Background: an optimization exercise with open tools, aiming at a short achievable clock period and few clock cycles. Do not read the settings as production practice.
RTL that was checked went through simulation tests only; none was proved equivalent to the original.
Some runs may be left out. An edit can pass the tests and still lose a function that they never use.
The RTL of run 2 was laid out without a check of its function.

==> run_1/closeup.png <==
Window x 332 to 362, y 332 to 362 um. Cells in gray, sequential cells in the stronger gray; small squares are vias.
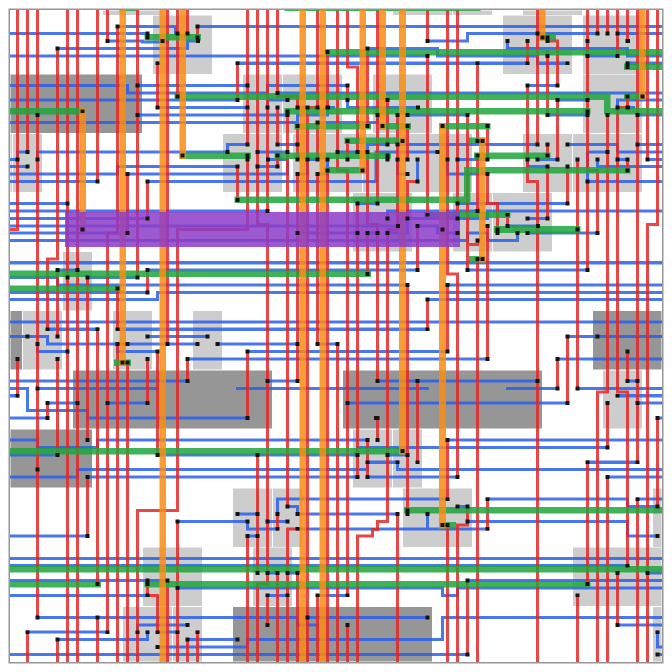
==> run_1/critical_path.png <==
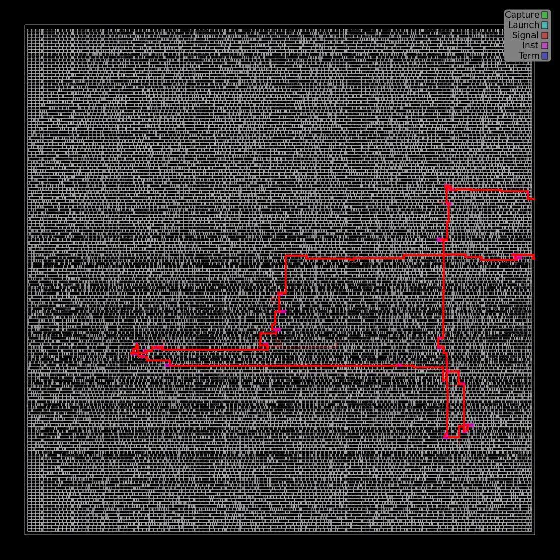
==> run_1/pinout.png <==
Pins as bars across the die edge, other pins in gray.
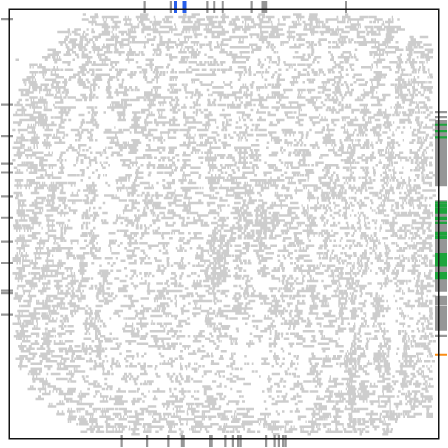
==> run_1/ff_map.png <==
Drawn at 1 px/um. Other cells in gray.
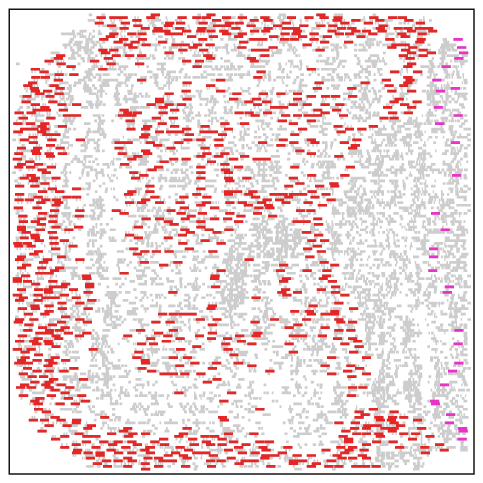
$ cat design/flow/design.v
localparam
    ZERO        = 32'd0,
    OPAND       = 5'd0,
    OPOR        = 5'd1,
    OPXOR       = 5'd2,
    OPADD       = 5'd3,
    OPSUB       = 5'd4,
    OPSLT       = 5'd5,
    OPSLTU      = 5'd6,
    OPSLL       = 5'd7,
    OPSRL       = 5'd8,
    OPSRA       = 5'd9,
    OPLUI       = 5'd10,
    OPMUL       = 5'd11,
    OPMULH      = 5'd12,
    OPMULHU     = 5'd13,
    OPMULHSU    = 5'd14,
    OPDIV       = 5'd15,
    OPDIVU      = 5'd16,
    OPREM       = 5'd17,
    OPREMU      = 5'd18,
    OPNULL      = 5'd31,  
    OPC_LOAD        = 7'b0000011,
    OPC_OPIMM       = 7'b0010011,
    OPC_STORE       = 7'b0100011,
    OPC_RTYPE       = 7'b0110011,
    OPC_BRANCH      = 7'b1100011,
    OPC_JALR        = 7'b1100111,
    OPC_JAL         = 7'b1101111,
    OPC_LUI         = 7'b0110111,
    FUNCT7_ADD      = 7'b0000000,
    FUNCT7_SUB      = 7'b0100000,
    FUNCT7_SLT      = 7'b0000000,
    FUNCT7_OR       = 7'b0000000,
    FUNCT7_AND      = 7'b0000000,
    FUNCT3_LW       = 3'b010,
    FUNCT3_SW       = 3'b010,
    FUNCT3_ADD      = 3'b000,
    FUNCT3_SUB      = 3'b000,
    FUNCT3_SLT      = 3'b010,
    FUNCT3_OR       = 3'b110,
    FUNCT3_AND      = 3'b111,
    FUNCT3_BEQ      = 3'b000,
    FUNCT3_JALR     = 3'b000,
    TEXT_ADDRESS    = 32'h0040_0000,
    DATA_ADDRESS    = 32'h1001_0000,
    STACK_ADDRESS   = 32'h1001_03FC,
    GP              = DATA_ADDRESS;
module mux4 (
   input  wire [31:0] entr0, entr1, entr2, entr3,
   input  wire [1:0]  sel,
   output reg  [31:0] saida
);
always @(*)
begin
   case (sel)
      2'b00:
         saida <= entr0;
      2'b01:
         saida <= entr1;
      2'b10:
         saida <= entr2;
      2'b11:
         saida <= entr3;
   endcase
end
endmodule
module adder (
   input  wire [31:0] iA,
   input  wire [31:0] iB,
   output reg  [31:0] out
);
always @(*)
begin
   out <= iA + iB;
end
endmodule
module ALU (
    input        [4:0]  iControl,
    input signed [31:0] iA, iB,
    output logic [31:0] oResult,
    output logic        Zero
    );
localparam
    ZERO        = 32'd0,
    OPAND       = 5'd0,
    OPOR        = 5'd1,
    OPXOR       = 5'd2,
    OPADD       = 5'd3,
    OPSUB       = 5'd4,
    OPSLT       = 5'd5,
    OPSLTU      = 5'd6,
    OPSLL       = 5'd7,
    OPSRL       = 5'd8,
    OPSRA       = 5'd9,
    OPLUI       = 5'd10,
    OPMUL       = 5'd11,
    OPMULH      = 5'd12,
    OPMULHU     = 5'd13,
    OPMULHSU    = 5'd14,
    OPDIV       = 5'd15,
    OPDIVU      = 5'd16,
    OPREM       = 5'd17,
    OPREMU      = 5'd18,
    OPNULL      = 5'd31,  
    OPC_LOAD        = 7'b0000011,
    OPC_OPIMM       = 7'b0010011,
    OPC_STORE       = 7'b0100011,
    OPC_RTYPE       = 7'b0110011,
    OPC_BRANCH      = 7'b1100011,
    OPC_JALR        = 7'b1100111,
    OPC_JAL         = 7'b1101111,
    OPC_LUI         = 7'b0110111,
    FUNCT7_ADD      = 7'b0000000,
    FUNCT7_SUB      = 7'b0100000,
    FUNCT7_SLT      = 7'b0000000,
    FUNCT7_OR       = 7'b0000000,
    FUNCT7_AND      = 7'b0000000,
    FUNCT3_LW       = 3'b010,
    FUNCT3_SW       = 3'b010,
    FUNCT3_ADD      = 3'b000,
    FUNCT3_SUB      = 3'b000,
    FUNCT3_SLT      = 3'b010,
    FUNCT3_OR       = 3'b110,
    FUNCT3_AND      = 3'b111,
    FUNCT3_BEQ      = 3'b000,
    FUNCT3_JALR     = 3'b000,
    TEXT_ADDRESS    = 32'h0040_0000,
    DATA_ADDRESS    = 32'h1001_0000,
    STACK_ADDRESS   = 32'h1001_03FC,
    GP              = DATA_ADDRESS;
    assign Zero = (oResult==32'b0);
always @(*)
begin
    case (iControl)
        OPAND:
            oResult  = iA & iB;
        OPOR:
            oResult  = iA | iB;
        OPADD:
            oResult  = iA + iB;
        OPSUB:
            oResult  = iA - iB;
        OPSLT:
            oResult  = {31'b0, iA < iB};
        OPLUI:
            oResult  = iB;
        default:
            oResult  = ZERO;
    endcase
end
endmodule
module ImmGen (
    input        [31:0] iInstrucao,
    output logic [31:0] oImm
);
localparam
    ZERO        = 32'd0,
    OPAND       = 5'd0,
    OPOR        = 5'd1,
    OPXOR       = 5'd2,
    OPADD       = 5'd3,
    OPSUB       = 5'd4,
    OPSLT       = 5'd5,
    OPSLTU      = 5'd6,
    OPSLL       = 5'd7,
    OPSRL       = 5'd8,
    OPSRA       = 5'd9,
    OPLUI       = 5'd10,
    OPMUL       = 5'd11,
    OPMULH      = 5'd12,
    OPMULHU     = 5'd13,
    OPMULHSU    = 5'd14,
    OPDIV       = 5'd15,
    OPDIVU      = 5'd16,
    OPREM       = 5'd17,
    OPREMU      = 5'd18,
    OPNULL      = 5'd31,  
    OPC_LOAD        = 7'b0000011,
    OPC_OPIMM       = 7'b0010011,
    OPC_STORE       = 7'b0100011,
    OPC_RTYPE       = 7'b0110011,
    OPC_BRANCH      = 7'b1100011,
    OPC_JALR        = 7'b1100111,
    OPC_JAL         = 7'b1101111,
    OPC_LUI         = 7'b0110111,
    FUNCT7_ADD      = 7'b0000000,
    FUNCT7_SUB      = 7'b0100000,
    FUNCT7_SLT      = 7'b0000000,
    FUNCT7_OR       = 7'b0000000,
    FUNCT7_AND      = 7'b0000000,
    FUNCT3_LW       = 3'b010,
    FUNCT3_SW       = 3'b010,
    FUNCT3_ADD      = 3'b000,
    FUNCT3_SUB      = 3'b000,
    FUNCT3_SLT      = 3'b010,
    FUNCT3_OR       = 3'b110,
    FUNCT3_AND      = 3'b111,
    FUNCT3_BEQ      = 3'b000,
    FUNCT3_JALR     = 3'b000,
    TEXT_ADDRESS    = 32'h0040_0000,
    DATA_ADDRESS    = 32'h1001_0000,
    STACK_ADDRESS   = 32'h1001_03FC,
    GP              = DATA_ADDRESS;
always @ (*)
    case (iInstrucao[6:0])
        OPC_LOAD,
        OPC_OPIMM,
        OPC_JALR:
            oImm <= {{20{iInstrucao[31]}}, iInstrucao[31:20]};
        OPC_STORE:
            oImm <= {{20{iInstrucao[31]}}, iInstrucao[31:25], iInstrucao[11:7]};
        OPC_BRANCH:
            oImm <= {{20{iInstrucao[31]}}, iInstrucao[7], iInstrucao[30:25], iInstrucao[11:8], 1'b0};
        OPC_JAL:
            oImm <= {{12{iInstrucao[31]}}, iInstrucao[19:12], iInstrucao[20], iInstrucao[30:21], 1'b0};
        OPC_LUI:
            oImm <= {iInstrucao[31:12], {12{1'b0}}};		
        default:
            oImm <= ZERO;
    endcase
endmodule
module ControleULA (
   input  wire [1:0] opULA,
   input  wire [2:0] funct3,
   input  wire [6:0] funct7,
   output reg  [4:0] codULA
);
localparam
    ZERO        = 32'd0,
    OPAND       = 5'd0,
    OPOR        = 5'd1,
    OPXOR       = 5'd2,
    OPADD       = 5'd3,
    OPSUB       = 5'd4,
    OPSLT       = 5'd5,
    OPSLTU      = 5'd6,
    OPSLL       = 5'd7,
    OPSRL       = 5'd8,
    OPSRA       = 5'd9,
    OPLUI       = 5'd10,
    OPMUL       = 5'd11,
    OPMULH      = 5'd12,
    OPMULHU     = 5'd13,
    OPMULHSU    = 5'd14,
    OPDIV       = 5'd15,
    OPDIVU      = 5'd16,
    OPREM       = 5'd17,
    OPREMU      = 5'd18,
    OPNULL      = 5'd31,  
    OPC_LOAD        = 7'b0000011,
    OPC_OPIMM       = 7'b0010011,
    OPC_STORE       = 7'b0100011,
    OPC_RTYPE       = 7'b0110011,
    OPC_BRANCH      = 7'b1100011,
    OPC_JALR        = 7'b1100111,
    OPC_JAL         = 7'b1101111,
    OPC_LUI         = 7'b0110111,
    FUNCT7_ADD      = 7'b0000000,
    FUNCT7_SUB      = 7'b0100000,
    FUNCT7_SLT      = 7'b0000000,
    FUNCT7_OR       = 7'b0000000,
    FUNCT7_AND      = 7'b0000000,
    FUNCT3_LW       = 3'b010,
    FUNCT3_SW       = 3'b010,
    FUNCT3_ADD      = 3'b000,
    FUNCT3_SUB      = 3'b000,
    FUNCT3_SLT      = 3'b010,
    FUNCT3_OR       = 3'b110,
    FUNCT3_AND      = 3'b111,
    FUNCT3_BEQ      = 3'b000,
    FUNCT3_JALR     = 3'b000,
    TEXT_ADDRESS    = 32'h0040_0000,
    DATA_ADDRESS    = 32'h1001_0000,
    STACK_ADDRESS   = 32'h1001_03FC,
    GP              = DATA_ADDRESS;
always @(*)
begin
   case (opULA)
      2'b00:
         codULA <= OPADD;    
      2'b01:
         codULA <= OPSUB;    
      2'b10:
         case (funct3)            
            3'b000:
            begin
               if (funct7 == 7'b0)
                  codULA <= OPADD;
               else
                  codULA <= OPSUB;
            end
            3'b010:
                  codULA    <= OPSLT;
            3'b110:
                  codULA    <= OPOR;
            3'b111:
                  codULA    <= OPAND;
            default:
                  codULA    <= OPNULL;
         endcase
      2'b11:
         codULA <= OPLUI;    
      default:
         codULA <= OPNULL;
   endcase
end
endmodule
module Controle (
   input  wire [6:0] opcode,
   output reg        Mem2Reg, LeMem, EscreveMem, Branch, OrigULA, EscreveReg,
   output reg        Jal, Jalr,
   output reg  [1:0] opULA
);
localparam
    ZERO        = 32'd0,
    OPAND       = 5'd0,
    OPOR        = 5'd1,
    OPXOR       = 5'd2,
    OPADD       = 5'd3,
    OPSUB       = 5'd4,
    OPSLT       = 5'd5,
    OPSLTU      = 5'd6,
    OPSLL       = 5'd7,
    OPSRL       = 5'd8,
    OPSRA       = 5'd9,
    OPLUI       = 5'd10,
    OPMUL       = 5'd11,
    OPMULH      = 5'd12,
    OPMULHU     = 5'd13,
    OPMULHSU    = 5'd14,
    OPDIV       = 5'd15,
    OPDIVU      = 5'd16,
    OPREM       = 5'd17,
    OPREMU      = 5'd18,
    OPNULL      = 5'd31,  
    OPC_LOAD        = 7'b0000011,
    OPC_OPIMM       = 7'b0010011,
    OPC_STORE       = 7'b0100011,
    OPC_RTYPE       = 7'b0110011,
    OPC_BRANCH      = 7'b1100011,
    OPC_JALR        = 7'b1100111,
    OPC_JAL         = 7'b1101111,
    OPC_LUI         = 7'b0110111,
    FUNCT7_ADD      = 7'b0000000,
    FUNCT7_SUB      = 7'b0100000,
    FUNCT7_SLT      = 7'b0000000,
    FUNCT7_OR       = 7'b0000000,
    FUNCT7_AND      = 7'b0000000,
    FUNCT3_LW       = 3'b010,
    FUNCT3_SW       = 3'b010,
    FUNCT3_ADD      = 3'b000,
    FUNCT3_SUB      = 3'b000,
    FUNCT3_SLT      = 3'b010,
    FUNCT3_OR       = 3'b110,
    FUNCT3_AND      = 3'b111,
    FUNCT3_BEQ      = 3'b000,
    FUNCT3_JALR     = 3'b000,
    TEXT_ADDRESS    = 32'h0040_0000,
    DATA_ADDRESS    = 32'h1001_0000,
    STACK_ADDRESS   = 32'h1001_03FC,
    GP              = DATA_ADDRESS;
always @(*)
begin
   Jal         <= 1'b0;
   Jalr        <= 1'b0;
   case (opcode)
      OPC_RTYPE:  begin        
         EscreveReg  <= 1'b1;
         Mem2Reg     <= 1'b0;
         LeMem       <= 1'b0;
         EscreveMem  <= 1'b0;
         Branch      <= 1'b0;
         OrigULA     <= 1'b0;
         opULA       <= 2'b10;
      end
      OPC_OPIMM:  begin        
         EscreveReg  <= 1'b1;
         Mem2Reg     <= 1'b0;
         LeMem       <= 1'b0;
         EscreveMem  <= 1'b0;
         Branch      <= 1'b0;
         OrigULA     <= 1'b1;
         opULA       <= 2'b00;
      end
      OPC_LUI:    begin        
         EscreveReg  <= 1'b1;
         Mem2Reg     <= 1'b0;
         LeMem       <= 1'b0;
         EscreveMem  <= 1'b0;
         Branch      <= 1'b0;
         OrigULA     <= 1'b1;
         opULA       <= 2'b11;
      end
      OPC_LOAD:   begin        
         EscreveReg  <= 1'b1;
         Mem2Reg     <= 1'b1;
         LeMem       <= 1'b1;
         EscreveMem  <= 1'b0;
         Branch      <= 1'b0;
         OrigULA     <= 1'b1;
         opULA       <= 2'b00;
      end
      OPC_STORE:  begin        
         EscreveReg  <= 1'b0;
         Mem2Reg     <= 1'b0;
         LeMem       <= 1'b0;
         EscreveMem  <= 1'b1;
         Branch      <= 1'b0;
         OrigULA     <= 1'b1;
         opULA       <= 2'b00;
      end
      OPC_BRANCH: begin        
         EscreveReg  <= 1'b0;
         Mem2Reg     <= 1'b0;
         LeMem       <= 1'b0;
         EscreveMem  <= 1'b0;
         Branch      <= 1'b1;
         OrigULA     <= 1'b0;
         opULA       <= 2'b01;
      end
      OPC_JALR:   begin        
         EscreveReg  <= 1'b1;
         Mem2Reg     <= 1'b0;
         LeMem       <= 1'b0;
         EscreveMem  <= 1'b0;
         Branch      <= 1'b0;
         OrigULA     <= 1'b1;
         opULA       <= 2'b00;
         Jalr        <= 1'b1;
      end
      OPC_JAL:    begin        
         EscreveReg  <= 1'b1;
         Mem2Reg     <= 1'b0;
         LeMem       <= 1'b0;
         EscreveMem  <= 1'b0;
         Branch      <= 1'b0;
         OrigULA     <= 1'b0;
         opULA       <= 2'b00;
         Jal         <= 1'b1;     
      end
      default:    begin
         EscreveReg  <= 1'b0;
         Mem2Reg     <= 1'b0;
         LeMem       <= 1'b0;
         EscreveMem  <= 1'b0;
         Branch      <= 1'b0;
         OrigULA     <= 1'b0;
         opULA       <= 2'b00;
      end
   endcase
end
endmodule
module Registers (
    input wire          iCLK, iRST, iRegWrite,
    input wire  [4:0]   iReadRegister1, iReadRegister2, iWriteRegister,
    input wire  [31:0]  iWriteData,
    output wire [31:0]  oReadData1, oReadData2,
    input wire  [4:0]   iRegDispSelect,      
    output wire [31:0]  oRegDisp             
    );
localparam
    ZERO        = 32'd0,
    OPAND       = 5'd0,
    OPOR        = 5'd1,
    OPXOR       = 5'd2,
    OPADD       = 5'd3,
    OPSUB       = 5'd4,
    OPSLT       = 5'd5,
    OPSLTU      = 5'd6,
    OPSLL       = 5'd7,
    OPSRL       = 5'd8,
    OPSRA       = 5'd9,
    OPLUI       = 5'd10,
    OPMUL       = 5'd11,
    OPMULH      = 5'd12,
    OPMULHU     = 5'd13,
    OPMULHSU    = 5'd14,
    OPDIV       = 5'd15,
    OPDIVU      = 5'd16,
    OPREM       = 5'd17,
    OPREMU      = 5'd18,
    OPNULL      = 5'd31,  
    OPC_LOAD        = 7'b0000011,
    OPC_OPIMM       = 7'b0010011,
    OPC_STORE       = 7'b0100011,
    OPC_RTYPE       = 7'b0110011,
    OPC_BRANCH      = 7'b1100011,
    OPC_JALR        = 7'b1100111,
    OPC_JAL         = 7'b1101111,
    OPC_LUI         = 7'b0110111,
    FUNCT7_ADD      = 7'b0000000,
    FUNCT7_SUB      = 7'b0100000,
    FUNCT7_SLT      = 7'b0000000,
    FUNCT7_OR       = 7'b0000000,
    FUNCT7_AND      = 7'b0000000,
    FUNCT3_LW       = 3'b010,
    FUNCT3_SW       = 3'b010,
    FUNCT3_ADD      = 3'b000,
    FUNCT3_SUB      = 3'b000,
    FUNCT3_SLT      = 3'b010,
    FUNCT3_OR       = 3'b110,
    FUNCT3_AND      = 3'b111,
    FUNCT3_BEQ      = 3'b000,
    FUNCT3_JALR     = 3'b000,
    TEXT_ADDRESS    = 32'h0040_0000,
    DATA_ADDRESS    = 32'h1001_0000,
    STACK_ADDRESS   = 32'h1001_03FC,
    GP              = DATA_ADDRESS;
reg [31:0] registers[31:0];
parameter SPR=5'd2;                          
integer i;
assign oReadData1 = registers[iReadRegister1];
assign oReadData2 = registers[iReadRegister2];
assign oRegDisp   = registers[iRegDispSelect];
always @(posedge iCLK or posedge iRST)
begin
    if (iRST)
        begin            
            for (i = 0; i <= 31; i = i + 1)
                registers[i] <= (i == {27'b0, SPR}) ? STACK_ADDRESS : 32'b0;
        end
    else
        begin
            if(iRegWrite && (iWriteRegister != 5'b0))
                    registers[iWriteRegister] <= iWriteData;
        end
end
endmodule
module Uniciclo (
    input  logic        clockCPU,
    input  logic        reset,
    input  logic [4:0]  RegIn,
    output logic [31:0] PC,
    input  logic [31:0] Instr,
    output logic [31:0] MemAddr, MemWrData,
    output logic        MemWrEn,
    input  logic [31:0] MemRdData,
    output logic [31:0] RegOut
    );
localparam
    ZERO        = 32'd0,
    OPAND       = 5'd0,
    OPOR        = 5'd1,
    OPXOR       = 5'd2,
    OPADD       = 5'd3,
    OPSUB       = 5'd4,
    OPSLT       = 5'd5,
    OPSLTU      = 5'd6,
    OPSLL       = 5'd7,
    OPSRL       = 5'd8,
    OPSRA       = 5'd9,
    OPLUI       = 5'd10,
    OPMUL       = 5'd11,
    OPMULH      = 5'd12,
    OPMULHU     = 5'd13,
    OPMULHSU    = 5'd14,
    OPDIV       = 5'd15,
    OPDIVU      = 5'd16,
    OPREM       = 5'd17,
    OPREMU      = 5'd18,
    OPNULL      = 5'd31,  
    OPC_LOAD        = 7'b0000011,
    OPC_OPIMM       = 7'b0010011,
    OPC_STORE       = 7'b0100011,
    OPC_RTYPE       = 7'b0110011,
    OPC_BRANCH      = 7'b1100011,
    OPC_JALR        = 7'b1100111,
    OPC_JAL         = 7'b1101111,
    OPC_LUI         = 7'b0110111,
    FUNCT7_ADD      = 7'b0000000,
    FUNCT7_SUB      = 7'b0100000,
    FUNCT7_SLT      = 7'b0000000,
    FUNCT7_OR       = 7'b0000000,
    FUNCT7_AND      = 7'b0000000,
    FUNCT3_LW       = 3'b010,
    FUNCT3_SW       = 3'b010,
    FUNCT3_ADD      = 3'b000,
    FUNCT3_SUB      = 3'b000,
    FUNCT3_SLT      = 3'b010,
    FUNCT3_OR       = 3'b110,
    FUNCT3_AND      = 3'b111,
    FUNCT3_BEQ      = 3'b000,
    FUNCT3_JALR     = 3'b000,
    TEXT_ADDRESS    = 32'h0040_0000,
    DATA_ADDRESS    = 32'h1001_0000,
    STACK_ADDRESS   = 32'h1001_03FC,
    GP              = DATA_ADDRESS;
wire [6:0] opcode = Instr[6:0];
wire [2:0] funct3 = Instr[14:12];
wire [6:0] funct7 = Instr[31:25];
wire [4:0] rs1    = Instr[19:15];
wire [4:0] rs2    = Instr[24:20];
wire [4:0] rd     = Instr[11:7];
wire Mem2Reg, LeMem, EscreveMem, Branch, OrigULA, EscreveReg, Jal, Jalr;
wire [1:0] ALUop;
wire [4:0] codULA;
wire [31:0] Imm;
wire [31:0] DadoEscrita, PCEscrita, OperadorULA;
wire [31:0] PC4, PCImm;
wire Zero;
wire [31:0] SaidaULA;
wire [31:0] Dado1, Dado2;
wire [31:0] MemData = MemRdData;
wire [31:0] RegMonitorado;
Registers bancoReg (
   .iCLK(clockCPU), .iRST(reset), .iRegWrite(EscreveReg), .iReadRegister1(rs1),
   .iReadRegister2(rs2), .iWriteData(DadoEscrita), .iWriteRegister(rd),
   .oReadData1(Dado1), .oReadData2(Dado2),
   .iRegDispSelect(RegIn), .oRegDisp(RegOut)       
);
Controle controle (
   .opcode(opcode), .Mem2Reg(Mem2Reg), .LeMem(LeMem), .EscreveMem(EscreveMem),
   .Branch(Branch), .OrigULA(OrigULA), .EscreveReg(EscreveReg), .Jal(Jal), .Jalr(Jalr),
   .opULA(ALUop)
);
ControleULA controleULA (
   .opULA(ALUop), .funct3(funct3), .funct7(funct7), .codULA(codULA)
);
ImmGen GeraImm(.iInstrucao(Instr), .oImm(Imm));
mux4 muxOrigULA (.entr0(Dado2), .entr1(Imm), .entr2(32'b0), .entr3(32'b0),
                 .sel({1'b0, OrigULA}), .saida(OperadorULA));
mux4 muxEscrReg (.entr0(SaidaULA), .entr1(MemData), .entr2(PC4), .entr3(32'b0),
                 .sel({Jal | Jalr, Mem2Reg}), .saida(DadoEscrita));
mux4 muxOrigPC  (.entr0(PC4), .entr1(PCImm), .entr2({SaidaULA[31:1], 1'b0}), .entr3(32'b0),
                 .sel({Jalr, (Branch & Zero) | Jal}), .saida(PCEscrita));
adder SomaPC4   (.iA(PC), .iB(32'd4), .out(PC4));
adder SomaPCImm (.iA(PC), .iB(Imm), .out(PCImm));
ALU ULA (
   .iControl(codULA), .iA(Dado1), .iB(OperadorULA), .oResult(SaidaULA), .Zero(Zero)
);
assign MemAddr   = SaidaULA;
assign MemWrData = Dado2;
assign MemWrEn   = EscreveMem;
always @(posedge clockCPU  or posedge reset)
begin
if(reset)
   PC <= 32'h0040_0000;
else
   PC <= PCEscrita;
end
endmodule
$ cat design/flow/run.sh
#!/bin/bash
# synth_recipe.tcl (not shown) runs the flow's synth.tcl, then flattens the netlist and writes it again
# the make line also repeats each setting of config.mk as NAME=value (left out here)
make -C /OpenROAD-flow-scripts/flow DESIGN_CONFIG=/design/flow/config.mk WORK_HOME=/design/flow/orfs CLKGATE_MAP_FILE= SYNTH_SCRIPT=/design/flow/synth_recipe.tcl finish
$ cat design/flow/config.mk
export PLATFORM = sky130hd
export DESIGN_NAME = Uniciclo
export DESIGN_NICKNAME = Uniciclo
export VERILOG_FILES = /design/flow/design.v
export SDC_FILE = /design/flow/constraint.sdc
export NUM_CORES = 8
export LEC_CHECK = 0
export CAP_MARGIN = 20
export CORE_MARGIN = 2
export CORE_UTILIZATION = 30
export PLACE_DENSITY = 0.45
export SETUP_SLACK_MARGIN = 0.6
export SLEW_MARGIN = 20
$ cat design/flow/constraint.sdc
create_clock -name core_clock -period 10.0 [get_ports {clockCPU}]
set_input_delay 2.0000 -clock core_clock [delete_from_list [all_inputs] [get_ports {clockCPU}]]
set_output_delay 2.0000 -clock core_clock [all_outputs]
set_load 0.01 [all_outputs]
==> impl_metrics.xml, run 1 <==
<?xml version="1.0" encoding="UTF-8"?>
<metrics>
  <group name="cells_and_area">
    <metric name="non_filler_cells_final" unit="">11000</metric>
    <metric name="layout.clock_buffers" unit="">181</metric>
    <metric name="share_of_cells_above_drive_strength_1" unit="">0.207</metric>
    <metric name="multi_input_comb_area" unit="um2">36200</metric>
    <metric name="share_of_cell_area_taken_by_multi_input_logic_gates" unit="">0.433</metric>
    <metric name="antennaDiodeCount" unit="">21</metric>
    <metric name="buffers_excl_clock" unit="">1259</metric>
    <metric name="layout-area-overhead-vs-synth" unit="%">32.1</metric>
    <metric name="numSequentialCells" unit="">1056</metric>
    <metric name="n_all_inverters" unit="">137</metric>
  </group>
  <group name="die">
    <metric name="io_pins" unit="">200</metric>
    <metric name="num_rows" unit="">168</metric>
    <metric name="fp.coreArea" unit="um2">210000</metric>
    <metric name="fp.dieArea" unit="um2">215000</metric>
    <metric name="initial_core_util" unit="">0.302</metric>
    <metric name="n_tap_cell" unit="">2805</metric>
    <metric name="die-height" unit="um">463</metric>
    <metric name="chipWidth" unit="um">463</metric>
  </group>
  <group name="flow_run">
    <metric name="cap_violations" unit="">0</metric>
  </group>
  <group name="hold_path">
    <metric name="timing.hold.worst.start" unit="">bancoReg.registers[0][23]</metric>
    <metric name="min_delay_path_depth" unit="">0</metric>
  </group>
  <group name="critical_path">
    <metric name="cp_max_fo" unit="">6</metric>
    <metric name="crit_type" unit="">in -&gt; out</metric>
    <metric name="critical_path.slowest_cell" unit="">sky130_fd_sc_hd__or4_4</metric>
    <metric name="rrSetupSlack" unit="ns">3.40</metric>
    <metric name="crit_family" unit="">compound AO/OA/AOI/OAI gates</metric>
    <metric name="crit_buf_inv" unit="">11</metric>
    <metric name="path_depth" unit="">27</metric>
    <metric name="endpoint" unit="">MemAddr[25]</metric>
    <metric name="timing.critical_path.to_type" unit="">output pin</metric>
    <metric name="worstReg2RegStart" unit="">bancoReg.registers[26][0]</metric>
    <metric name="critPathLaunchType" unit="">input port</metric>
  </group>
  <group name="sta">
    <metric name="min_period_over_period" unit="">0.936</metric>
    <metric name="timing.final.setup_violations" unit="">0</metric>
    <metric name="setup_clock_skew_after_layout" unit="ns">0.0389</metric>
    <metric name="finalWorstPathRequiredPeriod" unit="ns">9.36</metric>
    <metric name="clock.fmax" unit="GHz">0.107</metric>
    <metric name="slew_headroom" unit="">0.123</metric>
  </group>
  <group name="synthesis">
    <metric name="synth.net_count" unit="">7627</metric>
    <metric name="synth_fa_ha_area_frac" unit="">0.0263</metric>
    <metric name="synth_top_area_cell" unit="">sky130_fd_sc_hd__dfrtp_1</metric>
    <metric name="synth-seq-area-share" unit="">0.418</metric>
    <metric name="synth_top_family_by_area" unit="">compound AO/OA/AOI/OAI gates</metric>
    <metric name="synthesis.area" unit="um2">63300</metric>
    <metric name="synth_compound_gate_area_share" unit="">0.345</metric>
    <metric name="synth.mux.area_fraction" unit="">0.00241</metric>
    <metric name="ys_seq_elements" unit="">1056</metric>
    <metric name="number_of_enable_flip_flop_cells_after_synthesis" unit="">0</metric>
    <metric name="post_synth_inst_count" unit="">7425</metric>
    <metric name="ys.warnings.count" unit="">9</metric>
  </group>
  <group name="grt">
    <metric name="wire_length_of_the_first_global_routing_pass" unit="um">674000</metric>
    <metric name="grt_util_all_layers" unit="">0.461</metric>
    <metric name="initial_antenna_violation_count" unit="">55</metric>
    <metric name="grt_overflow" unit="">0</metric>
  </group>
  <group name="clock_network">
    <metric name="cts_max_level" unit="">4</metric>
    <metric name="root_buffer_cell" unit="">sky130_fd_sc_hd__clkbuf_16</metric>
    <metric name="cts_made_buffers" unit="">134</metric>
    <metric name="cts.repair.resized" unit="">305</metric>
    <metric name="cts_hold_buf" unit="">0</metric>
    <metric name="cts.clk_slew.worst_paths" unit="ns">0.06</metric>
    <metric name="clkSinkCount" unit="">1056</metric>
    <metric name="number_of_setup_buffers_added_after_cts" unit="">55</metric>
  </group>
  <group name="placed_design">
    <metric name="preCtsSetupSlack" unit="ns">-0.841</metric>
    <metric name="detailed_place_hpwl" unit="um">348000</metric>
  </group>
  <group name="outcome">
    <metric name="status" unit="">finished clean</metric>
  </group>
  <group name="drt">
    <metric name="dr.pass1.iters" unit="">15</metric>
    <metric name="route.antenna.remaining_nets" unit="">0</metric>
    <metric name="detailroute.via_count" unit="">76100</metric>
    <metric name="initialDrtViolationCount" unit="">12600</metric>
    <metric name="remaining_drc_errors" unit="">0</metric>
  </group>
</metrics>
Testbench counts for the RTL of run 1, summed over its fixed seeds: cycles 83,995.
-- closeup.png (at the start) --
legend:
  M1:
    color: blue
  M3:
    color: green
  M2:
    color: red
  M4:
    color: orange
  M5:
    color: purple
sequential cells in the window: 4
cells with their middle in the window: 36
most frequent: a22oi_1 (8), o21ai_0 (6), nand2_1 (5)
netlist names of flops here include: `bancoReg.registers` (4)

-- critical_path.png (at the start) --
setup TNS: 0 ns
Final Worst Setup Slack: 0.640 ns

-- pinout.png (at the start) --
legend:
  `reset`:
    color: orange
    pins: 1
    direction: input
    edge: right
  `RegIn`:
    color: blue
    pins: 5
    direction: input
    edge: top
  `Instr`:
    color: green
    pins: 32
    direction: input
    edge: right

-- ff_map.png (at the start) --
legend:
  `PC`:
    color: magenta
    sequential_cells: 32
    where: a column on the right
  `bancoReg.registers`:
    color: red
    sequential_cells: 1024
    where: all over the die
final core utilization: 0.399
Seq. cell area: 26400 um2

-- run 1: routing by layer --
| layer | GRT usage | up-vias | part of all wire |
|---|---|---|---|
| li1 | - | 29500 | - |
| met4 | 0.300 | 50 | 0.086 |
| met2 | 0.649 | 6633 | 0.40 |
| met5 | 0.00312 | - | 0.00091 |
| met1 | 0.584 | 37700 | 0.39 |
| met3 | 0.176 | 2255 | 0.13 |
-- run 1: per-stage QoR --
step | hold WS, ns | utilization | instance area [um2]
floorplan | 0.468 | - | 63300
global placement | 0.417 | 0.364 | 76300
global route | 0.460 | 0.399 | 83500
CTS | 0.436 | 0.394 | 82600
detailed placement | 0.416 | 0.364 | 76300
finish | 0.440 | 0.399 | 83600
-- run 1: registers in the layout, summed over array words and instances, names as in the netlist --
signal / cells
PC: 32
bancoReg.registers: 1024
-- run 1: logic make-up after synthesis --
kind of cell,after synthesis
and+or+nand+nor,2097
buffers and inverters,862
muxes,15
xor gates and xnor gates,78
AOI/OAI and AO/OA,3186
DFF,1056
adders and majority gates,131
==> inputs of run 2 (changes only) <==
--- a/design/flow/design.v
+++ b/design/flow/design.v
@@ -586,57 +586,264 @@
     DATA_ADDRESS    = 32'h1001_0000,
     STACK_ADDRESS   = 32'h1001_03FC,
     GP              = DATA_ADDRESS;
-wire [6:0] opcode = Instr[6:0];
+reg         e_valid;
+reg  [31:0] e_a, e_b, e_sd;             
+reg         e_fwa, e_fwb, e_fws;        
+reg  [31:0] e_link;                     
+reg  [31:0] e_pc;                       
+reg  [31:0] e_bimm;                     
+reg  [31:0] e_ptgt;                     
+reg         e_pred;                     
+reg  [4:0]  e_rd;
+reg         e_wr, e_load, e_store, e_beq, e_jal, e_jalr, e_call, e_ret;
+reg         e_add, e_sub, e_and, e_or, e_slt, e_selb, e_link_sel;
+reg  [9:0]  e_pcidx;                    
+reg         m_valid;
+reg  [31:0] m_res;
+reg  [4:0]  m_rd;
+reg         m_wr, m_load, m_we;
+reg  [31:0] m_addr, m_wdata;
+reg  [31:0] rf [1:31];
+reg  [31:1] rf_ok;
+wire [6:0] opc    = Instr[6:0];
 wire [2:0] funct3 = Instr[14:12];
 wire [6:0] funct7 = Instr[31:25];
 wire [4:0] rs1    = Instr[19:15];
 wire [4:0] rs2    = Instr[24:20];
 wire [4:0] rd     = Instr[11:7];
-wire Mem2Reg, LeMem, EscreveMem, Branch, OrigULA, EscreveReg, Jal, Jalr;
-wire [1:0] ALUop;
-wire [4:0] codULA;
-wire [31:0] Imm;
-wire [31:0] DadoEscrita, PCEscrita, OperadorULA;
-wire [31:0] PC4, PCImm;
-wire Zero;
-wire [31:0] SaidaULA;
-wire [31:0] Dado1, Dado2;
-wire [31:0] MemData = MemRdData;
-wire [31:0] RegMonitorado;
-Registers bancoReg (
-   .iCLK(clockCPU), .iRST(reset), .iRegWrite(EscreveReg), .iReadRegister1(rs1),
-   .iReadRegister2(rs2), .iWriteData(DadoEscrita), .iWriteRegister(rd),
-   .oReadData1(Dado1), .oReadData2(Dado2),
-   .iRegDispSelect(RegIn), .oRegDisp(RegOut)       
-);
-Controle controle (
-   .opcode(opcode), .Mem2Reg(Mem2Reg), .LeMem(LeMem), .EscreveMem(EscreveMem),
-   .Branch(Branch), .OrigULA(OrigULA), .EscreveReg(EscreveReg), .Jal(Jal), .Jalr(Jalr),
-   .opULA(ALUop)
-);
-ControleULA controleULA (
-   .opULA(ALUop), .funct3(funct3), .funct7(funct7), .codULA(codULA)
-);
-ImmGen GeraImm(.iInstrucao(Instr), .oImm(Imm));
-mux4 muxOrigULA (.entr0(Dado2), .entr1(Imm), .entr2(32'b0), .entr3(32'b0),
-                 .sel({1'b0, OrigULA}), .saida(OperadorULA));
-mux4 muxEscrReg (.entr0(SaidaULA), .entr1(MemData), .entr2(PC4), .entr3(32'b0),
-                 .sel({Jal | Jalr, Mem2Reg}), .saida(DadoEscrita));
-mux4 muxOrigPC  (.entr0(PC4), .entr1(PCImm), .entr2({SaidaULA[31:1], 1'b0}), .entr3(32'b0),
-                 .sel({Jalr, (Branch & Zero) | Jal}), .saida(PCEscrita));
-adder SomaPC4   (.iA(PC), .iB(32'd4), .out(PC4));
-adder SomaPCImm (.iA(PC), .iB(Imm), .out(PCImm));
-ALU ULA (
-   .iControl(codULA), .iA(Dado1), .iB(OperadorULA), .oResult(SaidaULA), .Zero(Zero)
-);
-assign MemAddr   = SaidaULA;
-assign MemWrData = Dado2;
-assign MemWrEn   = EscreveMem;
-always @(posedge clockCPU  or posedge reset)
-begin
-if(reset)
-   PC <= 32'h0040_0000;
-else
-   PC <= PCEscrita;
+wire d_r     = (opc == OPC_RTYPE);
+wire d_addi  = (opc == OPC_OPIMM);
+wire d_lui   = (opc == OPC_LUI);
+wire d_lw    = (opc == OPC_LOAD);
+wire d_sw    = (opc == OPC_STORE);
+wire d_beq   = (opc == OPC_BRANCH);
+wire d_jal   = (opc == OPC_JAL);
+wire d_jalr  = (opc == OPC_JALR);
+wire d_wr    = d_r | d_addi | d_lui | d_lw | d_jal | d_jalr;
+wire d_use1  = d_r | d_addi | d_lw | d_sw | d_beq | d_jalr;
+wire d_use2  = d_r | d_sw | d_beq;
+wire d_useimm = d_addi | d_lui | d_lw | d_sw | d_jalr;
+wire d_radd  = d_r & (funct3 == 3'b000) & (funct7 == 7'b0);
+wire d_rsub  = d_r & (funct3 == 3'b000) & (funct7 != 7'b0);
+wire d_add   = d_addi | d_lw | d_sw | d_radd;
+wire d_and   = d_r & (funct3 == 3'b111);
+wire d_or    = d_r & (funct3 == 3'b110);
+wire d_slt   = d_r & (funct3 == 3'b010);
+wire d_ret   = d_jalr & (rd == 5'd0) & (rs1 == 5'd1);
+wire d_call  = (d_jal | d_jalr) & (rd == 5'd1);
+wire [31:0] immI = {{20{Instr[31]}}, Instr[31:20]};
+wire [31:0] immS = {{20{Instr[31]}}, Instr[31:25], Instr[11:7]};
+wire [31:0] immB = {{20{Instr[31]}}, Instr[7], Instr[30:25], Instr[11:8], 1'b0};
+wire [31:0] immJ = {{12{Instr[31]}}, Instr[19:12], Instr[20], Instr[30:21], 1'b0};
+wire [31:0] immU = {Instr[31:12], 12'b0};
+wire [31:0] d_imm = d_sw  ? immS :
+                    d_lui ? immU : immI;
+wire [31:0] d_bimm = Instr[3] ? immJ : immB;
+wire [31:0] d_link = PC + 32'd4;
+wire [9:0]  d_tidx = PC[11:2] + d_bimm[11:2];
+wire [31:0] d_tgt  = {PC[31:12], d_tidx, 2'b00};
+wire [31:0] m_wb   = m_load ? MemRdData : m_res;
+wire        m_wen  = m_valid & m_wr;            
+function [31:0] rf_read;
+    input [4:0] r;
+    begin
+        if (r == 5'd0)
+            rf_read = 32'b0;
+        else if (rf_ok[r])
+            rf_read = rf[r];
+        else if (r == 5'd2)
+            rf_read = STACK_ADDRESS;
+        else
+            rf_read = 32'b0;
+    end
+endfunction
+wire [31:0] d_rv1 = (m_wen && m_rd == rs1) ? m_wb : rf_read(rs1);
+wire [31:0] d_rv2 = (m_wen && m_rd == rs2) ? m_wb : rf_read(rs2);
+wire e_ldhz  = e_valid & e_load & e_wr;
+wire d_stall = e_ldhz & ((d_use1 & (rs1 == e_rd)) | (d_use2 & (rs2 == e_rd)));
+wire e_fwd_ok = e_valid & e_wr;
+reg  [15:0] btb_v;
+reg  [5:0]  btb_tag [0:15];
+reg  [9:0]  btb_tgt [0:15];
+reg  [1:0]  btb_ctr [0:15];
+wire [3:0]  f_idx = PC[5:2];
+wire        btb_hit = btb_v[f_idx] & (btb_tag[f_idx] == PC[11:6]);
+wire        btb_taken = btb_hit & btb_ctr[f_idx][1];
+reg  [31:0] ras [0:1];
+reg         ras_sp;                     
+reg  [1:0]  ras_n;                      
+wire [31:0] ras_top = ras[~ras_sp];
+wire        f_sure = d_jal | (d_beq & (rs1 == rs2));
+wire        f_pred_ret = d_ret & (ras_n != 2'd0);
+wire        f_pred = f_sure | f_pred_ret | btb_taken;
+wire [31:0] f_btgt = f_pred_ret ? ras_top : {PC[31:12], btb_tgt[f_idx], 2'b00};
+wire [31:0] f_ptgt = f_sure ? d_tgt : f_btgt;
+wire [31:0] A  = e_fwa ? m_res : e_a;
+wire [31:0] B  = e_fwb ? m_res : e_b;
+wire [31:0] SD = e_fws ? m_res : e_sd;
+wire [31:0] sum  = A + B;
+wire [31:0] diff = A - B;
+wire        lt   = (A[31] != B[31]) ? A[31] : diff[31];
+wire [31:0] res = ({32{e_add}}  & sum)  |
+                  ({32{e_sub}}  & diff) |
+                  ({32{e_and}}  & (A & B)) |
+                  ({32{e_or}}   & (A | B)) |
+                  ({32{e_slt}}  & {31'b0, lt}) |
+                  ({32{e_selb}} & B) |
+                  ({32{e_link_sel}} & e_link);
+wire        eq     = (A == B);
+wire [31:0] e_tgt  = e_pc + e_bimm;
+wire [31:0] tx     = e_pc ^ e_bimm ^ e_ptgt;
+wire [31:0] tc     = (e_pc & e_bimm) | ((e_pc ^ e_bimm) & ~e_ptgt);
+wire        tgt_ok = (tx == {tc[30:0], 1'b0});
+wire [31:0] jx   = A ^ B ^ e_ptgt;
+wire [31:0] jc   = (A & B) | ((A ^ B) & ~e_ptgt);
+wire        j_ok = (jx[31:1] == {jc[30:1], A[0] & B[0]}) & (e_ptgt[0] == 1'b0);
+wire        e_taken = e_jal | e_jalr | (e_beq & eq);
+wire        e_tok   = e_jalr ? j_ok : tgt_ok;
+wire        e_mis   = e_valid & (e_taken ? ~(e_pred & e_tok) : e_pred);
+wire [31:0] e_jtgt  = {sum[31:1], 1'b0};
+wire [31:0] e_ntgt  = e_jalr ? e_jtgt : (e_taken ? e_tgt : e_link);
+wire d_adv = ~e_mis & ~d_stall;         
+always @(posedge clockCPU or posedge reset)
+begin
+    if (reset)
+        PC <= TEXT_ADDRESS;
+    else if (e_mis)
+        PC <= e_ntgt;
+    else if (d_stall)
+        PC <= PC;
+    else if (f_pred)
+        PC <= f_ptgt;
+    else
+        PC <= d_link;
+end
+always @(posedge clockCPU or posedge reset)
+begin
+    if (reset) begin
+        e_valid <= 1'b0;
+        m_valid <= 1'b0;
+        m_we    <= 1'b0;
+    end else begin
+        e_valid <= d_adv;
+        m_valid <= e_valid;
+        m_we    <= e_valid & e_store;
+    end
+end
+always @(posedge clockCPU)
+begin
+    e_a      <= d_rv1;
+    e_b      <= d_useimm ? d_imm : d_rv2;
+    e_sd     <= d_rv2;
+    e_fwa    <= e_fwd_ok & (e_rd == rs1);
+    e_fwb    <= e_fwd_ok & (e_rd == rs2) & ~d_useimm;
+    e_fws    <= e_fwd_ok & (e_rd == rs2);
+    e_link   <= d_link;
+    e_pc     <= PC;
+    e_bimm   <= d_bimm;
+    e_ptgt   <= f_ptgt;
+    e_pred   <= f_pred;
+    e_rd     <= rd;
+    e_wr     <= d_wr & (rd != 5'd0);
+    e_load   <= d_lw;
+    e_store  <= d_sw;
+    e_beq    <= d_beq;
+    e_jal    <= d_jal;
+    e_jalr   <= d_jalr;
+    e_call   <= d_call;
+    e_ret    <= d_ret;
+    e_add    <= d_add;
+    e_sub    <= d_rsub;
+    e_and    <= d_and;
+    e_or     <= d_or;
+    e_slt    <= d_slt;
+    e_selb   <= d_lui;
+    e_link_sel <= d_jal | d_jalr;
+    e_pcidx  <= PC[11:2];
+    m_res    <= res;
+    m_rd     <= e_rd;
+    m_wr     <= e_wr;
+    m_load   <= e_load;
+    if (e_load | e_store)
+        m_addr <= sum;
+    if (e_store)
+        m_wdata <= SD;
+end
+assign MemAddr   = m_addr;
+assign MemWrData = m_wdata;
+assign MemWrEn   = m_we;
+always @(posedge clockCPU)
+begin
+    if (m_wen)
+        rf[m_rd] <= m_wb;
+end
+always @(posedge clockCPU or posedge reset)
+begin
+    if (reset)
+        rf_ok <= 31'b0;
+    else if (m_wen)
+        rf_ok[m_rd] <= 1'b1;
+end
+always @(posedge clockCPU)
+    RegOut <= rf_read(RegIn);
+reg        u_v, u_taken;
+reg  [9:0] u_pcidx;
+reg  [9:0] u_tgt;
+always @(posedge clockCPU or posedge reset)
+begin
+    if (reset)
+        u_v <= 1'b0;
+    else
+        u_v <= e_valid & (e_beq | e_jalr) & ~e_ret;
+end
+always @(posedge clockCPU)
+begin
+    u_taken <= e_taken;
+    u_pcidx <= e_pcidx;
+    u_tgt   <= e_ntgt[11:2];
+end
+wire [3:0] u_idx = u_pcidx[3:0];
+wire [5:0] u_tag = u_pcidx[9:4];
+wire       u_hit = btb_v[u_idx] & (btb_tag[u_idx] == u_tag);
+always @(posedge clockCPU or posedge reset)
+begin
+    if (reset)
+        btb_v <= 16'b0;
+    else if (u_v & u_taken)
+        btb_v[u_idx] <= 1'b1;
+end
+always @(posedge clockCPU)
+begin
+    if (u_v) begin
+        if (u_taken) begin
+            btb_tag[u_idx] <= u_tag;
+            btb_tgt[u_idx] <= u_tgt;
+            btb_ctr[u_idx] <= u_hit ? ((btb_ctr[u_idx] == 2'b11) ? 2'b11 : btb_ctr[u_idx] + 2'b01) : 2'b11;
+        end else if (u_hit) begin
+            btb_ctr[u_idx] <= (btb_ctr[u_idx] == 2'b00) ? 2'b00 : btb_ctr[u_idx] - 2'b01;
+        end
+    end
+end
+wire ras_push = e_valid & e_call;
+wire ras_pop  = e_valid & e_ret & (ras_n != 2'd0);
+always @(posedge clockCPU or posedge reset)
+begin
+    if (reset) begin
+        ras_sp <= 1'b0;
+        ras_n  <= 2'd0;
+    end else if (ras_push & ~ras_pop) begin
+        ras_sp <= ~ras_sp;
+        ras_n  <= (ras_n == 2'd2) ? 2'd2 : ras_n + 2'd1;
+    end else if (ras_pop & ~ras_push) begin
+        ras_sp <= ~ras_sp;
+        ras_n  <= ras_n - 2'd1;
+    end
+end
+always @(posedge clockCPU)
+begin
+    if (ras_push & ras_pop)
+        ras[~ras_sp] <= e_link;
+    else if (ras_push)
+        ras[ras_sp] <= e_link;
 end
 endmodule
==> design/flow/flow/run.sh (new file) <==
#!/bin/bash
set -euo pipefail
MARGIN=6.8
sed -E "s/SETUP_SLACK_MARGIN=[^ ]+/SETUP_SLACK_MARGIN=${MARGIN}/" standard.sh > std_margin.sh
grep -q "SETUP_SLACK_MARGIN=${MARGIN}" std_margin.sh
bash std_margin.sh > flow_make.log 2>&1
==> design/flow/standard.sh (new file) <==
#!/bin/bash
# synth_recipe.tcl (not shown) runs the flow's synth.tcl, then flattens the netlist and writes it again
# the make line also repeats each setting of config.mk as NAME=value (left out here)
make -C /OpenROAD-flow-scripts/flow DESIGN_CONFIG=/design/flow/config.mk WORK_HOME=/design/flow/orfs CLKGATE_MAP_FILE= SYNTH_SCRIPT=/design/flow/synth_recipe.tcl "${@:-finish}"
removed: design/flow/run.sh
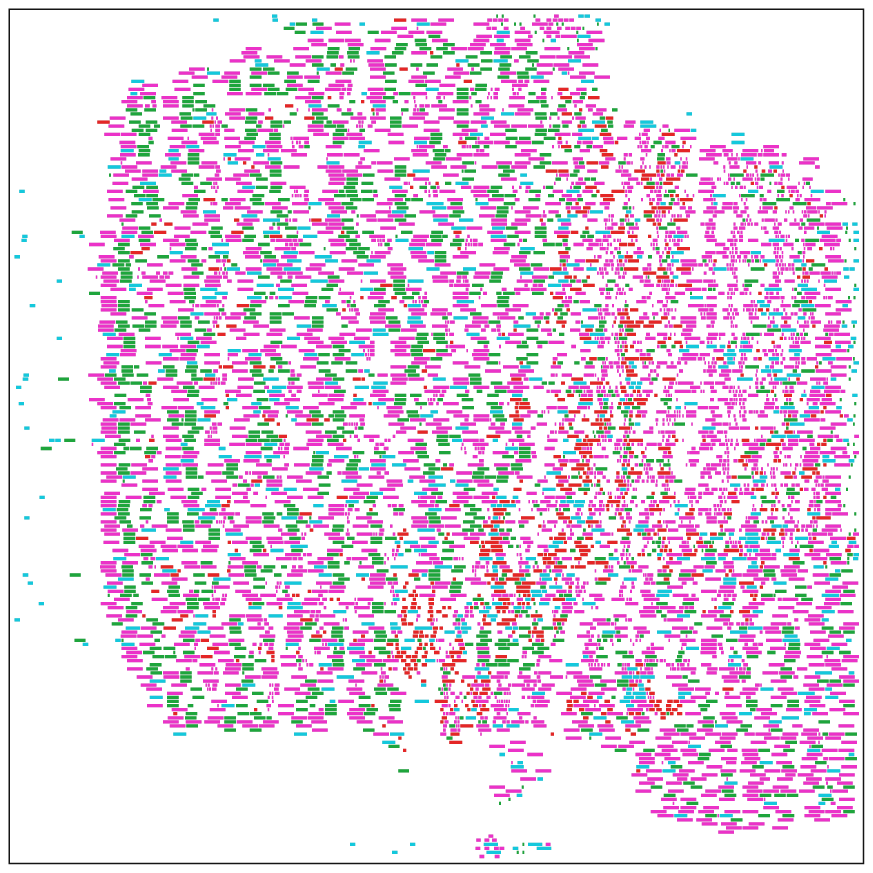
(run_2/sizing.png)
Drawn at 1.5 px/um.
legend:
  x6 and larger:
    color: cyan
    cells: 648
  x1 and smaller:
    color: magenta
    cells: 4231
  x3 and x4:
    color: red
    cells: 761
  x2:
    color: green
    cells: 1440

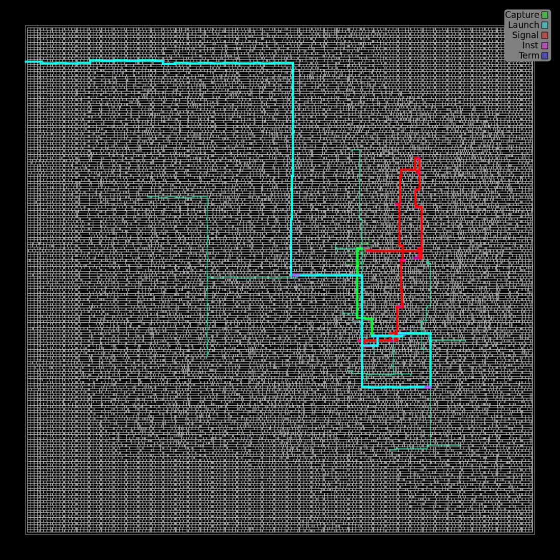
(run_2/critical_path.png)
final core utilization: 0.382
minimum period implied by the final worst setup slack: 4.33 ns
non-filler cells, final: 11300

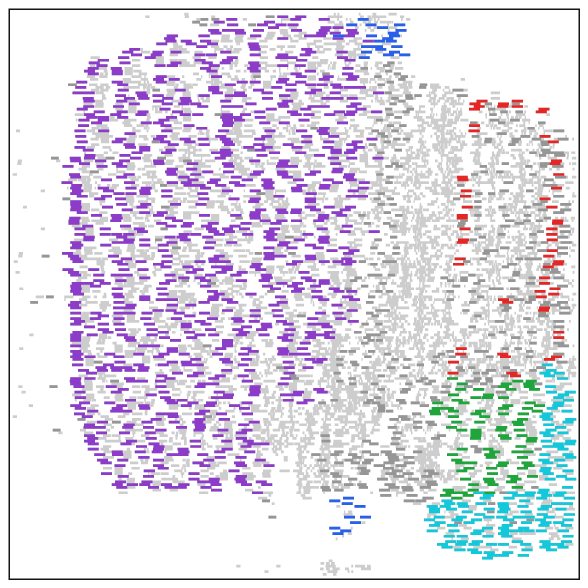
(run_2/ff_map.png)
Drawn at 1 px/um. Other sequential cells in the stronger gray, the rest of the logic in the fainter gray.
legend:
  `btb_tgt`:
    color: cyan
    sequential_cells: 160
    where: bottom right
  `rf`:
    color: purple
    sequential_cells: 992
  `btb_tag`:
    color: green
    sequential_cells: 96
    where: bottom right
  `m_wdata`:
    color: blue
    sequential_cells: 32
  `ras`:
    color: red
    sequential_cells: 64

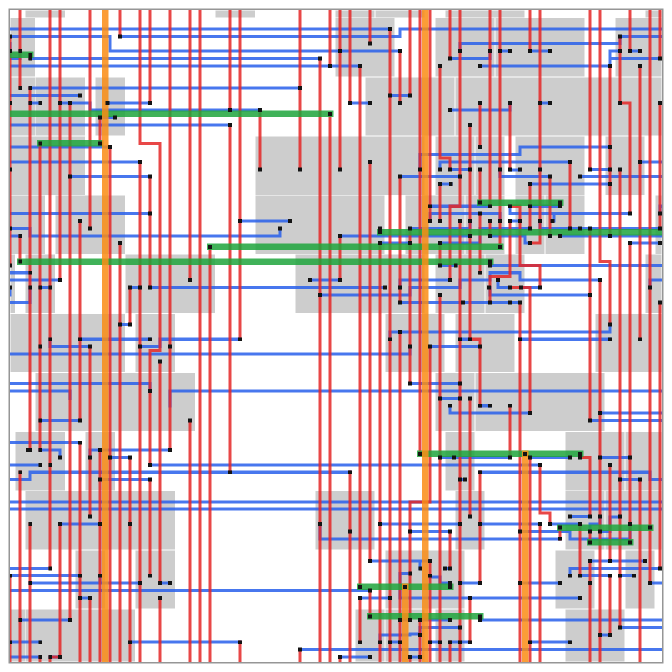
(run_2/closeup.png)
Window x 411 to 441, y 411 to 441 um. Cells in gray, sequential cells in the stronger gray; small squares are vias.
legend:
  M4:
    color: orange
  M3:
    color: green
  M1:
    color: blue
  M2:
    color: red
sequential cells in the window: 0
cells with their middle in the window: 54
most frequent: nor2_1 (7), buf_4 (6), o21ai_0 (5)

==> run 2 against run 1 <==
Still clean; critical path depth decreased by 11; first-iteration DRC count decreased by 41%; synthesized cell count decreased by 15%; maximum frequency increased by 120%; clock skew increased by 0.038 ns; clock-buffer cell count increased by 111; critical path type is now reg -> reg; highest routed layer unchanged.
==> impl_metrics.xml, run 2 <==
<?xml version="1.0" encoding="UTF-8"?>
<metrics>
  <group name="hold_path">
    <metric name="hold_path_class" unit="">reg -&gt; reg</metric>
    <metric name="timing.hold.worst.start" unit="">e_load</metric>
    <metric name="min_delay_path_depth" unit="">0</metric>
    <metric name="min_to" unit="">m_load</metric>
  </group>
  <group name="die">
    <metric name="fp.dieArea" unit="um2">323000</metric>
    <metric name="die-height" unit="um">568</metric>
    <metric name="chipWidth" unit="um">568</metric>
    <metric name="io_pins" unit="">200</metric>
    <metric name="num_rows" unit="">207</metric>
    <metric name="fp.coreArea" unit="um2">318000</metric>
    <metric name="initial_core_util" unit="">0.301</metric>
  </group>
  <group name="synthesis">
    <metric name="yosysMostFrequentCell" unit="">sky130_fd_sc_hd__edfxtp_1</metric>
    <metric name="synthesis.area" unit="um2">95600</metric>
    <metric name="post_synth_inst_count" unit="">6337</metric>
    <metric name="synth_top_area_cell" unit="">sky130_fd_sc_hd__edfxtp_1</metric>
    <metric name="synth.net_count" unit="">6637</metric>
    <metric name="yosysTopAreaCellShare" unit="">0.442</metric>
    <metric name="post_synth_main_area_contributors" unit="">sky130_fd_sc_hd__edfxtp_1, sky130_fd_sc_hd__mux4_2, sky130_fd_sc_hd__dfxtp_1, sky130_fd_sc_hd__mux2i_1, sky130_fd_sc_hd__dfrtp_1</metric>
    <metric name="synth-seq-area-share" unit="">0.533</metric>
    <metric name="number_of_enable_flip_flop_cells_after_synthesis" unit="">1408</metric>
    <metric name="ys_seq_elements" unit="">1820</metric>
    <metric name="netlist-cell-type-count" unit="">89</metric>
    <metric name="ys.warnings.count" unit="">1</metric>
  </group>
  <group name="clock_network">
    <metric name="cts_made_buffers" unit="">216</metric>
    <metric name="root_buffer_cell" unit="">sky130_fd_sc_hd__clkbuf_16</metric>
    <metric name="cts.clk_slew.worst_paths" unit="ns">0.06</metric>
    <metric name="cts_hold_buf" unit="">0</metric>
    <metric name="worst_skew_pair.late_latency" unit="ns">0.95</metric>
    <metric name="cts_buffer_depth" unit="">4</metric>
    <metric name="clkSinkCount" unit="">1820</metric>
    <metric name="tritoncts" unit="">yes</metric>
    <metric name="cts_max_level" unit="">4</metric>
  </group>
  <group name="sta">
    <metric name="setup_repair_after_global_routing_missed_its_margin" unit="">true</metric>
    <metric name="min_period_over_period" unit="">0.433</metric>
    <metric name="setup_clock_skew_after_layout" unit="ns">0.0770</metric>
    <metric name="timing.final.setup_violations" unit="">0</metric>
    <metric name="setup_total_negative_slack" unit="ns">0</metric>
    <metric name="worst-slew-pin-transition" unit="ns">1.21</metric>
    <metric name="clock.fmax" unit="GHz">0.231</metric>
    <metric name="setup_ws" unit="ns">5.67</metric>
    <metric name="fin_hold_ws" unit="ns">0.392</metric>
    <metric name="slew_headroom" unit="">0.192</metric>
  </group>
  <group name="cells_and_area">
    <metric name="largest_register_ff_count" unit="">992</metric>
    <metric name="registers_with_the_most_flip_flops" unit="">rf (992), btb_tgt (160), btb_tag (96)</metric>
    <metric name="ff_latch_area" unit="um2">51100</metric>
    <metric name="share_of_cells_above_drive_strength_1" unit="">0.402</metric>
    <metric name="layout-area-overhead-vs-synth" unit="%">26.9</metric>
    <metric name="final_design_area_no_fill" unit="um2">121000</metric>
    <metric name="registers.top_by_ff_count" unit="">rf</metric>
    <metric name="multi_input_comb_area" unit="um2">47000</metric>
  </group>
  <group name="critical_path">
    <metric name="crit_family" unit="">compound AO/OA/AOI/OAI gates</metric>
    <metric name="crit_type" unit="">reg -&gt; reg</metric>
    <metric name="critical_path.slowest_cell" unit="">sky130_fd_sc_hd__mux2i_1</metric>
    <metric name="critPathLaunchType" unit="">register</metric>
    <metric name="cp_max_fo" unit="">5</metric>
    <metric name="path_depth" unit="">16</metric>
    <metric name="endpoint" unit="">m_res[31]</metric>
    <metric name="worstReg2RegStart" unit="">e_fwa</metric>
    <metric name="critPathArrivalTime" unit="ns">5.13</metric>
    <metric name="crit_buf_inv" unit="">1</metric>
    <metric name="timing.critical_path.to_type" unit="">register</metric>
    <metric name="rrSetupSlack" unit="ns">5.67</metric>
  </group>
  <group name="placed_design">
    <metric name="preCtsSetupSlack" unit="ns">3.89</metric>
    <metric name="dp_cells" unit="">10400</metric>
    <metric name="gpl.final_weighted_congestion" unit="">0.870</metric>
    <metric name="post_place_instance_area" unit="um2">103000</metric>
    <metric name="placement.io_buffers" unit="">199</metric>
    <metric name="detailed_place_hpwl" unit="um">232000</metric>
  </group>
  <group name="drt">
    <metric name="maxUsedRoutingLayer" unit="">met5</metric>
    <metric name="dr.pass1.iters" unit="">5</metric>
    <metric name="routed_wl" unit="um">416000</metric>
    <metric name="detailroute.via_count" unit="">66500</metric>
    <metric name="routed_met1_length" unit="um">165000</metric>
    <metric name="met3WireLength" unit="um">30700</metric>
    <metric name="route.antenna.remaining_nets" unit="">0</metric>
    <metric name="remaining_drc_errors" unit="">0</metric>
    <metric name="dr_wl_met2" unit="um">198000</metric>
    <metric name="initialDrtViolationCount" unit="">7456</metric>
  </group>
  <group name="grt">
    <metric name="global_route.usage.met3" unit="">0.0423</metric>
    <metric name="grt_max_degree" unit="">58</metric>
    <metric name="wire_length_of_the_first_global_routing_pass" unit="um">563000</metric>
    <metric name="use_met2" unit="">0.413</metric>
    <metric name="grt_util_all_layers" unit="">0.250</metric>
    <metric name="top_usage_layer" unit="">met2</metric>
    <metric name="grtUsageMet1" unit="">0.321</metric>
    <metric name="grt_overflow" unit="">0</metric>
    <metric name="initial_antenna_violation_count" unit="">24</metric>
  </group>
  <group name="outcome">
    <metric name="status" unit="">finished clean</metric>
  </group>
  <group name="flow_run">
    <metric name="cap_violations" unit="">0</metric>
  </group>
</metrics>
## run 2: layout make-up
class                           instances  area share
Inverter                              206     0.00814
Clock inverter                        114      0.0105
Timing Repair inverter                 16    0.000949
Clock buffer                          292      0.0494
Tap cell                             4180      0.0431
Multi-Input combinational cell       3860       0.387
Antenna cell                            5    0.000103
Timing Repair Buffer                  772      0.0790
Sequential cell                      1820       0.421
## run 2: kinds of logic (layout without fill, tap and decap cells)
group,after synthesis,in the layout,share of synthesized area
xor+xnor,214,214,0.0196
simple gates,937,941,0.0454
other cells,0,5,0
compound gates,1073,1074,0.0747
mux,1401,1401,0.263
buf+inv,662,1400,0.0285
fa+ha+maj,230,230,0.0352
flops,1820,1820,0.533
## run 2: what timing repair did
item	4_1_cts	5_1_grt
endpoints found under the setup margin	959	869
gates resized for setup	1517	299
buffers inserted	277	75
pin swaps	130	130
cloned	80	12
endpoints found under the hold margin	0	0
==> inputs of run 3 (changes only) <==
--- a/design/flow/design.v
+++ b/design/flow/design.v
@@ -590,18 +590,17 @@
 reg  [31:0] e_a, e_b, e_sd;             
 reg         e_fwa, e_fwb, e_fws;        
 reg  [31:0] e_link;                     
-reg  [31:0] e_pc;                       
-reg  [31:0] e_bimm;                     
+reg  [31:0] e_tgt;                      
 reg  [31:0] e_ptgt;                     
 reg         e_pred;                     
 reg  [4:0]  e_rd;
-reg         e_wr, e_load, e_store, e_beq, e_jal, e_jalr, e_call, e_ret;
+reg         e_wr, e_load, e_store, e_beq, e_jal, e_jalr;
 reg         e_add, e_sub, e_and, e_or, e_slt, e_selb, e_link_sel;
 reg  [9:0]  e_pcidx;                    
 reg         m_valid;
 reg  [31:0] m_res;
 reg  [4:0]  m_rd;
-reg         m_wr, m_load, m_we;
+reg         m_wr, m_load, m_store;
 reg  [31:0] m_addr, m_wdata;
 reg  [31:0] rf [1:31];
 reg  [31:1] rf_ok;
@@ -638,12 +637,11 @@
 wire [31:0] immU = {Instr[31:12], 12'b0};
 wire [31:0] d_imm = d_sw  ? immS :
                     d_lui ? immU : immI;
-wire [31:0] d_bimm = Instr[3] ? immJ : immB;
+wire [31:0] d_bimm = d_jal ? immJ : immB;
 wire [31:0] d_link = PC + 32'd4;
-wire [9:0]  d_tidx = PC[11:2] + d_bimm[11:2];
-wire [31:0] d_tgt  = {PC[31:12], d_tidx, 2'b00};
+wire [31:0] d_tgt  = PC + d_bimm;
 wire [31:0] m_wb   = m_load ? MemRdData : m_res;
-wire        m_wen  = m_valid & m_wr;            
+wire        m_wen  = m_valid & m_wr & (m_rd != 5'd0);
 function [31:0] rf_read;
     input [4:0] r;
     begin
@@ -659,25 +657,24 @@
 endfunction
 wire [31:0] d_rv1 = (m_wen && m_rd == rs1) ? m_wb : rf_read(rs1);
 wire [31:0] d_rv2 = (m_wen && m_rd == rs2) ? m_wb : rf_read(rs2);
-wire e_ldhz  = e_valid & e_load & e_wr;
+wire e_ldhz = e_valid & e_load & (e_rd != 5'd0);
 wire d_stall = e_ldhz & ((d_use1 & (rs1 == e_rd)) | (d_use2 & (rs2 == e_rd)));
-wire e_fwd_ok = e_valid & e_wr;
-reg  [15:0] btb_v;
-reg  [5:0]  btb_tag [0:15];
-reg  [9:0]  btb_tgt [0:15];
-reg  [1:0]  btb_ctr [0:15];
-wire [3:0]  f_idx = PC[5:2];
-wire        btb_hit = btb_v[f_idx] & (btb_tag[f_idx] == PC[11:6]);
+wire e_fwd_ok = e_valid & e_wr & (e_rd != 5'd0);
+reg  [63:0] btb_v;
+reg  [3:0]  btb_tag [0:63];
+reg  [9:0]  btb_tgt [0:63];
+reg  [1:0]  btb_ctr [0:63];
+wire [5:0]  f_idx = PC[7:2];
+wire        btb_hit = btb_v[f_idx] & (btb_tag[f_idx] == PC[11:8]);
 wire        btb_taken = btb_hit & btb_ctr[f_idx][1];
-reg  [31:0] ras [0:1];
-reg         ras_sp;                     
-reg  [1:0]  ras_n;                      
-wire [31:0] ras_top = ras[~ras_sp];
-wire        f_sure = d_jal | (d_beq & (rs1 == rs2));
-wire        f_pred_ret = d_ret & (ras_n != 2'd0);
-wire        f_pred = f_sure | f_pred_ret | btb_taken;
-wire [31:0] f_btgt = f_pred_ret ? ras_top : {PC[31:12], btb_tgt[f_idx], 2'b00};
-wire [31:0] f_ptgt = f_sure ? d_tgt : f_btgt;
+reg  [31:0] ras [0:3];
+reg  [1:0]  ras_sp;                     
+reg  [2:0]  ras_n;                      
+wire [1:0]  ras_top_i = ras_sp - 2'd1;
+wire [31:0] ras_top = ras[ras_top_i];
+wire        f_pred_ret = d_ret & (ras_n != 3'd0);
+wire        f_pred = f_pred_ret | btb_taken;
+wire [31:0] f_ptgt = f_pred_ret ? ras_top : {PC[31:12], btb_tgt[f_idx], 2'b00};
 wire [31:0] A  = e_fwa ? m_res : e_a;
 wire [31:0] B  = e_fwb ? m_res : e_b;
 wire [31:0] SD = e_fws ? m_res : e_sd;
@@ -692,10 +689,7 @@
                   ({32{e_selb}} & B) |
                   ({32{e_link_sel}} & e_link);
 wire        eq     = (A == B);
-wire [31:0] e_tgt  = e_pc + e_bimm;
-wire [31:0] tx     = e_pc ^ e_bimm ^ e_ptgt;
-wire [31:0] tc     = (e_pc & e_bimm) | ((e_pc ^ e_bimm) & ~e_ptgt);
-wire        tgt_ok = (tx == {tc[30:0], 1'b0});
+wire        tgt_ok = (e_ptgt == e_tgt);
 wire [31:0] jx   = A ^ B ^ e_ptgt;
 wire [31:0] jc   = (A & B) | ((A ^ B) & ~e_ptgt);
 wire        j_ok = (jx[31:1] == {jc[30:1], A[0] & B[0]}) & (e_ptgt[0] == 1'b0);
@@ -723,11 +717,9 @@
     if (reset) begin
         e_valid <= 1'b0;
         m_valid <= 1'b0;
-        m_we    <= 1'b0;
     end else begin
         e_valid <= d_adv;
         m_valid <= e_valid;
-        m_we    <= e_valid & e_store;
     end
 end
 always @(posedge clockCPU)
@@ -739,19 +731,16 @@
     e_fwb    <= e_fwd_ok & (e_rd == rs2) & ~d_useimm;
     e_fws    <= e_fwd_ok & (e_rd == rs2);
     e_link   <= d_link;
-    e_pc     <= PC;
-    e_bimm   <= d_bimm;
+    e_tgt    <= d_tgt;
     e_ptgt   <= f_ptgt;
     e_pred   <= f_pred;
     e_rd     <= rd;
-    e_wr     <= d_wr & (rd != 5'd0);
+    e_wr     <= d_wr;
     e_load   <= d_lw;
     e_store  <= d_sw;
     e_beq    <= d_beq;
     e_jal    <= d_jal;
     e_jalr   <= d_jalr;
-    e_call   <= d_call;
-    e_ret    <= d_ret;
     e_add    <= d_add;
     e_sub    <= d_rsub;
     e_and    <= d_and;
@@ -764,6 +753,7 @@
     m_rd     <= e_rd;
     m_wr     <= e_wr;
     m_load   <= e_load;
+    m_store  <= e_store;
     if (e_load | e_store)
         m_addr <= sum;
     if (e_store)
@@ -771,7 +761,7 @@
 end
 assign MemAddr   = m_addr;
 assign MemWrData = m_wdata;
-assign MemWrEn   = m_we;
+assign MemWrEn   = m_valid & m_store;
 always @(posedge clockCPU)
 begin
     if (m_wen)
@@ -794,7 +784,7 @@
     if (reset)
         u_v <= 1'b0;
     else
-        u_v <= e_valid & (e_beq | e_jalr) & ~e_ret;
+        u_v <= e_valid & (e_beq | e_jal | e_jalr);
 end
 always @(posedge clockCPU)
 begin
@@ -802,13 +792,13 @@
     u_pcidx <= e_pcidx;
     u_tgt   <= e_ntgt[11:2];
 end
-wire [3:0] u_idx = u_pcidx[3:0];
-wire [5:0] u_tag = u_pcidx[9:4];
+wire [5:0] u_idx = u_pcidx[5:0];
+wire [3:0] u_tag = u_pcidx[9:6];
 wire       u_hit = btb_v[u_idx] & (btb_tag[u_idx] == u_tag);
 always @(posedge clockCPU or posedge reset)
 begin
     if (reset)
-        btb_v <= 16'b0;
+        btb_v <= 64'b0;
     else if (u_v & u_taken)
         btb_v[u_idx] <= 1'b1;
 end
@@ -824,26 +814,26 @@
         end
     end
 end
-wire ras_push = e_valid & e_call;
-wire ras_pop  = e_valid & e_ret & (ras_n != 2'd0);
+wire ras_push = d_adv & d_call;
+wire ras_pop  = d_adv & d_ret & (ras_n != 3'd0);
 always @(posedge clockCPU or posedge reset)
 begin
     if (reset) begin
-        ras_sp <= 1'b0;
-        ras_n  <= 2'd0;
+        ras_sp <= 2'd0;
+        ras_n  <= 3'd0;
     end else if (ras_push & ~ras_pop) begin
-        ras_sp <= ~ras_sp;
-        ras_n  <= (ras_n == 2'd2) ? 2'd2 : ras_n + 2'd1;
+        ras_sp <= ras_sp + 2'd1;
+        ras_n  <= (ras_n == 3'd4) ? 3'd4 : ras_n + 3'd1;
     end else if (ras_pop & ~ras_push) begin
-        ras_sp <= ~ras_sp;
-        ras_n  <= ras_n - 2'd1;
+        ras_sp <= ras_sp - 2'd1;
+        ras_n  <= ras_n - 3'd1;
     end
 end
 always @(posedge clockCPU)
 begin
     if (ras_push & ras_pop)
-        ras[~ras_sp] <= e_link;
+        ras[ras_top_i] <= d_link;
     else if (ras_push)
-        ras[ras_sp] <= e_link;
+        ras[ras_sp] <= d_link;
 end
 endmodule
==> design/flow/run.sh (new file) <==
#!/bin/bash
# synth_recipe.tcl (not shown) runs the flow's synth.tcl, then flattens the netlist and writes it again
# the make line also repeats each setting of config.mk as NAME=value (left out here)
make -C /OpenROAD-flow-scripts/flow DESIGN_CONFIG=/design/flow/config.mk WORK_HOME=/design/flow/orfs CLKGATE_MAP_FILE= SYNTH_SCRIPT=/design/flow/synth_recipe.tcl finish
removed: design/flow/flow/run.sh
removed: design/flow/standard.sh
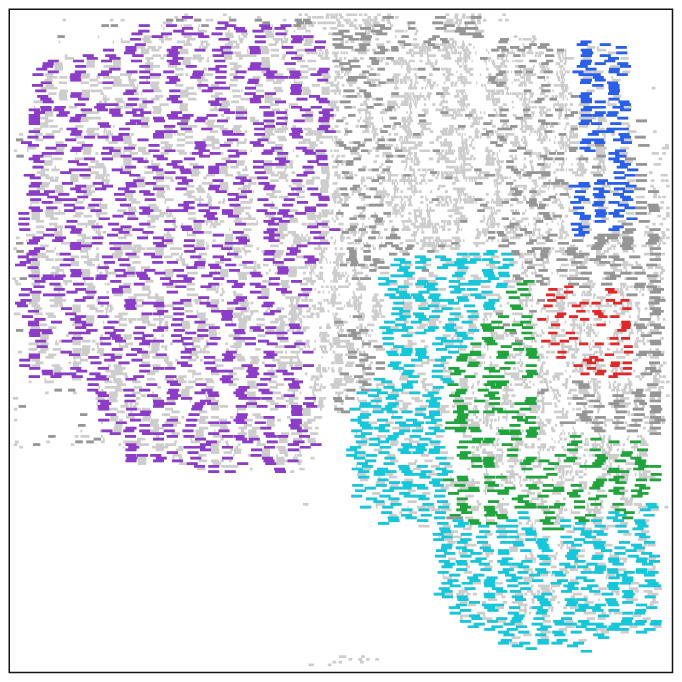
(run_3/ff_map.png)
Drawn at 1 px/um. Other sequential cells in the stronger gray, the rest of the logic in the fainter gray.
legend:
  `btb_v`:
    color: red
    sequential_cells: 64
    where: right middle
  `ras`:
    color: blue
    sequential_cells: 128
    where: top right
  `btb_tag`:
    color: green
    sequential_cells: 256
  `btb_tgt`:
    color: cyan
    sequential_cells: 640
  `rf`:
    color: purple
    sequential_cells: 992
not colored: 579
final core utilization: 0.347
Seq/total area: 0.509
Seq. cell area: 76100 um2

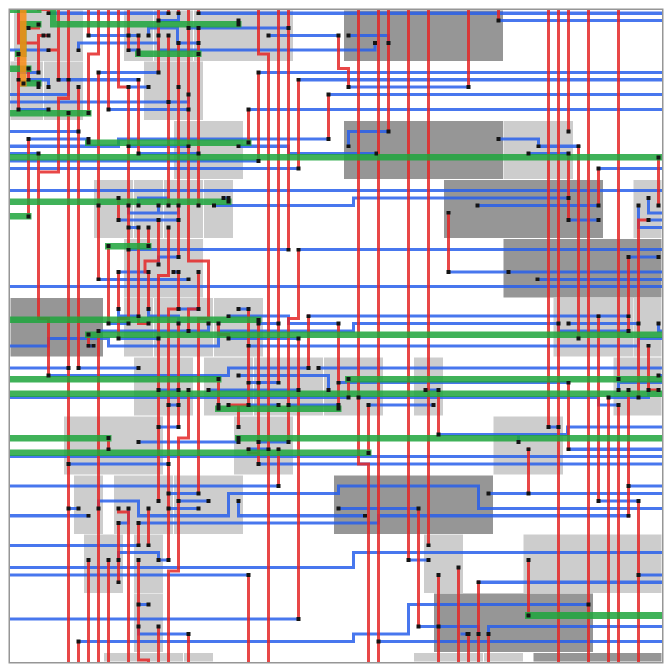
(run_3/closeup.png)
Window x 481 to 511, y 481 to 511 um. Cells in gray, sequential cells in the stronger gray; small squares are vias.
legend:
  M2:
    color: red
  M1:
    color: blue
  M3:
    color: green
  M4:
    color: orange
sequential cells in the window: 6
most frequent: nand2_1 (7), dfxtp_1 (6)
cells with their middle in the window: 42
netlist names of flops here include: `e_tgt` (3), `e_ptgt` (2)

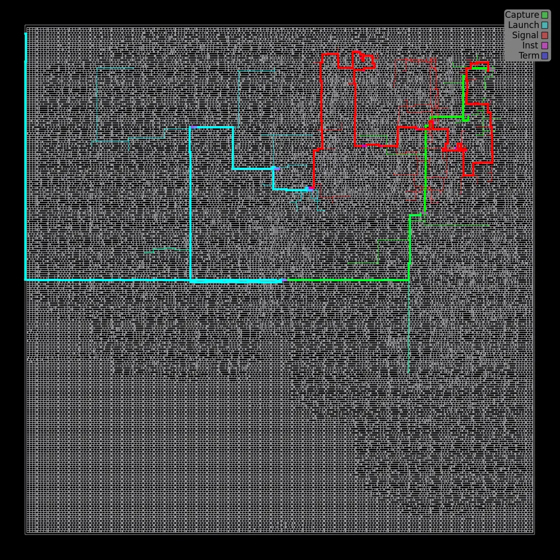
(run_3/critical_path.png)
non-filler cells, final: 14200
minimum period implied by the final worst setup slack: 7.29 ns
Final Worst Setup Slack: 2.71 ns

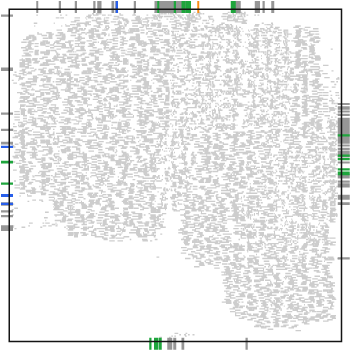
(run_3/pinout.png)
Drawn at 0.5 px/um. Pins as bars across the die edge, other pins in gray.
legend:
  `reset`:
    color: orange
    pins: 1
    direction: input
    edge: top
  `Instr`:
    color: green
    pins: 32
    direction: input
    edge: 16 top, 7 right, 6 bottom, 3 left
  `RegIn`:
    color: blue
    pins: 5
    direction: input
    edge: 4 left, 1 top

==> run 3 against run 2 <==
Clock skew is 0.035 ns lower; non-clock buffer count is 295 lower; wire length is 18% higher; register-to-register slack worse by 3.0 ns; design area is 23% higher; synthesized area is 36% higher; die area is 35% higher; via count is 22% higher; sequential share of layout area is 8.8 points higher; critical path type unchanged.
==> impl_metrics.xml, run 3 <==
<?xml version="1.0" encoding="UTF-8"?>
<metrics>
  <group name="synthesis">
    <metric name="synth_top_area_cell" unit="">sky130_fd_sc_hd__edfxtp_1</metric>
    <metric name="synth-seq-area-share" unit="">0.586</metric>
    <metric name="synth.net_count" unit="">8233</metric>
    <metric name="yosysMostFrequentCell" unit="">sky130_fd_sc_hd__edfxtp_1</metric>
    <metric name="yosysTopAreaCellShare" unit="">0.511</metric>
    <metric name="post_synth_main_area_contributors" unit="">sky130_fd_sc_hd__edfxtp_1, sky130_fd_sc_hd__mux4_2, sky130_fd_sc_hd__dfxtp_1, sky130_fd_sc_hd__mux2i_1, sky130_fd_sc_hd__dfrtp_1</metric>
    <metric name="ys.warnings.count" unit="">1</metric>
    <metric name="synthesis.area" unit="um2">130000</metric>
    <metric name="netlist-cell-type-count" unit="">88</metric>
  </group>
  <group name="cells_and_area">
    <metric name="layout-area-overhead-vs-synth" unit="%">15.2</metric>
    <metric name="n_multi_input_combinational_cell" unit="">4530</metric>
    <metric name="buffers_excl_clock" unit="">477</metric>
    <metric name="n_all_inverters" unit="">207</metric>
    <metric name="largest_cell_class_by_area" unit="">registers</metric>
    <metric name="clock_buffers_and_inverters_area_share" unit="">0.0691</metric>
    <metric name="share_of_cells_above_drive_strength_1" unit="">0.262</metric>
    <metric name="registers.top_by_ff_count" unit="">rf</metric>
    <metric name="largest_register_ff_count" unit="">992</metric>
    <metric name="buffer_area_frac" unit="">0.0280</metric>
    <metric name="final_design_area_no_fill" unit="um2">149000</metric>
    <metric name="layout.clock_buffers" unit="">415</metric>
    <metric name="share_of_cell_area_taken_by_multi_input_logic_gates" unit="">0.341</metric>
    <metric name="antennaDiodeCount" unit="">9</metric>
  </group>
  <group name="drt">
    <metric name="remaining_drc_errors" unit="">0</metric>
    <metric name="maxUsedRoutingLayer" unit="">met5</metric>
    <metric name="dr.pass1.iters" unit="">6</metric>
    <metric name="routed_met1_length" unit="um">205000</metric>
    <metric name="initialDrtViolationCount" unit="">9064</metric>
    <metric name="routed_wl" unit="um">492000</metric>
    <metric name="route.antenna.remaining_nets" unit="">0</metric>
  </group>
  <group name="sta">
    <metric name="worst-slew-pin-transition" unit="ns">1.24</metric>
    <metric name="setup_total_negative_slack" unit="ns">0</metric>
    <metric name="fin_hold_ws" unit="ns">0.324</metric>
    <metric name="setup_clock_skew_after_layout" unit="ns">0.0417</metric>
    <metric name="setup_repair_after_global_routing_missed_its_margin" unit="">false</metric>
    <metric name="clock.fmax" unit="GHz">0.137</metric>
    <metric name="slew_headroom" unit="">0.148</metric>
    <metric name="timing.final.setup_violations" unit="">0</metric>
  </group>
  <group name="clock_network">
    <metric name="cts.clk_slew.worst_paths" unit="ns">0.06</metric>
    <metric name="worst_skew_pair.late_latency" unit="ns">0.94</metric>
    <metric name="clkSinkCount" unit="">2659</metric>
    <metric name="root_buffer_cell" unit="">sky130_fd_sc_hd__clkbuf_16</metric>
    <metric name="cts.repair.resized" unit="">0</metric>
    <metric name="cts_hold_buf" unit="">0</metric>
    <metric name="number_of_setup_buffers_added_after_cts" unit="">0</metric>
    <metric name="cts_made_buffers" unit="">314</metric>
  </group>
  <group name="placed_design">
    <metric name="placement.io_buffers" unit="">199</metric>
    <metric name="post_place_instance_area" unit="um2">139000</metric>
    <metric name="dp_cells" unit="">13600</metric>
    <metric name="preCtsSetupSlack" unit="ns">2.74</metric>
  </group>
  <group name="outcome">
    <metric name="status" unit="">finished clean</metric>
  </group>
  <group name="grt">
    <metric name="grt_util_all_layers" unit="">0.220</metric>
    <metric name="grt_max_degree" unit="">117</metric>
    <metric name="global_route.usage.met3" unit="">0.0349</metric>
    <metric name="use_met2" unit="">0.350</metric>
    <metric name="initial_antenna_violation_count" unit="">27</metric>
    <metric name="top_usage_layer" unit="">met2</metric>
  </group>
  <group name="flow_run">
    <metric name="cap_violations" unit="">0</metric>
  </group>
  <group name="hold_path">
    <metric name="min_delay_path_depth" unit="">0</metric>
    <metric name="hold_path_class" unit="">reg -&gt; reg</metric>
    <metric name="min_to" unit="">u_pcidx[0]</metric>
    <metric name="timing.hold.worst.start" unit="">e_pcidx[0]</metric>
  </group>
  <group name="die">
    <metric name="io_pins" unit="">200</metric>
    <metric name="num_rows" unit="">241</metric>
    <metric name="die-height" unit="um">662</metric>
    <metric name="initial_core_util" unit="">0.301</metric>
    <metric name="chipWidth" unit="um">662</metric>
  </group>
  <group name="critical_path">
    <metric name="worstReg2RegStart" unit="">e_fwb</metric>
    <metric name="critical_path.slowest_cell" unit="">sky130_fd_sc_hd__nor4_1</metric>
    <metric name="critPathLaunchType" unit="">register</metric>
    <metric name="timing.critical_path.to_type" unit="">register</metric>
    <metric name="endpoint" unit="">ras[1][21]</metric>
    <metric name="cp_max_fo" unit="">35</metric>
  </group>
</metrics>
Testbench counts for the RTL of run 3, summed over its fixed seeds: cycles 95,078.
[run 3: changes by cell type after synthesis, moves of 49 or more]
cell,previous run,this run
sky130_fd_sc_hd__a22oi_1,21,80
sky130_fd_sc_hd__clkbuf_1,281,364
sky130_fd_sc_hd__dfrtp_1,85,134
sky130_fd_sc_hd__edfxtp_1,1408,2208
sky130_fd_sc_hd__mux4_2,875,1165
sky130_fd_sc_hd__nand2_1,274,359
sky130_fd_sc_hd__nor2_1,302,417
[run 3: worst max-delay path, delay by kind of cell (launching register included)]
family	cells	cell delay, ns
AOI/OAI and AO/OA	3	1.17
adders and majority gates	2	0.65
buffers and inverters	8	2.30
DFF	1	0.30
muxes	1	0.44
and+or+nand+nor	5	2.04
[run 3: cells by family (layout without fill, tap and decap cells)]
family / Yosys count / after routing / synth area share
buffers and inverters: 784 / 1261 / 0.0250
other: 0 / 9 / 0
adders and majority gates: 189 / 189 / 0.0202
DFF: 2659 / 2659 / 0.586
muxes: 1709 / 1709 / 0.245
AOI/OAI and AO/OA: 1258 / 1258 / 0.0690
xor gates and xnor gates: 207 / 207 / 0.0140
and+or+nand+nor: 1167 / 1167 / 0.0408
==> inputs of run 4 (changes only) <==
--- a/design/flow/design.v
+++ b/design/flow/design.v
@@ -75,6 +75,33 @@
    out <= iA + iB;
 end
 endmodule
+module ks_adder #(parameter W = 32, parameter L = 5) (
+   input  wire [W-1:0] iA,
+   input  wire [W-1:0] iB,
+   input  wire         iCin,
+   output wire [W-1:0] oSum
+);
+wire [W-1:0] p0 = iA ^ iB;
+wire [W-1:0] g [0:L];
+wire [W-1:0] p [0:L];
+assign g[0] = (iA & iB) | {{(W-1){1'b0}}, p0[0] & iCin};
+assign p[0] = p0;
+genvar l, i;
+generate
+   for (l = 0; l < L; l = l + 1) begin : nivel
+      for (i = 0; i < W; i = i + 1) begin : posicao
+         if (i >= (1 << l)) begin : comb
+            assign g[l+1][i] = g[l][i] | (p[l][i] & g[l][i-(1<<l)]);
+            assign p[l+1][i] = p[l][i] & p[l][i-(1<<l)];
+         end else begin : repassa
+            assign g[l+1][i] = g[l][i];
+            assign p[l+1][i] = p[l][i];
+         end
+      end
+   end
+endgenerate
+assign oSum = p0 ^ {g[L][W-2:0], iCin};
+endmodule
 module ALU (
     input        [4:0]  iControl,
     input signed [31:0] iA, iB,
@@ -586,21 +613,21 @@
     DATA_ADDRESS    = 32'h1001_0000,
     STACK_ADDRESS   = 32'h1001_03FC,
     GP              = DATA_ADDRESS;
+reg  [31:0] pc_i;                       
 reg         e_valid;
 reg  [31:0] e_a, e_b, e_sd;             
-reg         e_fwa, e_fwb, e_fws;        
+reg  [31:0] e_pc;                       
 reg  [31:0] e_link;                     
-reg  [31:0] e_tgt;                      
+reg  [31:0] e_bimm;                     
 reg  [31:0] e_ptgt;                     
 reg         e_pred;                     
 reg  [4:0]  e_rd;
-reg         e_wr, e_load, e_store, e_beq, e_jal, e_jalr;
+reg         e_wr, e_load, e_store, e_beq, e_jal, e_jalr, e_call, e_ret;
 reg         e_add, e_sub, e_and, e_or, e_slt, e_selb, e_link_sel;
-reg  [9:0]  e_pcidx;                    
 reg         m_valid;
 reg  [31:0] m_res;
 reg  [4:0]  m_rd;
-reg         m_wr, m_load, m_store;
+reg         m_wr, m_load, m_we;
 reg  [31:0] m_addr, m_wdata;
 reg  [31:0] rf [1:31];
 reg  [31:1] rf_ok;
@@ -637,11 +664,10 @@
 wire [31:0] immU = {Instr[31:12], 12'b0};
 wire [31:0] d_imm = d_sw  ? immS :
                     d_lui ? immU : immI;
-wire [31:0] d_bimm = d_jal ? immJ : immB;
-wire [31:0] d_link = PC + 32'd4;
-wire [31:0] d_tgt  = PC + d_bimm;
-wire [31:0] m_wb   = m_load ? MemRdData : m_res;
-wire        m_wen  = m_valid & m_wr & (m_rd != 5'd0);
+wire [31:0] d_bimm = Instr[3] ? immJ : immB;
+wire [31:0] d_link = pc_i + 32'd4;
+wire [9:0]  d_tidx = pc_i[11:2] + d_bimm[11:2];
+wire [31:0] d_tgt  = {pc_i[31:12], d_tidx, 2'b00};
 function [31:0] rf_read;
     input [4:0] r;
     begin
@@ -655,41 +681,53 @@
             rf_read = 32'b0;
     end
 endfunction
-wire [31:0] d_rv1 = (m_wen && m_rd == rs1) ? m_wb : rf_read(rs1);
-wire [31:0] d_rv2 = (m_wen && m_rd == rs2) ? m_wb : rf_read(rs2);
-wire e_ldhz = e_valid & e_load & (e_rd != 5'd0);
+wire [31:0] m_wb   = m_load ? MemRdData : m_res;
+wire        m_wen  = m_valid & m_wr;            
+wire        e_fwd_ok = e_valid & e_wr;          
+wire        d_e1 = e_fwd_ok & (e_rd == rs1);
+wire        d_e2 = e_fwd_ok & (e_rd == rs2);
+wire        d_m1 = m_wen & (m_rd == rs1);
+wire        d_m2 = m_wen & (m_rd == rs2);
+wire [31:0] d_rv1_mr = d_m1 ? m_wb : rf_read(rs1);
+wire [31:0] d_rv2_mr = d_m2 ? m_wb : rf_read(rs2);
+wire [31:0] d_b_mr   = d_useimm ? d_imm : d_rv2_mr;
+wire e_ldhz  = e_valid & e_load & e_wr;
 wire d_stall = e_ldhz & ((d_use1 & (rs1 == e_rd)) | (d_use2 & (rs2 == e_rd)));
-wire e_fwd_ok = e_valid & e_wr & (e_rd != 5'd0);
-reg  [63:0] btb_v;
-reg  [3:0]  btb_tag [0:63];
-reg  [9:0]  btb_tgt [0:63];
-reg  [1:0]  btb_ctr [0:63];
-wire [5:0]  f_idx = PC[7:2];
-wire        btb_hit = btb_v[f_idx] & (btb_tag[f_idx] == PC[11:8]);
+reg  [15:0] btb_v;
+reg  [5:0]  btb_tag [0:15];
+reg  [9:0]  btb_tgt [0:15];
+reg  [1:0]  btb_ctr [0:15];
+wire [3:0]  f_idx = pc_i[5:2];
+wire        btb_hit = btb_v[f_idx] & (btb_tag[f_idx] == pc_i[11:6]);
 wire        btb_taken = btb_hit & btb_ctr[f_idx][1];
-reg  [31:0] ras [0:3];
-reg  [1:0]  ras_sp;                     
-reg  [2:0]  ras_n;                      
-wire [1:0]  ras_top_i = ras_sp - 2'd1;
-wire [31:0] ras_top = ras[ras_top_i];
-wire        f_pred_ret = d_ret & (ras_n != 3'd0);
-wire        f_pred = f_pred_ret | btb_taken;
-wire [31:0] f_ptgt = f_pred_ret ? ras_top : {PC[31:12], btb_tgt[f_idx], 2'b00};
-wire [31:0] A  = e_fwa ? m_res : e_a;
-wire [31:0] B  = e_fwb ? m_res : e_b;
-wire [31:0] SD = e_fws ? m_res : e_sd;
-wire [31:0] sum  = A + B;
-wire [31:0] diff = A - B;
+reg  [31:0] ras [0:1];
+reg         ras_sp;                     
+reg  [1:0]  ras_n;                      
+wire [31:0] ras_top = ras[~ras_sp];
+wire        f_sure = d_jal | (d_beq & (rs1 == rs2));
+wire        f_pred_ret = d_ret & (ras_n != 2'd0);
+wire        f_pred = f_sure | f_pred_ret | btb_taken;
+wire [31:0] f_btgt = f_pred_ret ? ras_top : {pc_i[31:12], btb_tgt[f_idx], 2'b00};
+wire [31:0] f_ptgt = f_sure ? d_tgt : f_btgt;
+wire [31:0] A = e_a;
+wire [31:0] B = e_b;
+wire [31:0] sum, diff;
+ks_adder #(32) somaULA (.iA(A), .iB(B),  .iCin(1'b0), .oSum(sum));
+ks_adder #(32) subULA  (.iA(A), .iB(~B), .iCin(1'b1), .oSum(diff));
 wire        lt   = (A[31] != B[31]) ? A[31] : diff[31];
-wire [31:0] res = ({32{e_add}}  & sum)  |
-                  ({32{e_sub}}  & diff) |
-                  ({32{e_and}}  & (A & B)) |
-                  ({32{e_or}}   & (A | B)) |
-                  ({32{e_slt}}  & {31'b0, lt}) |
-                  ({32{e_selb}} & B) |
-                  ({32{e_link_sel}} & e_link);
-wire        eq     = (A == B);
-wire        tgt_ok = (e_ptgt == e_tgt);
+wire [31:0] res_early = ({32{e_and}}  & (A & B)) |
+                        ({32{e_or}}   & (A | B)) |
+                        ({32{e_selb}} & B) |
+                        ({32{e_link_sel}} & e_link);
+wire [31:0] res = e_add ? sum :
+                  e_sub ? diff :
+                  e_slt ? {31'b0, lt} : res_early;
+wire        eq = (A == B);
+wire [31:0] e_tgt;
+ks_adder #(32) somaAlvo (.iA(e_pc), .iB(e_bimm), .iCin(1'b0), .oSum(e_tgt));
+wire [31:0] tx     = e_pc ^ e_bimm ^ e_ptgt;
+wire [31:0] tc     = (e_pc & e_bimm) | ((e_pc ^ e_bimm) & ~e_ptgt);
+wire        tgt_ok = (tx == {tc[30:0], 1'b0});
 wire [31:0] jx   = A ^ B ^ e_ptgt;
 wire [31:0] jc   = (A & B) | ((A ^ B) & ~e_ptgt);
 wire        j_ok = (jx[31:1] == {jc[30:1], A[0] & B[0]}) & (e_ptgt[0] == 1'b0);
@@ -699,48 +737,54 @@
 wire [31:0] e_jtgt  = {sum[31:1], 1'b0};
 wire [31:0] e_ntgt  = e_jalr ? e_jtgt : (e_taken ? e_tgt : e_link);
 wire d_adv = ~e_mis & ~d_stall;         
+wire [31:0] f_next  = d_stall ? pc_i :
+                      f_pred  ? f_ptgt : d_link;
+wire [31:0] pc_next = e_mis ? e_ntgt : f_next;
 always @(posedge clockCPU or posedge reset)
 begin
     if (reset)
         PC <= TEXT_ADDRESS;
-    else if (e_mis)
-        PC <= e_ntgt;
-    else if (d_stall)
-        PC <= PC;
-    else if (f_pred)
-        PC <= f_ptgt;
     else
-        PC <= d_link;
+        PC <= pc_next;
+end
+always @(posedge clockCPU)
+begin
+    if (reset)
+        pc_i <= TEXT_ADDRESS;
+    else
+        pc_i <= pc_next;
 end
 always @(posedge clockCPU or posedge reset)
 begin
     if (reset) begin
         e_valid <= 1'b0;
         m_valid <= 1'b0;
+        m_we    <= 1'b0;
     end else begin
         e_valid <= d_adv;
         m_valid <= e_valid;
+        m_we    <= e_valid & e_store;
     end
 end
 always @(posedge clockCPU)
 begin
-    e_a      <= d_rv1;
-    e_b      <= d_useimm ? d_imm : d_rv2;
-    e_sd     <= d_rv2;
-    e_fwa    <= e_fwd_ok & (e_rd == rs1);
-    e_fwb    <= e_fwd_ok & (e_rd == rs2) & ~d_useimm;
-    e_fws    <= e_fwd_ok & (e_rd == rs2);
+    e_a      <= d_e1 ? res : d_rv1_mr;
+    e_b      <= (d_e2 & ~d_useimm) ? res : d_b_mr;
+    e_sd     <= d_e2 ? res : d_rv2_mr;
+    e_pc     <= pc_i;
     e_link   <= d_link;
-    e_tgt    <= d_tgt;
+    e_bimm   <= d_bimm;
     e_ptgt   <= f_ptgt;
     e_pred   <= f_pred;
     e_rd     <= rd;
-    e_wr     <= d_wr;
+    e_wr     <= d_wr & (rd != 5'd0);
     e_load   <= d_lw;
     e_store  <= d_sw;
     e_beq    <= d_beq;
     e_jal    <= d_jal;
     e_jalr   <= d_jalr;
+    e_call   <= d_call;
+    e_ret    <= d_ret;
     e_add    <= d_add;
     e_sub    <= d_rsub;
     e_and    <= d_and;
@@ -748,20 +792,16 @@
     e_slt    <= d_slt;
     e_selb   <= d_lui;
     e_link_sel <= d_jal | d_jalr;
-    e_pcidx  <= PC[11:2];
     m_res    <= res;
     m_rd     <= e_rd;
     m_wr     <= e_wr;
     m_load   <= e_load;
-    m_store  <= e_store;
-    if (e_load | e_store)
-        m_addr <= sum;
-    if (e_store)
-        m_wdata <= SD;
+    m_addr   <= sum;
+    m_wdata  <= e_sd;
 end
 assign MemAddr   = m_addr;
 assign MemWrData = m_wdata;
-assign MemWrEn   = m_valid & m_store;
+assign MemWrEn   = m_we;
 always @(posedge clockCPU)
 begin
     if (m_wen)
@@ -784,21 +824,21 @@
     if (reset)
         u_v <= 1'b0;
     else
-        u_v <= e_valid & (e_beq | e_jal | e_jalr);
+        u_v <= e_valid & (e_beq | e_jalr) & ~e_ret;
 end
 always @(posedge clockCPU)
 begin
     u_taken <= e_taken;
-    u_pcidx <= e_pcidx;
+    u_pcidx <= e_pc[11:2];
     u_tgt   <= e_ntgt[11:2];
 end
-wire [5:0] u_idx = u_pcidx[5:0];
-wire [3:0] u_tag = u_pcidx[9:6];
+wire [3:0] u_idx = u_pcidx[3:0];
+wire [5:0] u_tag = u_pcidx[9:4];
 wire       u_hit = btb_v[u_idx] & (btb_tag[u_idx] == u_tag);
 always @(posedge clockCPU or posedge reset)
 begin
     if (reset)
-        btb_v <= 64'b0;
+        btb_v <= 16'b0;
     else if (u_v & u_taken)
         btb_v[u_idx] <= 1'b1;
 end
@@ -814,26 +854,26 @@
         end
     end
 end
-wire ras_push = d_adv & d_call;
-wire ras_pop  = d_adv & d_ret & (ras_n != 3'd0);
+wire ras_push = e_valid & e_call;
+wire ras_pop  = e_valid & e_ret & (ras_n != 2'd0);
 always @(posedge clockCPU or posedge reset)
 begin
     if (reset) begin
-        ras_sp <= 2'd0;
-        ras_n  <= 3'd0;
+        ras_sp <= 1'b0;
+        ras_n  <= 2'd0;
     end else if (ras_push & ~ras_pop) begin
-        ras_sp <= ras_sp + 2'd1;
-        ras_n  <= (ras_n == 3'd4) ? 3'd4 : ras_n + 3'd1;
+        ras_sp <= ~ras_sp;
+        ras_n  <= (ras_n == 2'd2) ? 2'd2 : ras_n + 2'd1;
     end else if (ras_pop & ~ras_push) begin
-        ras_sp <= ras_sp - 2'd1;
-        ras_n  <= ras_n - 3'd1;
+        ras_sp <= ~ras_sp;
+        ras_n  <= ras_n - 2'd1;
     end
 end
 always @(posedge clockCPU)
 begin
     if (ras_push & ras_pop)
-        ras[ras_top_i] <= d_link;
+        ras[~ras_sp] <= e_link;
     else if (ras_push)
-        ras[ras_sp] <= d_link;
+        ras[ras_sp] <= e_link;
 end
 endmodule
==> design/flow/flow/run.sh (new file) <==
#!/bin/bash
set -euo pipefail
MARGIN=6.8
sed -E "s/SETUP_SLACK_MARGIN=[^ ]+/SETUP_SLACK_MARGIN=${MARGIN} ADDER_MAP_FILE=/" standard.sh > std_margin.sh
grep -q "SETUP_SLACK_MARGIN=${MARGIN}" std_margin.sh
bash std_margin.sh > flow_make.log 2>&1
==> design/flow/standard.sh (new file) <==
#!/bin/bash
# synth_recipe.tcl (not shown) runs the flow's synth.tcl, then flattens the netlist and writes it again
# the make line also repeats each setting of config.mk as NAME=value (left out here)
make -C /OpenROAD-flow-scripts/flow DESIGN_CONFIG=/design/flow/config.mk WORK_HOME=/design/flow/orfs CLKGATE_MAP_FILE= SYNTH_SCRIPT=/design/flow/synth_recipe.tcl "${@:-finish}"
--- a/design/flow/config.mk
+++ b/design/flow/config.mk
@@ -7,7 +7,7 @@
 export LEC_CHECK = 0
 export CAP_MARGIN = 20
 export CORE_MARGIN = 2
-export CORE_UTILIZATION = 30
-export PLACE_DENSITY = 0.45
+export CORE_UTILIZATION = 60
+export PLACE_DENSITY = 0.75
 export SETUP_SLACK_MARGIN = 0.6
 export SLEW_MARGIN = 20
removed: design/flow/run.sh
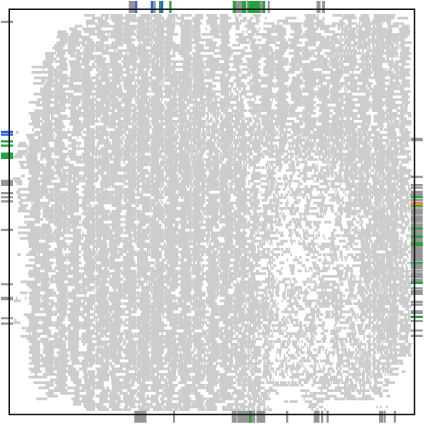
(run_4/pinout.png)
Drawn at 1 px/um. Pins as bars across the die edge, other pins in gray.
legend:
  `reset`:
    color: orange
    pins: 1
    direction: input
    edge: right
  `RegIn`:
    color: blue
    pins: 5
    direction: input
    edge: 3 top, 2 left
  `Instr`:
    color: green
    pins: 32
    direction: input
    edge: 16 top, 9 right, 6 left, 1 bottom
total of buffers placed on input and output ports: 199
horizontal die dimension: 404 um
die outline height: 404 um

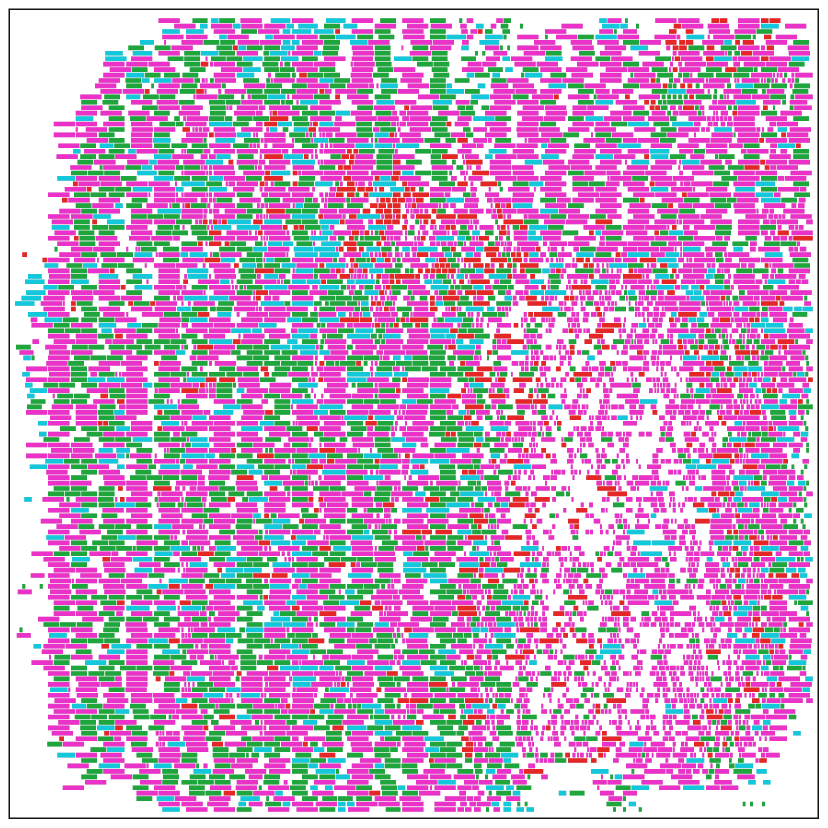
(run_4/sizing.png)
Drawn at 2 px/um.
legend:
  x1 and smaller:
    color: magenta
    cells: 4351
  x3 and x4:
    color: red
    cells: 634
  x6 and larger:
    color: cyan
    cells: 659
  x2:
    color: green
    cells: 1681
Final Worst Setup Slack: 5.97 ns
post-layout instance area: 118000 um2

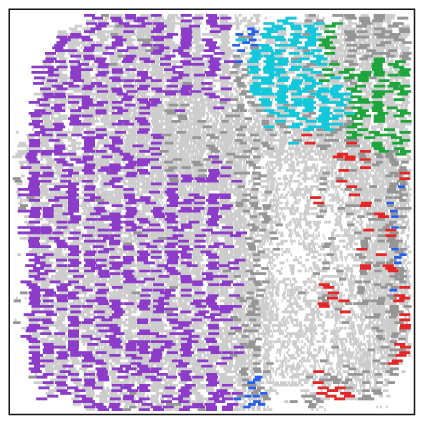
(run_4/ff_map.png)
Drawn at 1 px/um. Other sequential cells in the stronger gray, the rest of the logic in the fainter gray.
legend:
  `rf`:
    color: purple
    sequential_cells: 992
  `m_wdata`:
    color: blue
    sequential_cells: 32
  `ras`:
    color: red
    sequential_cells: 64
  `btb_tag`:
    color: green
    sequential_cells: 96
    where: top right
  `btb_tgt`:
    color: cyan
    sequential_cells: 160

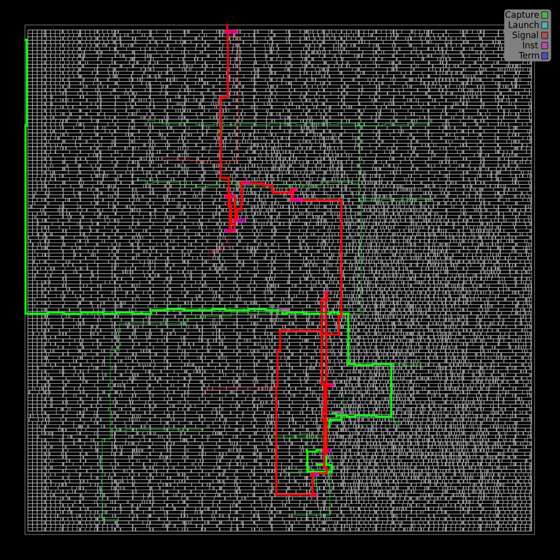
(run_4/critical_path.png)
non-filler cells, final: 9417
final core utilization: 0.746
minimum period implied by the final worst setup slack: 4.03 ns

==> run 4 against run 3 <==
Non-clock buffer count is 339 higher; setup slack better by 3.3 ns; hold slack gained 0.0038 ns; critical path depth decreased by 6; global-route usage rose by 24 points; die area shrank 63%.
==> impl_metrics.xml, run 4 <==
<?xml version="1.0" encoding="UTF-8"?>
<metrics>
  <group name="critical_path">
    <metric name="crit_family" unit="">compound AO/OA/AOI/OAI gates</metric>
    <metric name="critPathLaunchType" unit="">input port</metric>
    <metric name="crit_type" unit="">in -&gt; reg</metric>
    <metric name="critical_path.slowest_cell" unit="">sky130_fd_sc_hd__mux4_2</metric>
    <metric name="timing.critical_path.to_type" unit="">register</metric>
    <metric name="crit_buf_inv" unit="">3</metric>
    <metric name="crit_path_cell_trace" unit="">buf_16, mux4_2, mux4_2, o41ai_4, a2bb2oi_2, o211ai_1, buf_4, clkbuf_16, nor2_4, a21oi_4, o21ai_4, o211ai_1, o21ai_1</metric>
    <metric name="worstReg2RegStart" unit="">e_b[27]</metric>
    <metric name="critPathMaxStageDelay" unit="ns">0.54</metric>
    <metric name="worst_setup_path_startpoint" unit="">Instr[20]</metric>
    <metric name="required_worst_endpoint" unit="ns">10.73</metric>
    <metric name="cp_max_fo" unit="">7</metric>
    <metric name="critPathArrivalTime" unit="ns">4.76</metric>
    <metric name="rrSetupSlack" unit="ns">6.17</metric>
  </group>
  <group name="sta">
    <metric name="min_period_over_period" unit="">0.403</metric>
    <metric name="setup_total_negative_slack" unit="ns">0</metric>
    <metric name="slew_headroom" unit="">0.237</metric>
    <metric name="setup_clock_skew_after_layout" unit="ns">0.0721</metric>
    <metric name="fin_hold_ws" unit="ns">0.328</metric>
    <metric name="clock.fmax" unit="GHz">0.248</metric>
    <metric name="final_max_slew_viols" unit="">0</metric>
    <metric name="setup_repair_after_global_routing_missed_its_margin" unit="">true</metric>
    <metric name="timing.final.setup_violations" unit="">0</metric>
    <metric name="final_hold_viol_count" unit="">0</metric>
    <metric name="worst-slew-pin-transition" unit="ns">1.14</metric>
  </group>
  <group name="drt">
    <metric name="dr_wl_met2" unit="um">168000</metric>
    <metric name="routed_met1_length" unit="um">117000</metric>
    <metric name="route.antenna.remaining_nets" unit="">0</metric>
    <metric name="dr.pass1.iters" unit="">13</metric>
    <metric name="drt-vias-per-instance" unit="">7.93</metric>
    <metric name="routed_wl" unit="um">390000</metric>
    <metric name="maxUsedRoutingLayer" unit="">met5</metric>
    <metric name="remaining_drc_errors" unit="">0</metric>
    <metric name="met3WireLength" unit="um">62200</metric>
    <metric name="initialDrtViolationCount" unit="">14400</metric>
    <metric name="average_wire_length_per_cell_after_detail_routing" unit="um">41.5</metric>
    <metric name="detailroute.via_count" unit="">74700</metric>
  </group>
  <group name="clock_network">
    <metric name="worst_skew_pair.late_latency" unit="ns">0.94</metric>
    <metric name="cts_hold_buf" unit="">0</metric>
    <metric name="root_buffer_cell" unit="">sky130_fd_sc_hd__clkbuf_16</metric>
    <metric name="clkSinkCount" unit="">1849</metric>
    <metric name="cts_buffer_depth" unit="">3</metric>
    <metric name="cts_made_buffers" unit="">187</metric>
    <metric name="tritoncts" unit="">yes</metric>
    <metric name="cts.clk_slew.worst_paths" unit="ns">0.07</metric>
    <metric name="number_of_setup_buffers_added_after_cts" unit="">242</metric>
    <metric name="cts.repair.resized" unit="">1590</metric>
    <metric name="cts_max_level" unit="">4</metric>
  </group>
  <group name="grt">
    <metric name="grt_util_all_layers" unit="">0.457</metric>
    <metric name="grtUsageMet1" unit="">0.549</metric>
    <metric name="wire_length_of_the_first_global_routing_pass" unit="um">525000</metric>
    <metric name="global_route.usage.met3" unit="">0.170</metric>
    <metric name="grt_overflow" unit="">0</metric>
    <metric name="initial_antenna_violation_count" unit="">34</metric>
    <metric name="top_usage_layer" unit="">met2</metric>
    <metric name="grt_max_degree" unit="">77</metric>
    <metric name="use_met2" unit="">0.671</metric>
    <metric name="via_count_of_the_first_global_routing_pass" unit="">71300</metric>
  </group>
  <group name="cells_and_area">
    <metric name="n_all_inverters" unit="">158</metric>
    <metric name="multi_input_comb_area" unit="um2">46500</metric>
    <metric name="registers.top_by_ff_count" unit="">rf</metric>
    <metric name="final_cell_mix" unit="">sky130_fd_sc_hd__edfxtp_1, sky130_fd_sc_hd__mux4_2, sky130_fd_sc_hd__nand2_1</metric>
    <metric name="clock_buffers_and_inverters_area_share" unit="">0.0548</metric>
    <metric name="layout.clock_buffers" unit="">243</metric>
    <metric name="share_of_cells_above_drive_strength_1" unit="">0.406</metric>
    <metric name="ff_latch_area" unit="um2">51100</metric>
    <metric name="n_multi_input_combinational_cell" unit="">4147</metric>
    <metric name="largest_cell_class_by_area" unit="">registers</metric>
    <metric name="seq_total_area" unit="">0.432</metric>
    <metric name="largest_register_ff_count" unit="">992</metric>
    <metric name="registers_with_the_most_flip_flops" unit="">rf (992), btb_tgt (160), btb_tag (96)</metric>
    <metric name="antennaDiodeCount" unit="">20</metric>
    <metric name="layout-area-overhead-vs-synth" unit="%">23.3</metric>
    <metric name="numSequentialCells" unit="">1849</metric>
    <metric name="buffer_area_frac" unit="">0.0914</metric>
    <metric name="design.final.nets" unit="">7230</metric>
    <metric name="layout.cells.most_common" unit="">sky130_fd_sc_hd__edfxtp_1</metric>
    <metric name="fillCellCount" unit="">8933</metric>
    <metric name="share_of_cell_area_taken_by_multi_input_logic_gates" unit="">0.393</metric>
    <metric name="buffers_excl_clock" unit="">816</metric>
  </group>
  <group name="placed_design">
    <metric name="post_place_instance_area" unit="um2">100000</metric>
    <metric name="detailed_place_hpwl" unit="um">199000</metric>
    <metric name="preCtsSetupSlack" unit="ns">3.46</metric>
    <metric name="gpl.final_weighted_congestion" unit="">1.02</metric>
    <metric name="dp_cells" unit="">8562</metric>
  </group>
  <group name="die">
    <metric name="n_tap_cell" unit="">2072</metric>
    <metric name="fp.dieArea" unit="um2">163000</metric>
    <metric name="io_pins" unit="">200</metric>
    <metric name="num_rows" unit="">146</metric>
    <metric name="fp.coreArea" unit="um2">159000</metric>
    <metric name="initial_core_util" unit="">0.605</metric>
  </group>
  <group name="synthesis">
    <metric name="synth-seq-area-share" unit="">0.531</metric>
    <metric name="synth_compound_gate_area_share" unit="">0.0745</metric>
    <metric name="number_of_enable_flip_flop_cells_after_synthesis" unit="">1344</metric>
    <metric name="synthXorXnorAreaFrac" unit="">0.0319</metric>
    <metric name="post_synth_main_area_contributors" unit="">sky130_fd_sc_hd__edfxtp_1, sky130_fd_sc_hd__mux4_2, sky130_fd_sc_hd__dfxtp_1, sky130_fd_sc_hd__mux2i_1, sky130_fd_sc_hd__dfrtp_1</metric>
    <metric name="synth.mux.area_fraction" unit="">0.259</metric>
    <metric name="synth_top_family_by_area" unit="">multiplexers</metric>
    <metric name="netlist_top_cells_count" unit="">sky130_fd_sc_hd__edfxtp_1, sky130_fd_sc_hd__mux4_2, sky130_fd_sc_hd__dfxtp_1, sky130_fd_sc_hd__nand2_1, sky130_fd_sc_hd__nor2_1</metric>
    <metric name="netlist-cell-type-count" unit="">106</metric>
    <metric name="synth_top_area_cell" unit="">sky130_fd_sc_hd__edfxtp_1</metric>
    <metric name="ys.warnings.count" unit="">2</metric>
    <metric name="synth-simple-area-share" unit="">0.0634</metric>
    <metric name="post_synth_inst_count" unit="">6669</metric>
    <metric name="yosysMostFrequentCell" unit="">sky130_fd_sc_hd__edfxtp_1</metric>
    <metric name="synthesis.area" unit="um2">95900</metric>
    <metric name="asyncSetResetFlopFracSynth" unit="">0.0465</metric>
    <metric name="synth_ff_type" unit="">sky130_fd_sc_hd__edfxtp_1</metric>
    <metric name="synth_fa_ha_area_frac" unit="">0.0114</metric>
    <metric name="synthesis.area_per_instance" unit="um2">14.4</metric>
    <metric name="ys_seq_elements" unit="">1849</metric>
    <metric name="synth.net_count" unit="">6740</metric>
    <metric name="yosysTopAreaCellShare" unit="">0.421</metric>
  </group>
  <group name="flow_run">
    <metric name="cap_violations" unit="">0</metric>
  </group>
  <group name="outcome">
    <metric name="status" unit="">finished clean</metric>
  </group>
  <group name="hold_path">
    <metric name="timing.hold.worst.start" unit="">e_sd[22]</metric>
    <metric name="hold_path_class" unit="">reg -&gt; reg</metric>
  </group>
</metrics>
Testbench counts for the RTL of run 4, summed over its fixed seeds: cycles 93,496.
run 4: changes by cell type after synthesis, sizes merged, moves of 58 or more:
cell | previous run | this run
a2111oi | 77 | 5
a21oi | 257 | 369
clkbuf | 364 | 298
dfxtp | 316 | 419
edfxtp | 2208 | 1344
ha | 155 | 0
inv | 207 | 149
maj3 | 0 | 108
mux2i | 429 | 262
mux4 | 1165 | 950
o21ai | 168 | 247
o21bai | 86 | 7
o22ai | 99 | 41
xnor2 | 130 | 237
run 4: final timing paths:
path	end	cells after the start
setup / recovery	e_b[22]	13
hold / removal	m_wdata[22]	0
setup reg to reg	pc_i[24]	13
hold reg to reg	m_wdata[22]	0
max in group asynchronous	ras_sp	4
min in group asynchronous	PC[11]	4
run 4: worst register-to-register path, delay by kind of cell, from the launching register on:
family	cells	cell delay, ns
flops	1	0.64
compound gates	2	0.33
simple gates	7	1.80
xor+xnor	1	0.25
buf+inv	3	0.71
## Run 5: large edit since run 4, in outline
design/flow/design.v: 879 -> 1102 lines; modules unchanged: 5
  ProxPC: new, 94 lines
  ks_adder: edited, 27 -> 29 lines
  ALU: edited, 75 -> 27 lines
  Registers: edited, 76 -> 93 lines
  PortaLeitura: new, 70 lines
  Uniciclo: edited, 323 -> 411 lines
==> module ALU as of run 5 <==
module ALU (
    input  wire [31:0] iA, iB,
    input  wire [31:0] iLink,
    input  wire        iAdd, iSub, iAnd, iOr, iSlt, iSelB, iSelLink,
    output wire [31:0] oResult,
    output wire [31:0] oSum, oDiff,      
    output wire        oLt,              
    output wire [31:0] oEarly,           
    output wire        oEq
    );
wire [31:0] diff, c_sum, c_diff;
ks_adder #(32, 5) soma (.iA(iA), .iB(iB),  .iCin(1'b0), .oSum(oSum), .oCarry(c_sum));
ks_adder #(32, 5) sub  (.iA(iA), .iB(~iB), .iCin(1'b1), .oSum(diff), .oCarry(c_diff));
wire        lt = (iA[31] != iB[31]) ? iA[31] : ~c_diff[30];
assign oDiff = diff;
assign oLt   = lt;
wire [31:0] early = ({32{iAnd}}  & (iA & iB)) |
                    ({32{iOr}}   & (iA | iB)) |
                    ({32{iSelB}} & iB) |
                    ({32{iSelLink}} & iLink);
assign oResult = ({32{iAdd}} & oSum) |
                 ({32{iSub}} & diff) |
                 {31'b0, iSlt & lt} |
                 early;
assign oEarly = early;
assign oEq = (iA == iB);
endmodule
==> module PortaLeitura as of run 5 <==
module PortaLeitura #(parameter W = 32) (
    input  wire [31:0]     iSel,
    input  wire [32*W-1:0] iVals,
    input  wire [31:0]     iOk,
    output wire [W-1:0]    oData
    );
localparam
    ZERO        = 32'd0,
    OPAND       = 5'd0,
    OPOR        = 5'd1,
    OPXOR       = 5'd2,
    OPADD       = 5'd3,
    OPSUB       = 5'd4,
    OPSLT       = 5'd5,
    OPSLTU      = 5'd6,
    OPSLL       = 5'd7,
    OPSRL       = 5'd8,
    OPSRA       = 5'd9,
    OPLUI       = 5'd10,
    OPMUL       = 5'd11,
    OPMULH      = 5'd12,
    OPMULHU     = 5'd13,
    OPMULHSU    = 5'd14,
    OPDIV       = 5'd15,
    OPDIVU      = 5'd16,
    OPREM       = 5'd17,
    OPREMU      = 5'd18,
    OPNULL      = 5'd31,  
    OPC_LOAD        = 7'b0000011,
    OPC_OPIMM       = 7'b0010011,
    OPC_STORE       = 7'b0100011,
    OPC_RTYPE       = 7'b0110011,
    OPC_BRANCH      = 7'b1100011,
    OPC_JALR        = 7'b1100111,
    OPC_JAL         = 7'b1101111,
    OPC_LUI         = 7'b0110111,
    FUNCT7_ADD      = 7'b0000000,
    FUNCT7_SUB      = 7'b0100000,
    FUNCT7_SLT      = 7'b0000000,
    FUNCT7_OR       = 7'b0000000,
    FUNCT7_AND      = 7'b0000000,
    FUNCT3_LW       = 3'b010,
    FUNCT3_SW       = 3'b010,
    FUNCT3_ADD      = 3'b000,
    FUNCT3_SUB      = 3'b000,
    FUNCT3_SLT      = 3'b010,
    FUNCT3_OR       = 3'b110,
    FUNCT3_AND      = 3'b111,
    FUNCT3_BEQ      = 3'b000,
    FUNCT3_JALR     = 3'b000,
    TEXT_ADDRESS    = 32'h0040_0000,
    DATA_ADDRESS    = 32'h1001_0000,
    STACK_ADDRESS   = 32'h1001_03FC,
    GP              = DATA_ADDRESS;
function [W-1:0] le;
    input [31:0] sel;
    integer j, k;
    reg [W-1:0] t [0:31];
    begin
        for (j = 0; j < 32; j = j + 1)
            t[j] = {W{sel[j]}} & iVals[W*j +: W];
        for (k = 16; k > 0; k = k / 2)
            for (j = 0; j < k; j = j + 1)
                t[j] = t[2*j] | t[2*j+1];
        le = t[0];
    end
endfunction
wire ok = |(iSel & iOk);
assign oData = ({W{ok}} & le(iSel)) | ({W{iSel[2] & ~iOk[2]}} & STACK_ADDRESS[W-1:0]);
endmodule
==> module ks_adder as of run 5 <==
module ks_adder #(parameter W = 32, parameter L = 5) (
   input  wire [W-1:0] iA,
   input  wire [W-1:0] iB,
   input  wire         iCin,
   output wire [W-1:0] oSum,
   output wire [W-1:0] oCarry           
);
wire [W-1:0] p0 = iA ^ iB;
wire [W-1:0] g [0:L];
wire [W-1:0] p [0:L];
assign g[0] = (iA & iB) | {{(W-1){1'b0}}, p0[0] & iCin};
assign p[0] = p0;
genvar l, i;
generate
   for (l = 0; l < L; l = l + 1) begin : nivel
      for (i = 0; i < W; i = i + 1) begin : posicao
         if (i >= (1 << l)) begin : comb
            assign g[l+1][i] = g[l][i] | (p[l][i] & g[l][i-(1<<l)]);
            assign p[l+1][i] = p[l][i] & p[l][i-(1<<l)];
         end else begin : repassa
            assign g[l+1][i] = g[l][i];
            assign p[l+1][i] = p[l][i];
         end
      end
   end
endgenerate
assign oSum = p0 ^ {g[L][W-2:0], iCin};
assign oCarry = g[L];
endmodule
==> design/flow/flow/run.sh (replaced) <==
#!/bin/bash
# Layout flow: the standard ORFS flow (standard.sh) with these changes:
#  - synthesis leaves adders to ABC instead of mapping full/half-adder cells,
#    and ABC maps with a shorter script (flow/abc_speed.script: choices,
#    then delay-oriented mapping and sizing);
#  - a few slow cells (4-input ORs, 4-input muxes, majority gates, ...) are
#    not used (a222oi, which comes in one size only, too).
# Each tool's output stays in its ORFS log under orfs/logs; make's output
# goes to flow_make.log.
set -euo pipefail
MARGIN=6.8
SLOW=""
for c in or4_1 or4_2 or4_4 or4b_1 or4b_2 or4b_4 or4bb_1 or4bb_2 or4bb_4 \
         or3_1 or3_2 or3_4 or3b_1 or3b_2 or3b_4 mux4_1 mux4_2 mux4_4 \
         nor4b_1 nor4b_2 nor4b_4 nor4bb_1 nor4bb_2 nor4bb_4 \
         a2111o_1 a2111o_2 a2111o_4 o2111a_1 o2111a_2 o2111a_4 o41a_1 o41a_2 o41a_4 \
         maj3_1 maj3_2 maj3_4 a222oi_1; do
    SLOW="$SLOW sky130_fd_sc_hd__$c"
done
PLAT=$(make -s -C "$FLOW_HOME" DESIGN_CONFIG="$FLOW_CONFIG" WORK_HOME="$(pwd)/orfs" \
       print-DONT_USE_CELLS 2>/dev/null | sed -n 's/^DONT_USE_CELLS: //p')
echo "platform dont-use: $PLAT" > dont_use.log
[ -n "$PLAT" ]
DU="$PLAT$SLOW"
# ORFS's scripts, with our ABC script
rm -rf scripts_abc
cp -r "$FLOW_HOME/scripts" scripts_abc
cp flow/abc_speed.script scripts_abc/abc_speed.script
SD="$(pwd)/scripts_abc"
sed -E "s|SETUP_SLACK_MARGIN=[^ ]+|SETUP_SLACK_MARGIN=${MARGIN} ADDER_MAP_FILE= SCRIPTS_DIR=${SD} 'DONT_USE_CELLS=${DU}'|" standard.sh > std_custom.sh
grep -q "SETUP_SLACK_MARGIN=${MARGIN}" std_custom.sh
bash std_custom.sh > flow_make.log 2>&1
==> design/flow/flow/abc_speed.script (new file) <==
&get -n
&st
&dch
&nf 
&put
buffer -c
topo
stime -c
upsize -c 
dnsize -c 
--- a/design/flow/config.mk
+++ b/design/flow/config.mk
@@ -8,6 +8,6 @@
 export CAP_MARGIN = 20
 export CORE_MARGIN = 2
-export CORE_UTILIZATION = 60
-export PLACE_DENSITY = 0.75
+export CORE_UTILIZATION = 38
+export PLACE_DENSITY = 0.48
 export SETUP_SLACK_MARGIN = 0.6
 export SLEW_MARGIN = 20
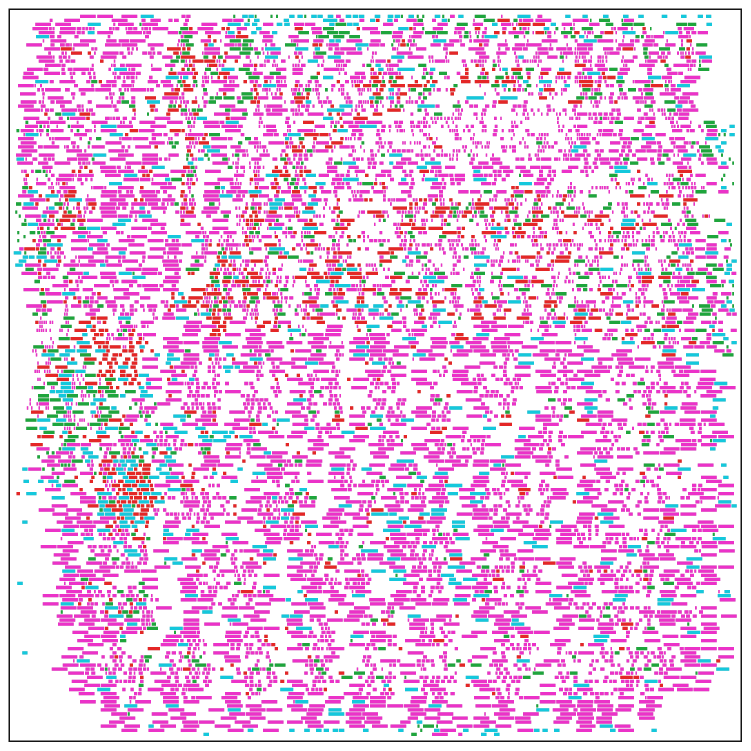
(run_5/sizing.png)
Drawn at 1.5 px/um.
legend:
  x2:
    color: green
    cells: 700
  x6 and larger:
    color: cyan
    cells: 617
  x1 and smaller:
    color: magenta
    cells: 6423
  x3 and x4:
    color: red
    cells: 933
Final Worst Setup Slack: 6.35 ns
post-layout instance area: 113000 um2
non-clock buffer instance count of the final layout: 910
area overhead of the layout relative to synthesis: 27.5%

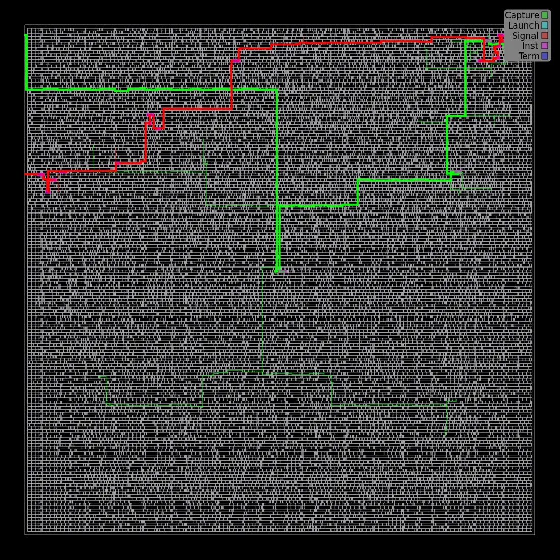
(run_5/critical_path.png)
minimum period implied by the final worst setup slack: 3.65 ns
non-filler cells, final: 11800
final core utilization: 0.487

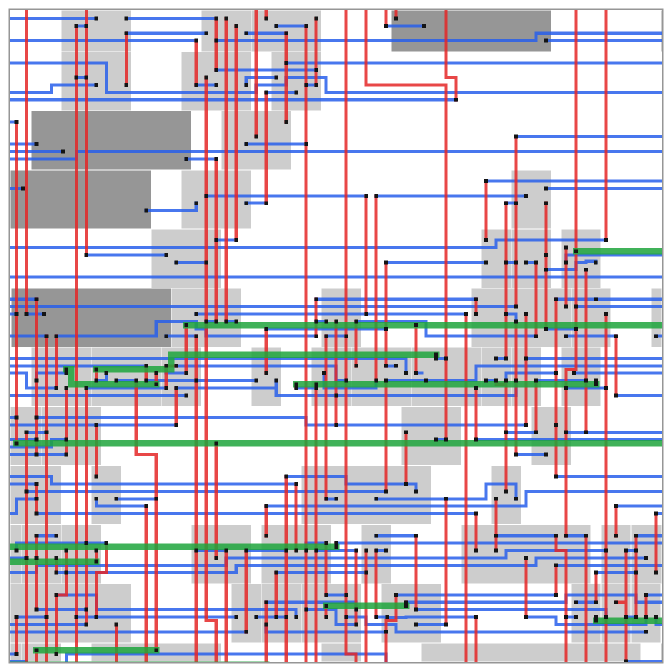
(run_5/closeup.png)
Window x 350 to 380, y 350 to 380 um. Cells in gray, sequential cells in the stronger gray; small squares are vias.
legend:
  M3:
    color: green
  M1:
    color: blue
  M2:
    color: red
sequential cells in the window: 4
most frequent: xor2_1 (9), a21oi_1 (7)
cells with their middle in the window: 55
netlist names of flops here include: `e_jk0` (2)

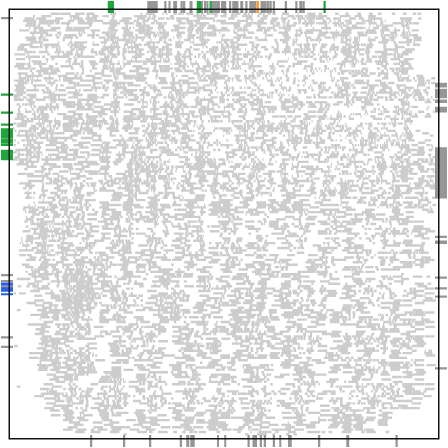
(run_5/pinout.png)
Pins as bars across the die edge, other pins in gray.
legend:
  `reset`:
    color: orange
    pins: 1
    direction: input
    edge: top
  `Instr`:
    color: green
    pins: 32
    direction: input
    edge: 22 left, 10 top
  `RegIn`:
    color: blue
    pins: 5
    direction: input
    edge: left
die outline height: 487 um
horizontal die dimension: 487 um

==> run 5 against run 4 <==
Die area increased by 45%; non-clock buffer count rose by 94; hold slack worse by 0.0013 ns; still clean on timing, DRC and antenna; via count rose by 19%; clock skew shrank 0.018 ns; first-iteration DRC count up 26%; critical path type unchanged; sequential share of layout area grew 1.5 points; critical endpoint is now PC[30]; synthesized area decreased by 7.6%.
==> impl_metrics.xml, run 5 <==
<?xml version="1.0" encoding="UTF-8"?>
<metrics>
  <group name="sta">
    <metric name="final_max_slew_viols" unit="">0</metric>
    <metric name="final_hold_viol_count" unit="">0</metric>
    <metric name="setup_clock_skew_after_layout" unit="ns">0.0542</metric>
    <metric name="setup_repair_after_global_routing_missed_its_margin" unit="">true</metric>
    <metric name="clock.fmax" unit="GHz">0.274</metric>
  </group>
  <group name="synthesis">
    <metric name="asyncSetResetFlopFracSynth" unit="">0.0262</metric>
    <metric name="yosysMostFrequentCell" unit="">sky130_fd_sc_hd__edfxtp_1</metric>
    <metric name="yosysTopAreaCellShare" unit="">0.420</metric>
    <metric name="ys_seq_elements" unit="">1871</metric>
    <metric name="post_synth_inst_count" unit="">7928</metric>
    <metric name="synthesis.area_per_instance" unit="um2">11.2</metric>
    <metric name="netlist_top_cells_count" unit="">sky130_fd_sc_hd__edfxtp_1, sky130_fd_sc_hd__dfxtp_1, sky130_fd_sc_hd__a22oi_1, sky130_fd_sc_hd__a22o_1, sky130_fd_sc_hd__nand2_1</metric>
  </group>
  <group name="hold_path">
    <metric name="min_to" unit="">m_wdata[30]</metric>
    <metric name="timing.hold.worst.start" unit="">e_sd[30]</metric>
    <metric name="min_delay_path_depth" unit="">0</metric>
    <metric name="hold_path_class" unit="">reg -&gt; reg</metric>
  </group>
  <group name="clock_network">
    <metric name="cts.clk_slew.worst_paths" unit="ns">0.06</metric>
    <metric name="worst_skew_pair.late_latency" unit="ns">0.91</metric>
    <metric name="cts_buffer_depth" unit="">3</metric>
    <metric name="clkSinkCount" unit="">1871</metric>
  </group>
  <group name="drt">
    <metric name="met3WireLength" unit="um">91000</metric>
    <metric name="detailroute.via_count" unit="">88700</metric>
    <metric name="routed_wl" unit="um">552000</metric>
    <metric name="dr_wl_met2" unit="um">206000</metric>
  </group>
  <group name="placed_design">
    <metric name="preCtsSetupSlack" unit="ns">3.75</metric>
    <metric name="detailed_place_hpwl" unit="um">323000</metric>
    <metric name="post_place_instance_area" unit="um2">95700</metric>
    <metric name="placement.io_buffers" unit="">199</metric>
  </group>
  <group name="critical_path">
    <metric name="worst_setup_path_startpoint" unit="">Instr[22]</metric>
    <metric name="timing.critical_path.to_type" unit="">register</metric>
    <metric name="worst-r2r-cell-count" unit="">17</metric>
    <metric name="endpoint" unit="">PC[30]</metric>
    <metric name="path_depth" unit="">15</metric>
    <metric name="cp_max_fo" unit="">5</metric>
    <metric name="critPathArrivalTime" unit="ns">4.40</metric>
    <metric name="reg2reg_to" unit="">PC[20]</metric>
    <metric name="crit_path_cell_trace" unit="">buf_12, xor2_2, nor4_2, nand3_1, o31ai_4, buf_6, or2_4, nor3b_4, buf_6, buf_12, and4_4, nand2_4, nor2_4, xnor2_2, a221o_1</metric>
    <metric name="crit_type" unit="">in -&gt; reg</metric>
  </group>
  <group name="outcome">
    <metric name="status" unit="">finished clean</metric>
  </group>
  <group name="grt">
    <metric name="grtUsageMet1" unit="">0.581</metric>
    <metric name="top_usage_layer" unit="">met1</metric>
    <metric name="via_count_of_the_first_global_routing_pass" unit="">79500</metric>
    <metric name="grt_max_degree" unit="">68</metric>
    <metric name="initial_antenna_violation_count" unit="">58</metric>
    <metric name="grt_overflow" unit="">0</metric>
    <metric name="grt_util_all_layers" unit="">0.445</metric>
  </group>
  <group name="cells_and_area">
    <metric name="final_cell_mix" unit="">sky130_fd_sc_hd__edfxtp_1, sky130_fd_sc_hd__a22oi_1, sky130_fd_sc_hd__a22o_1</metric>
    <metric name="layout.cells.most_common" unit="">sky130_fd_sc_hd__edfxtp_1</metric>
    <metric name="registers.top_by_ff_count" unit="">bancoReg.rf</metric>
    <metric name="share_of_cells_above_drive_strength_1" unit="">0.259</metric>
    <metric name="largest_register_ff_count" unit="">992</metric>
    <metric name="fillCellCount" unit="">20800</metric>
  </group>
  <group name="die">
    <metric name="num_rows" unit="">177</metric>
    <metric name="initial_core_util" unit="">0.382</metric>
  </group>
</metrics>
Testbench counts for the RTL of run 5, summed over its fixed seeds: cycles 91,836.
-- run 5: cell count changes after synthesis, sizes merged, moves of 116 or more --
cell / change
a221oi: +460
a22o: +529
a22oi: +523
clkbuf: +145
dfxtp: +164
mux2i: -177
mux4: -950
nand2: +116
nand4: +261
nor2: +132
o21ai: +197
-- run 5: kinds of logic (layout without fill, tap and decap cells) --
logic type / after synthesis / count (layout) / share of synthesized area
flip-flops: 1871 / 1871 / 0.565
other: 0 / 94 / 0
buffers and inverters: 711 / 1438 / 0.0312
AO/OA/AOI/OAI: 2826 / 2827 / 0.236
AND/OR/NAND/NOR: 1916 / 1921 / 0.104
multiplexers: 132 / 144 / 0.0157
XOR/XNOR: 472 / 472 / 0.0477
-- run 5: cell type report --
class	count	area (um2)	area share
antenna	94	235	0.00208
clock buffer	264	5820	0.0515
clock inverter	129	1540	0.0136
inverter	135	562	0.00497
multi-input combinational	5364	41100	0.364
sequential	1871	50600	0.447
tap	3043	3810	0.0337
timing repair buffer	910	9410	0.0832
-- run 5: repair_timing --
action                                  4_1_cts  5_1_grt
endpoints found under the setup margin      758      439
gates resized for setup                    1733      476
pin swaps                                   167      173
cloned                                       34        7
setup buffers                               255      146

## port drivers added, routing unchanged
Ports are ideal in the flow. The routed layouts listed here were re-timed in OpenROAD. Step 1: set_driving_cell puts a clkbuf_16 on clockCPU and a buf_2 on each other input, an assumption about the parent block. Step 2 times the ports against the registers' clock, not the clock port: input delays grow and output delays shrink by t, the midpoint of the rising clock arrivals with the driver on. a / b / c = no drivers / after step 1 / after step 2; a / b = the first two.
run | shift t [ns] | setup slack, ns | latest minus earliest clock arrival (ns) | worst slew at a driven data input, ns | pins driven straight from the clock port
run 1 | 0.933 | 0.640 / 0.585 / 0.585 | 0.039 / 0.039 | 0.23 | 1
run 2 | 1.010 | 5.673 / 5.673 / 4.891 | 0.083 / 0.083 | 0.49 | 1
run 3 | 1.042 | 2.711 / 2.710 / 2.687 | 0.066 / 0.066 | 0.24 | 1
run 4 | 0.988 | 5.968 / 5.753 / 4.765 | 0.094 / 0.094 | 0.49 | 1
run 5 | 0.983 | 6.352 / 6.409 / 5.425 | 0.058 / 0.059 | 0.20 | 1
After both steps every run listed still meets setup and hold. The setup slack of run 4, which loses most, moves by -0.215 ns with the drivers and by -1.203 ns with both steps.
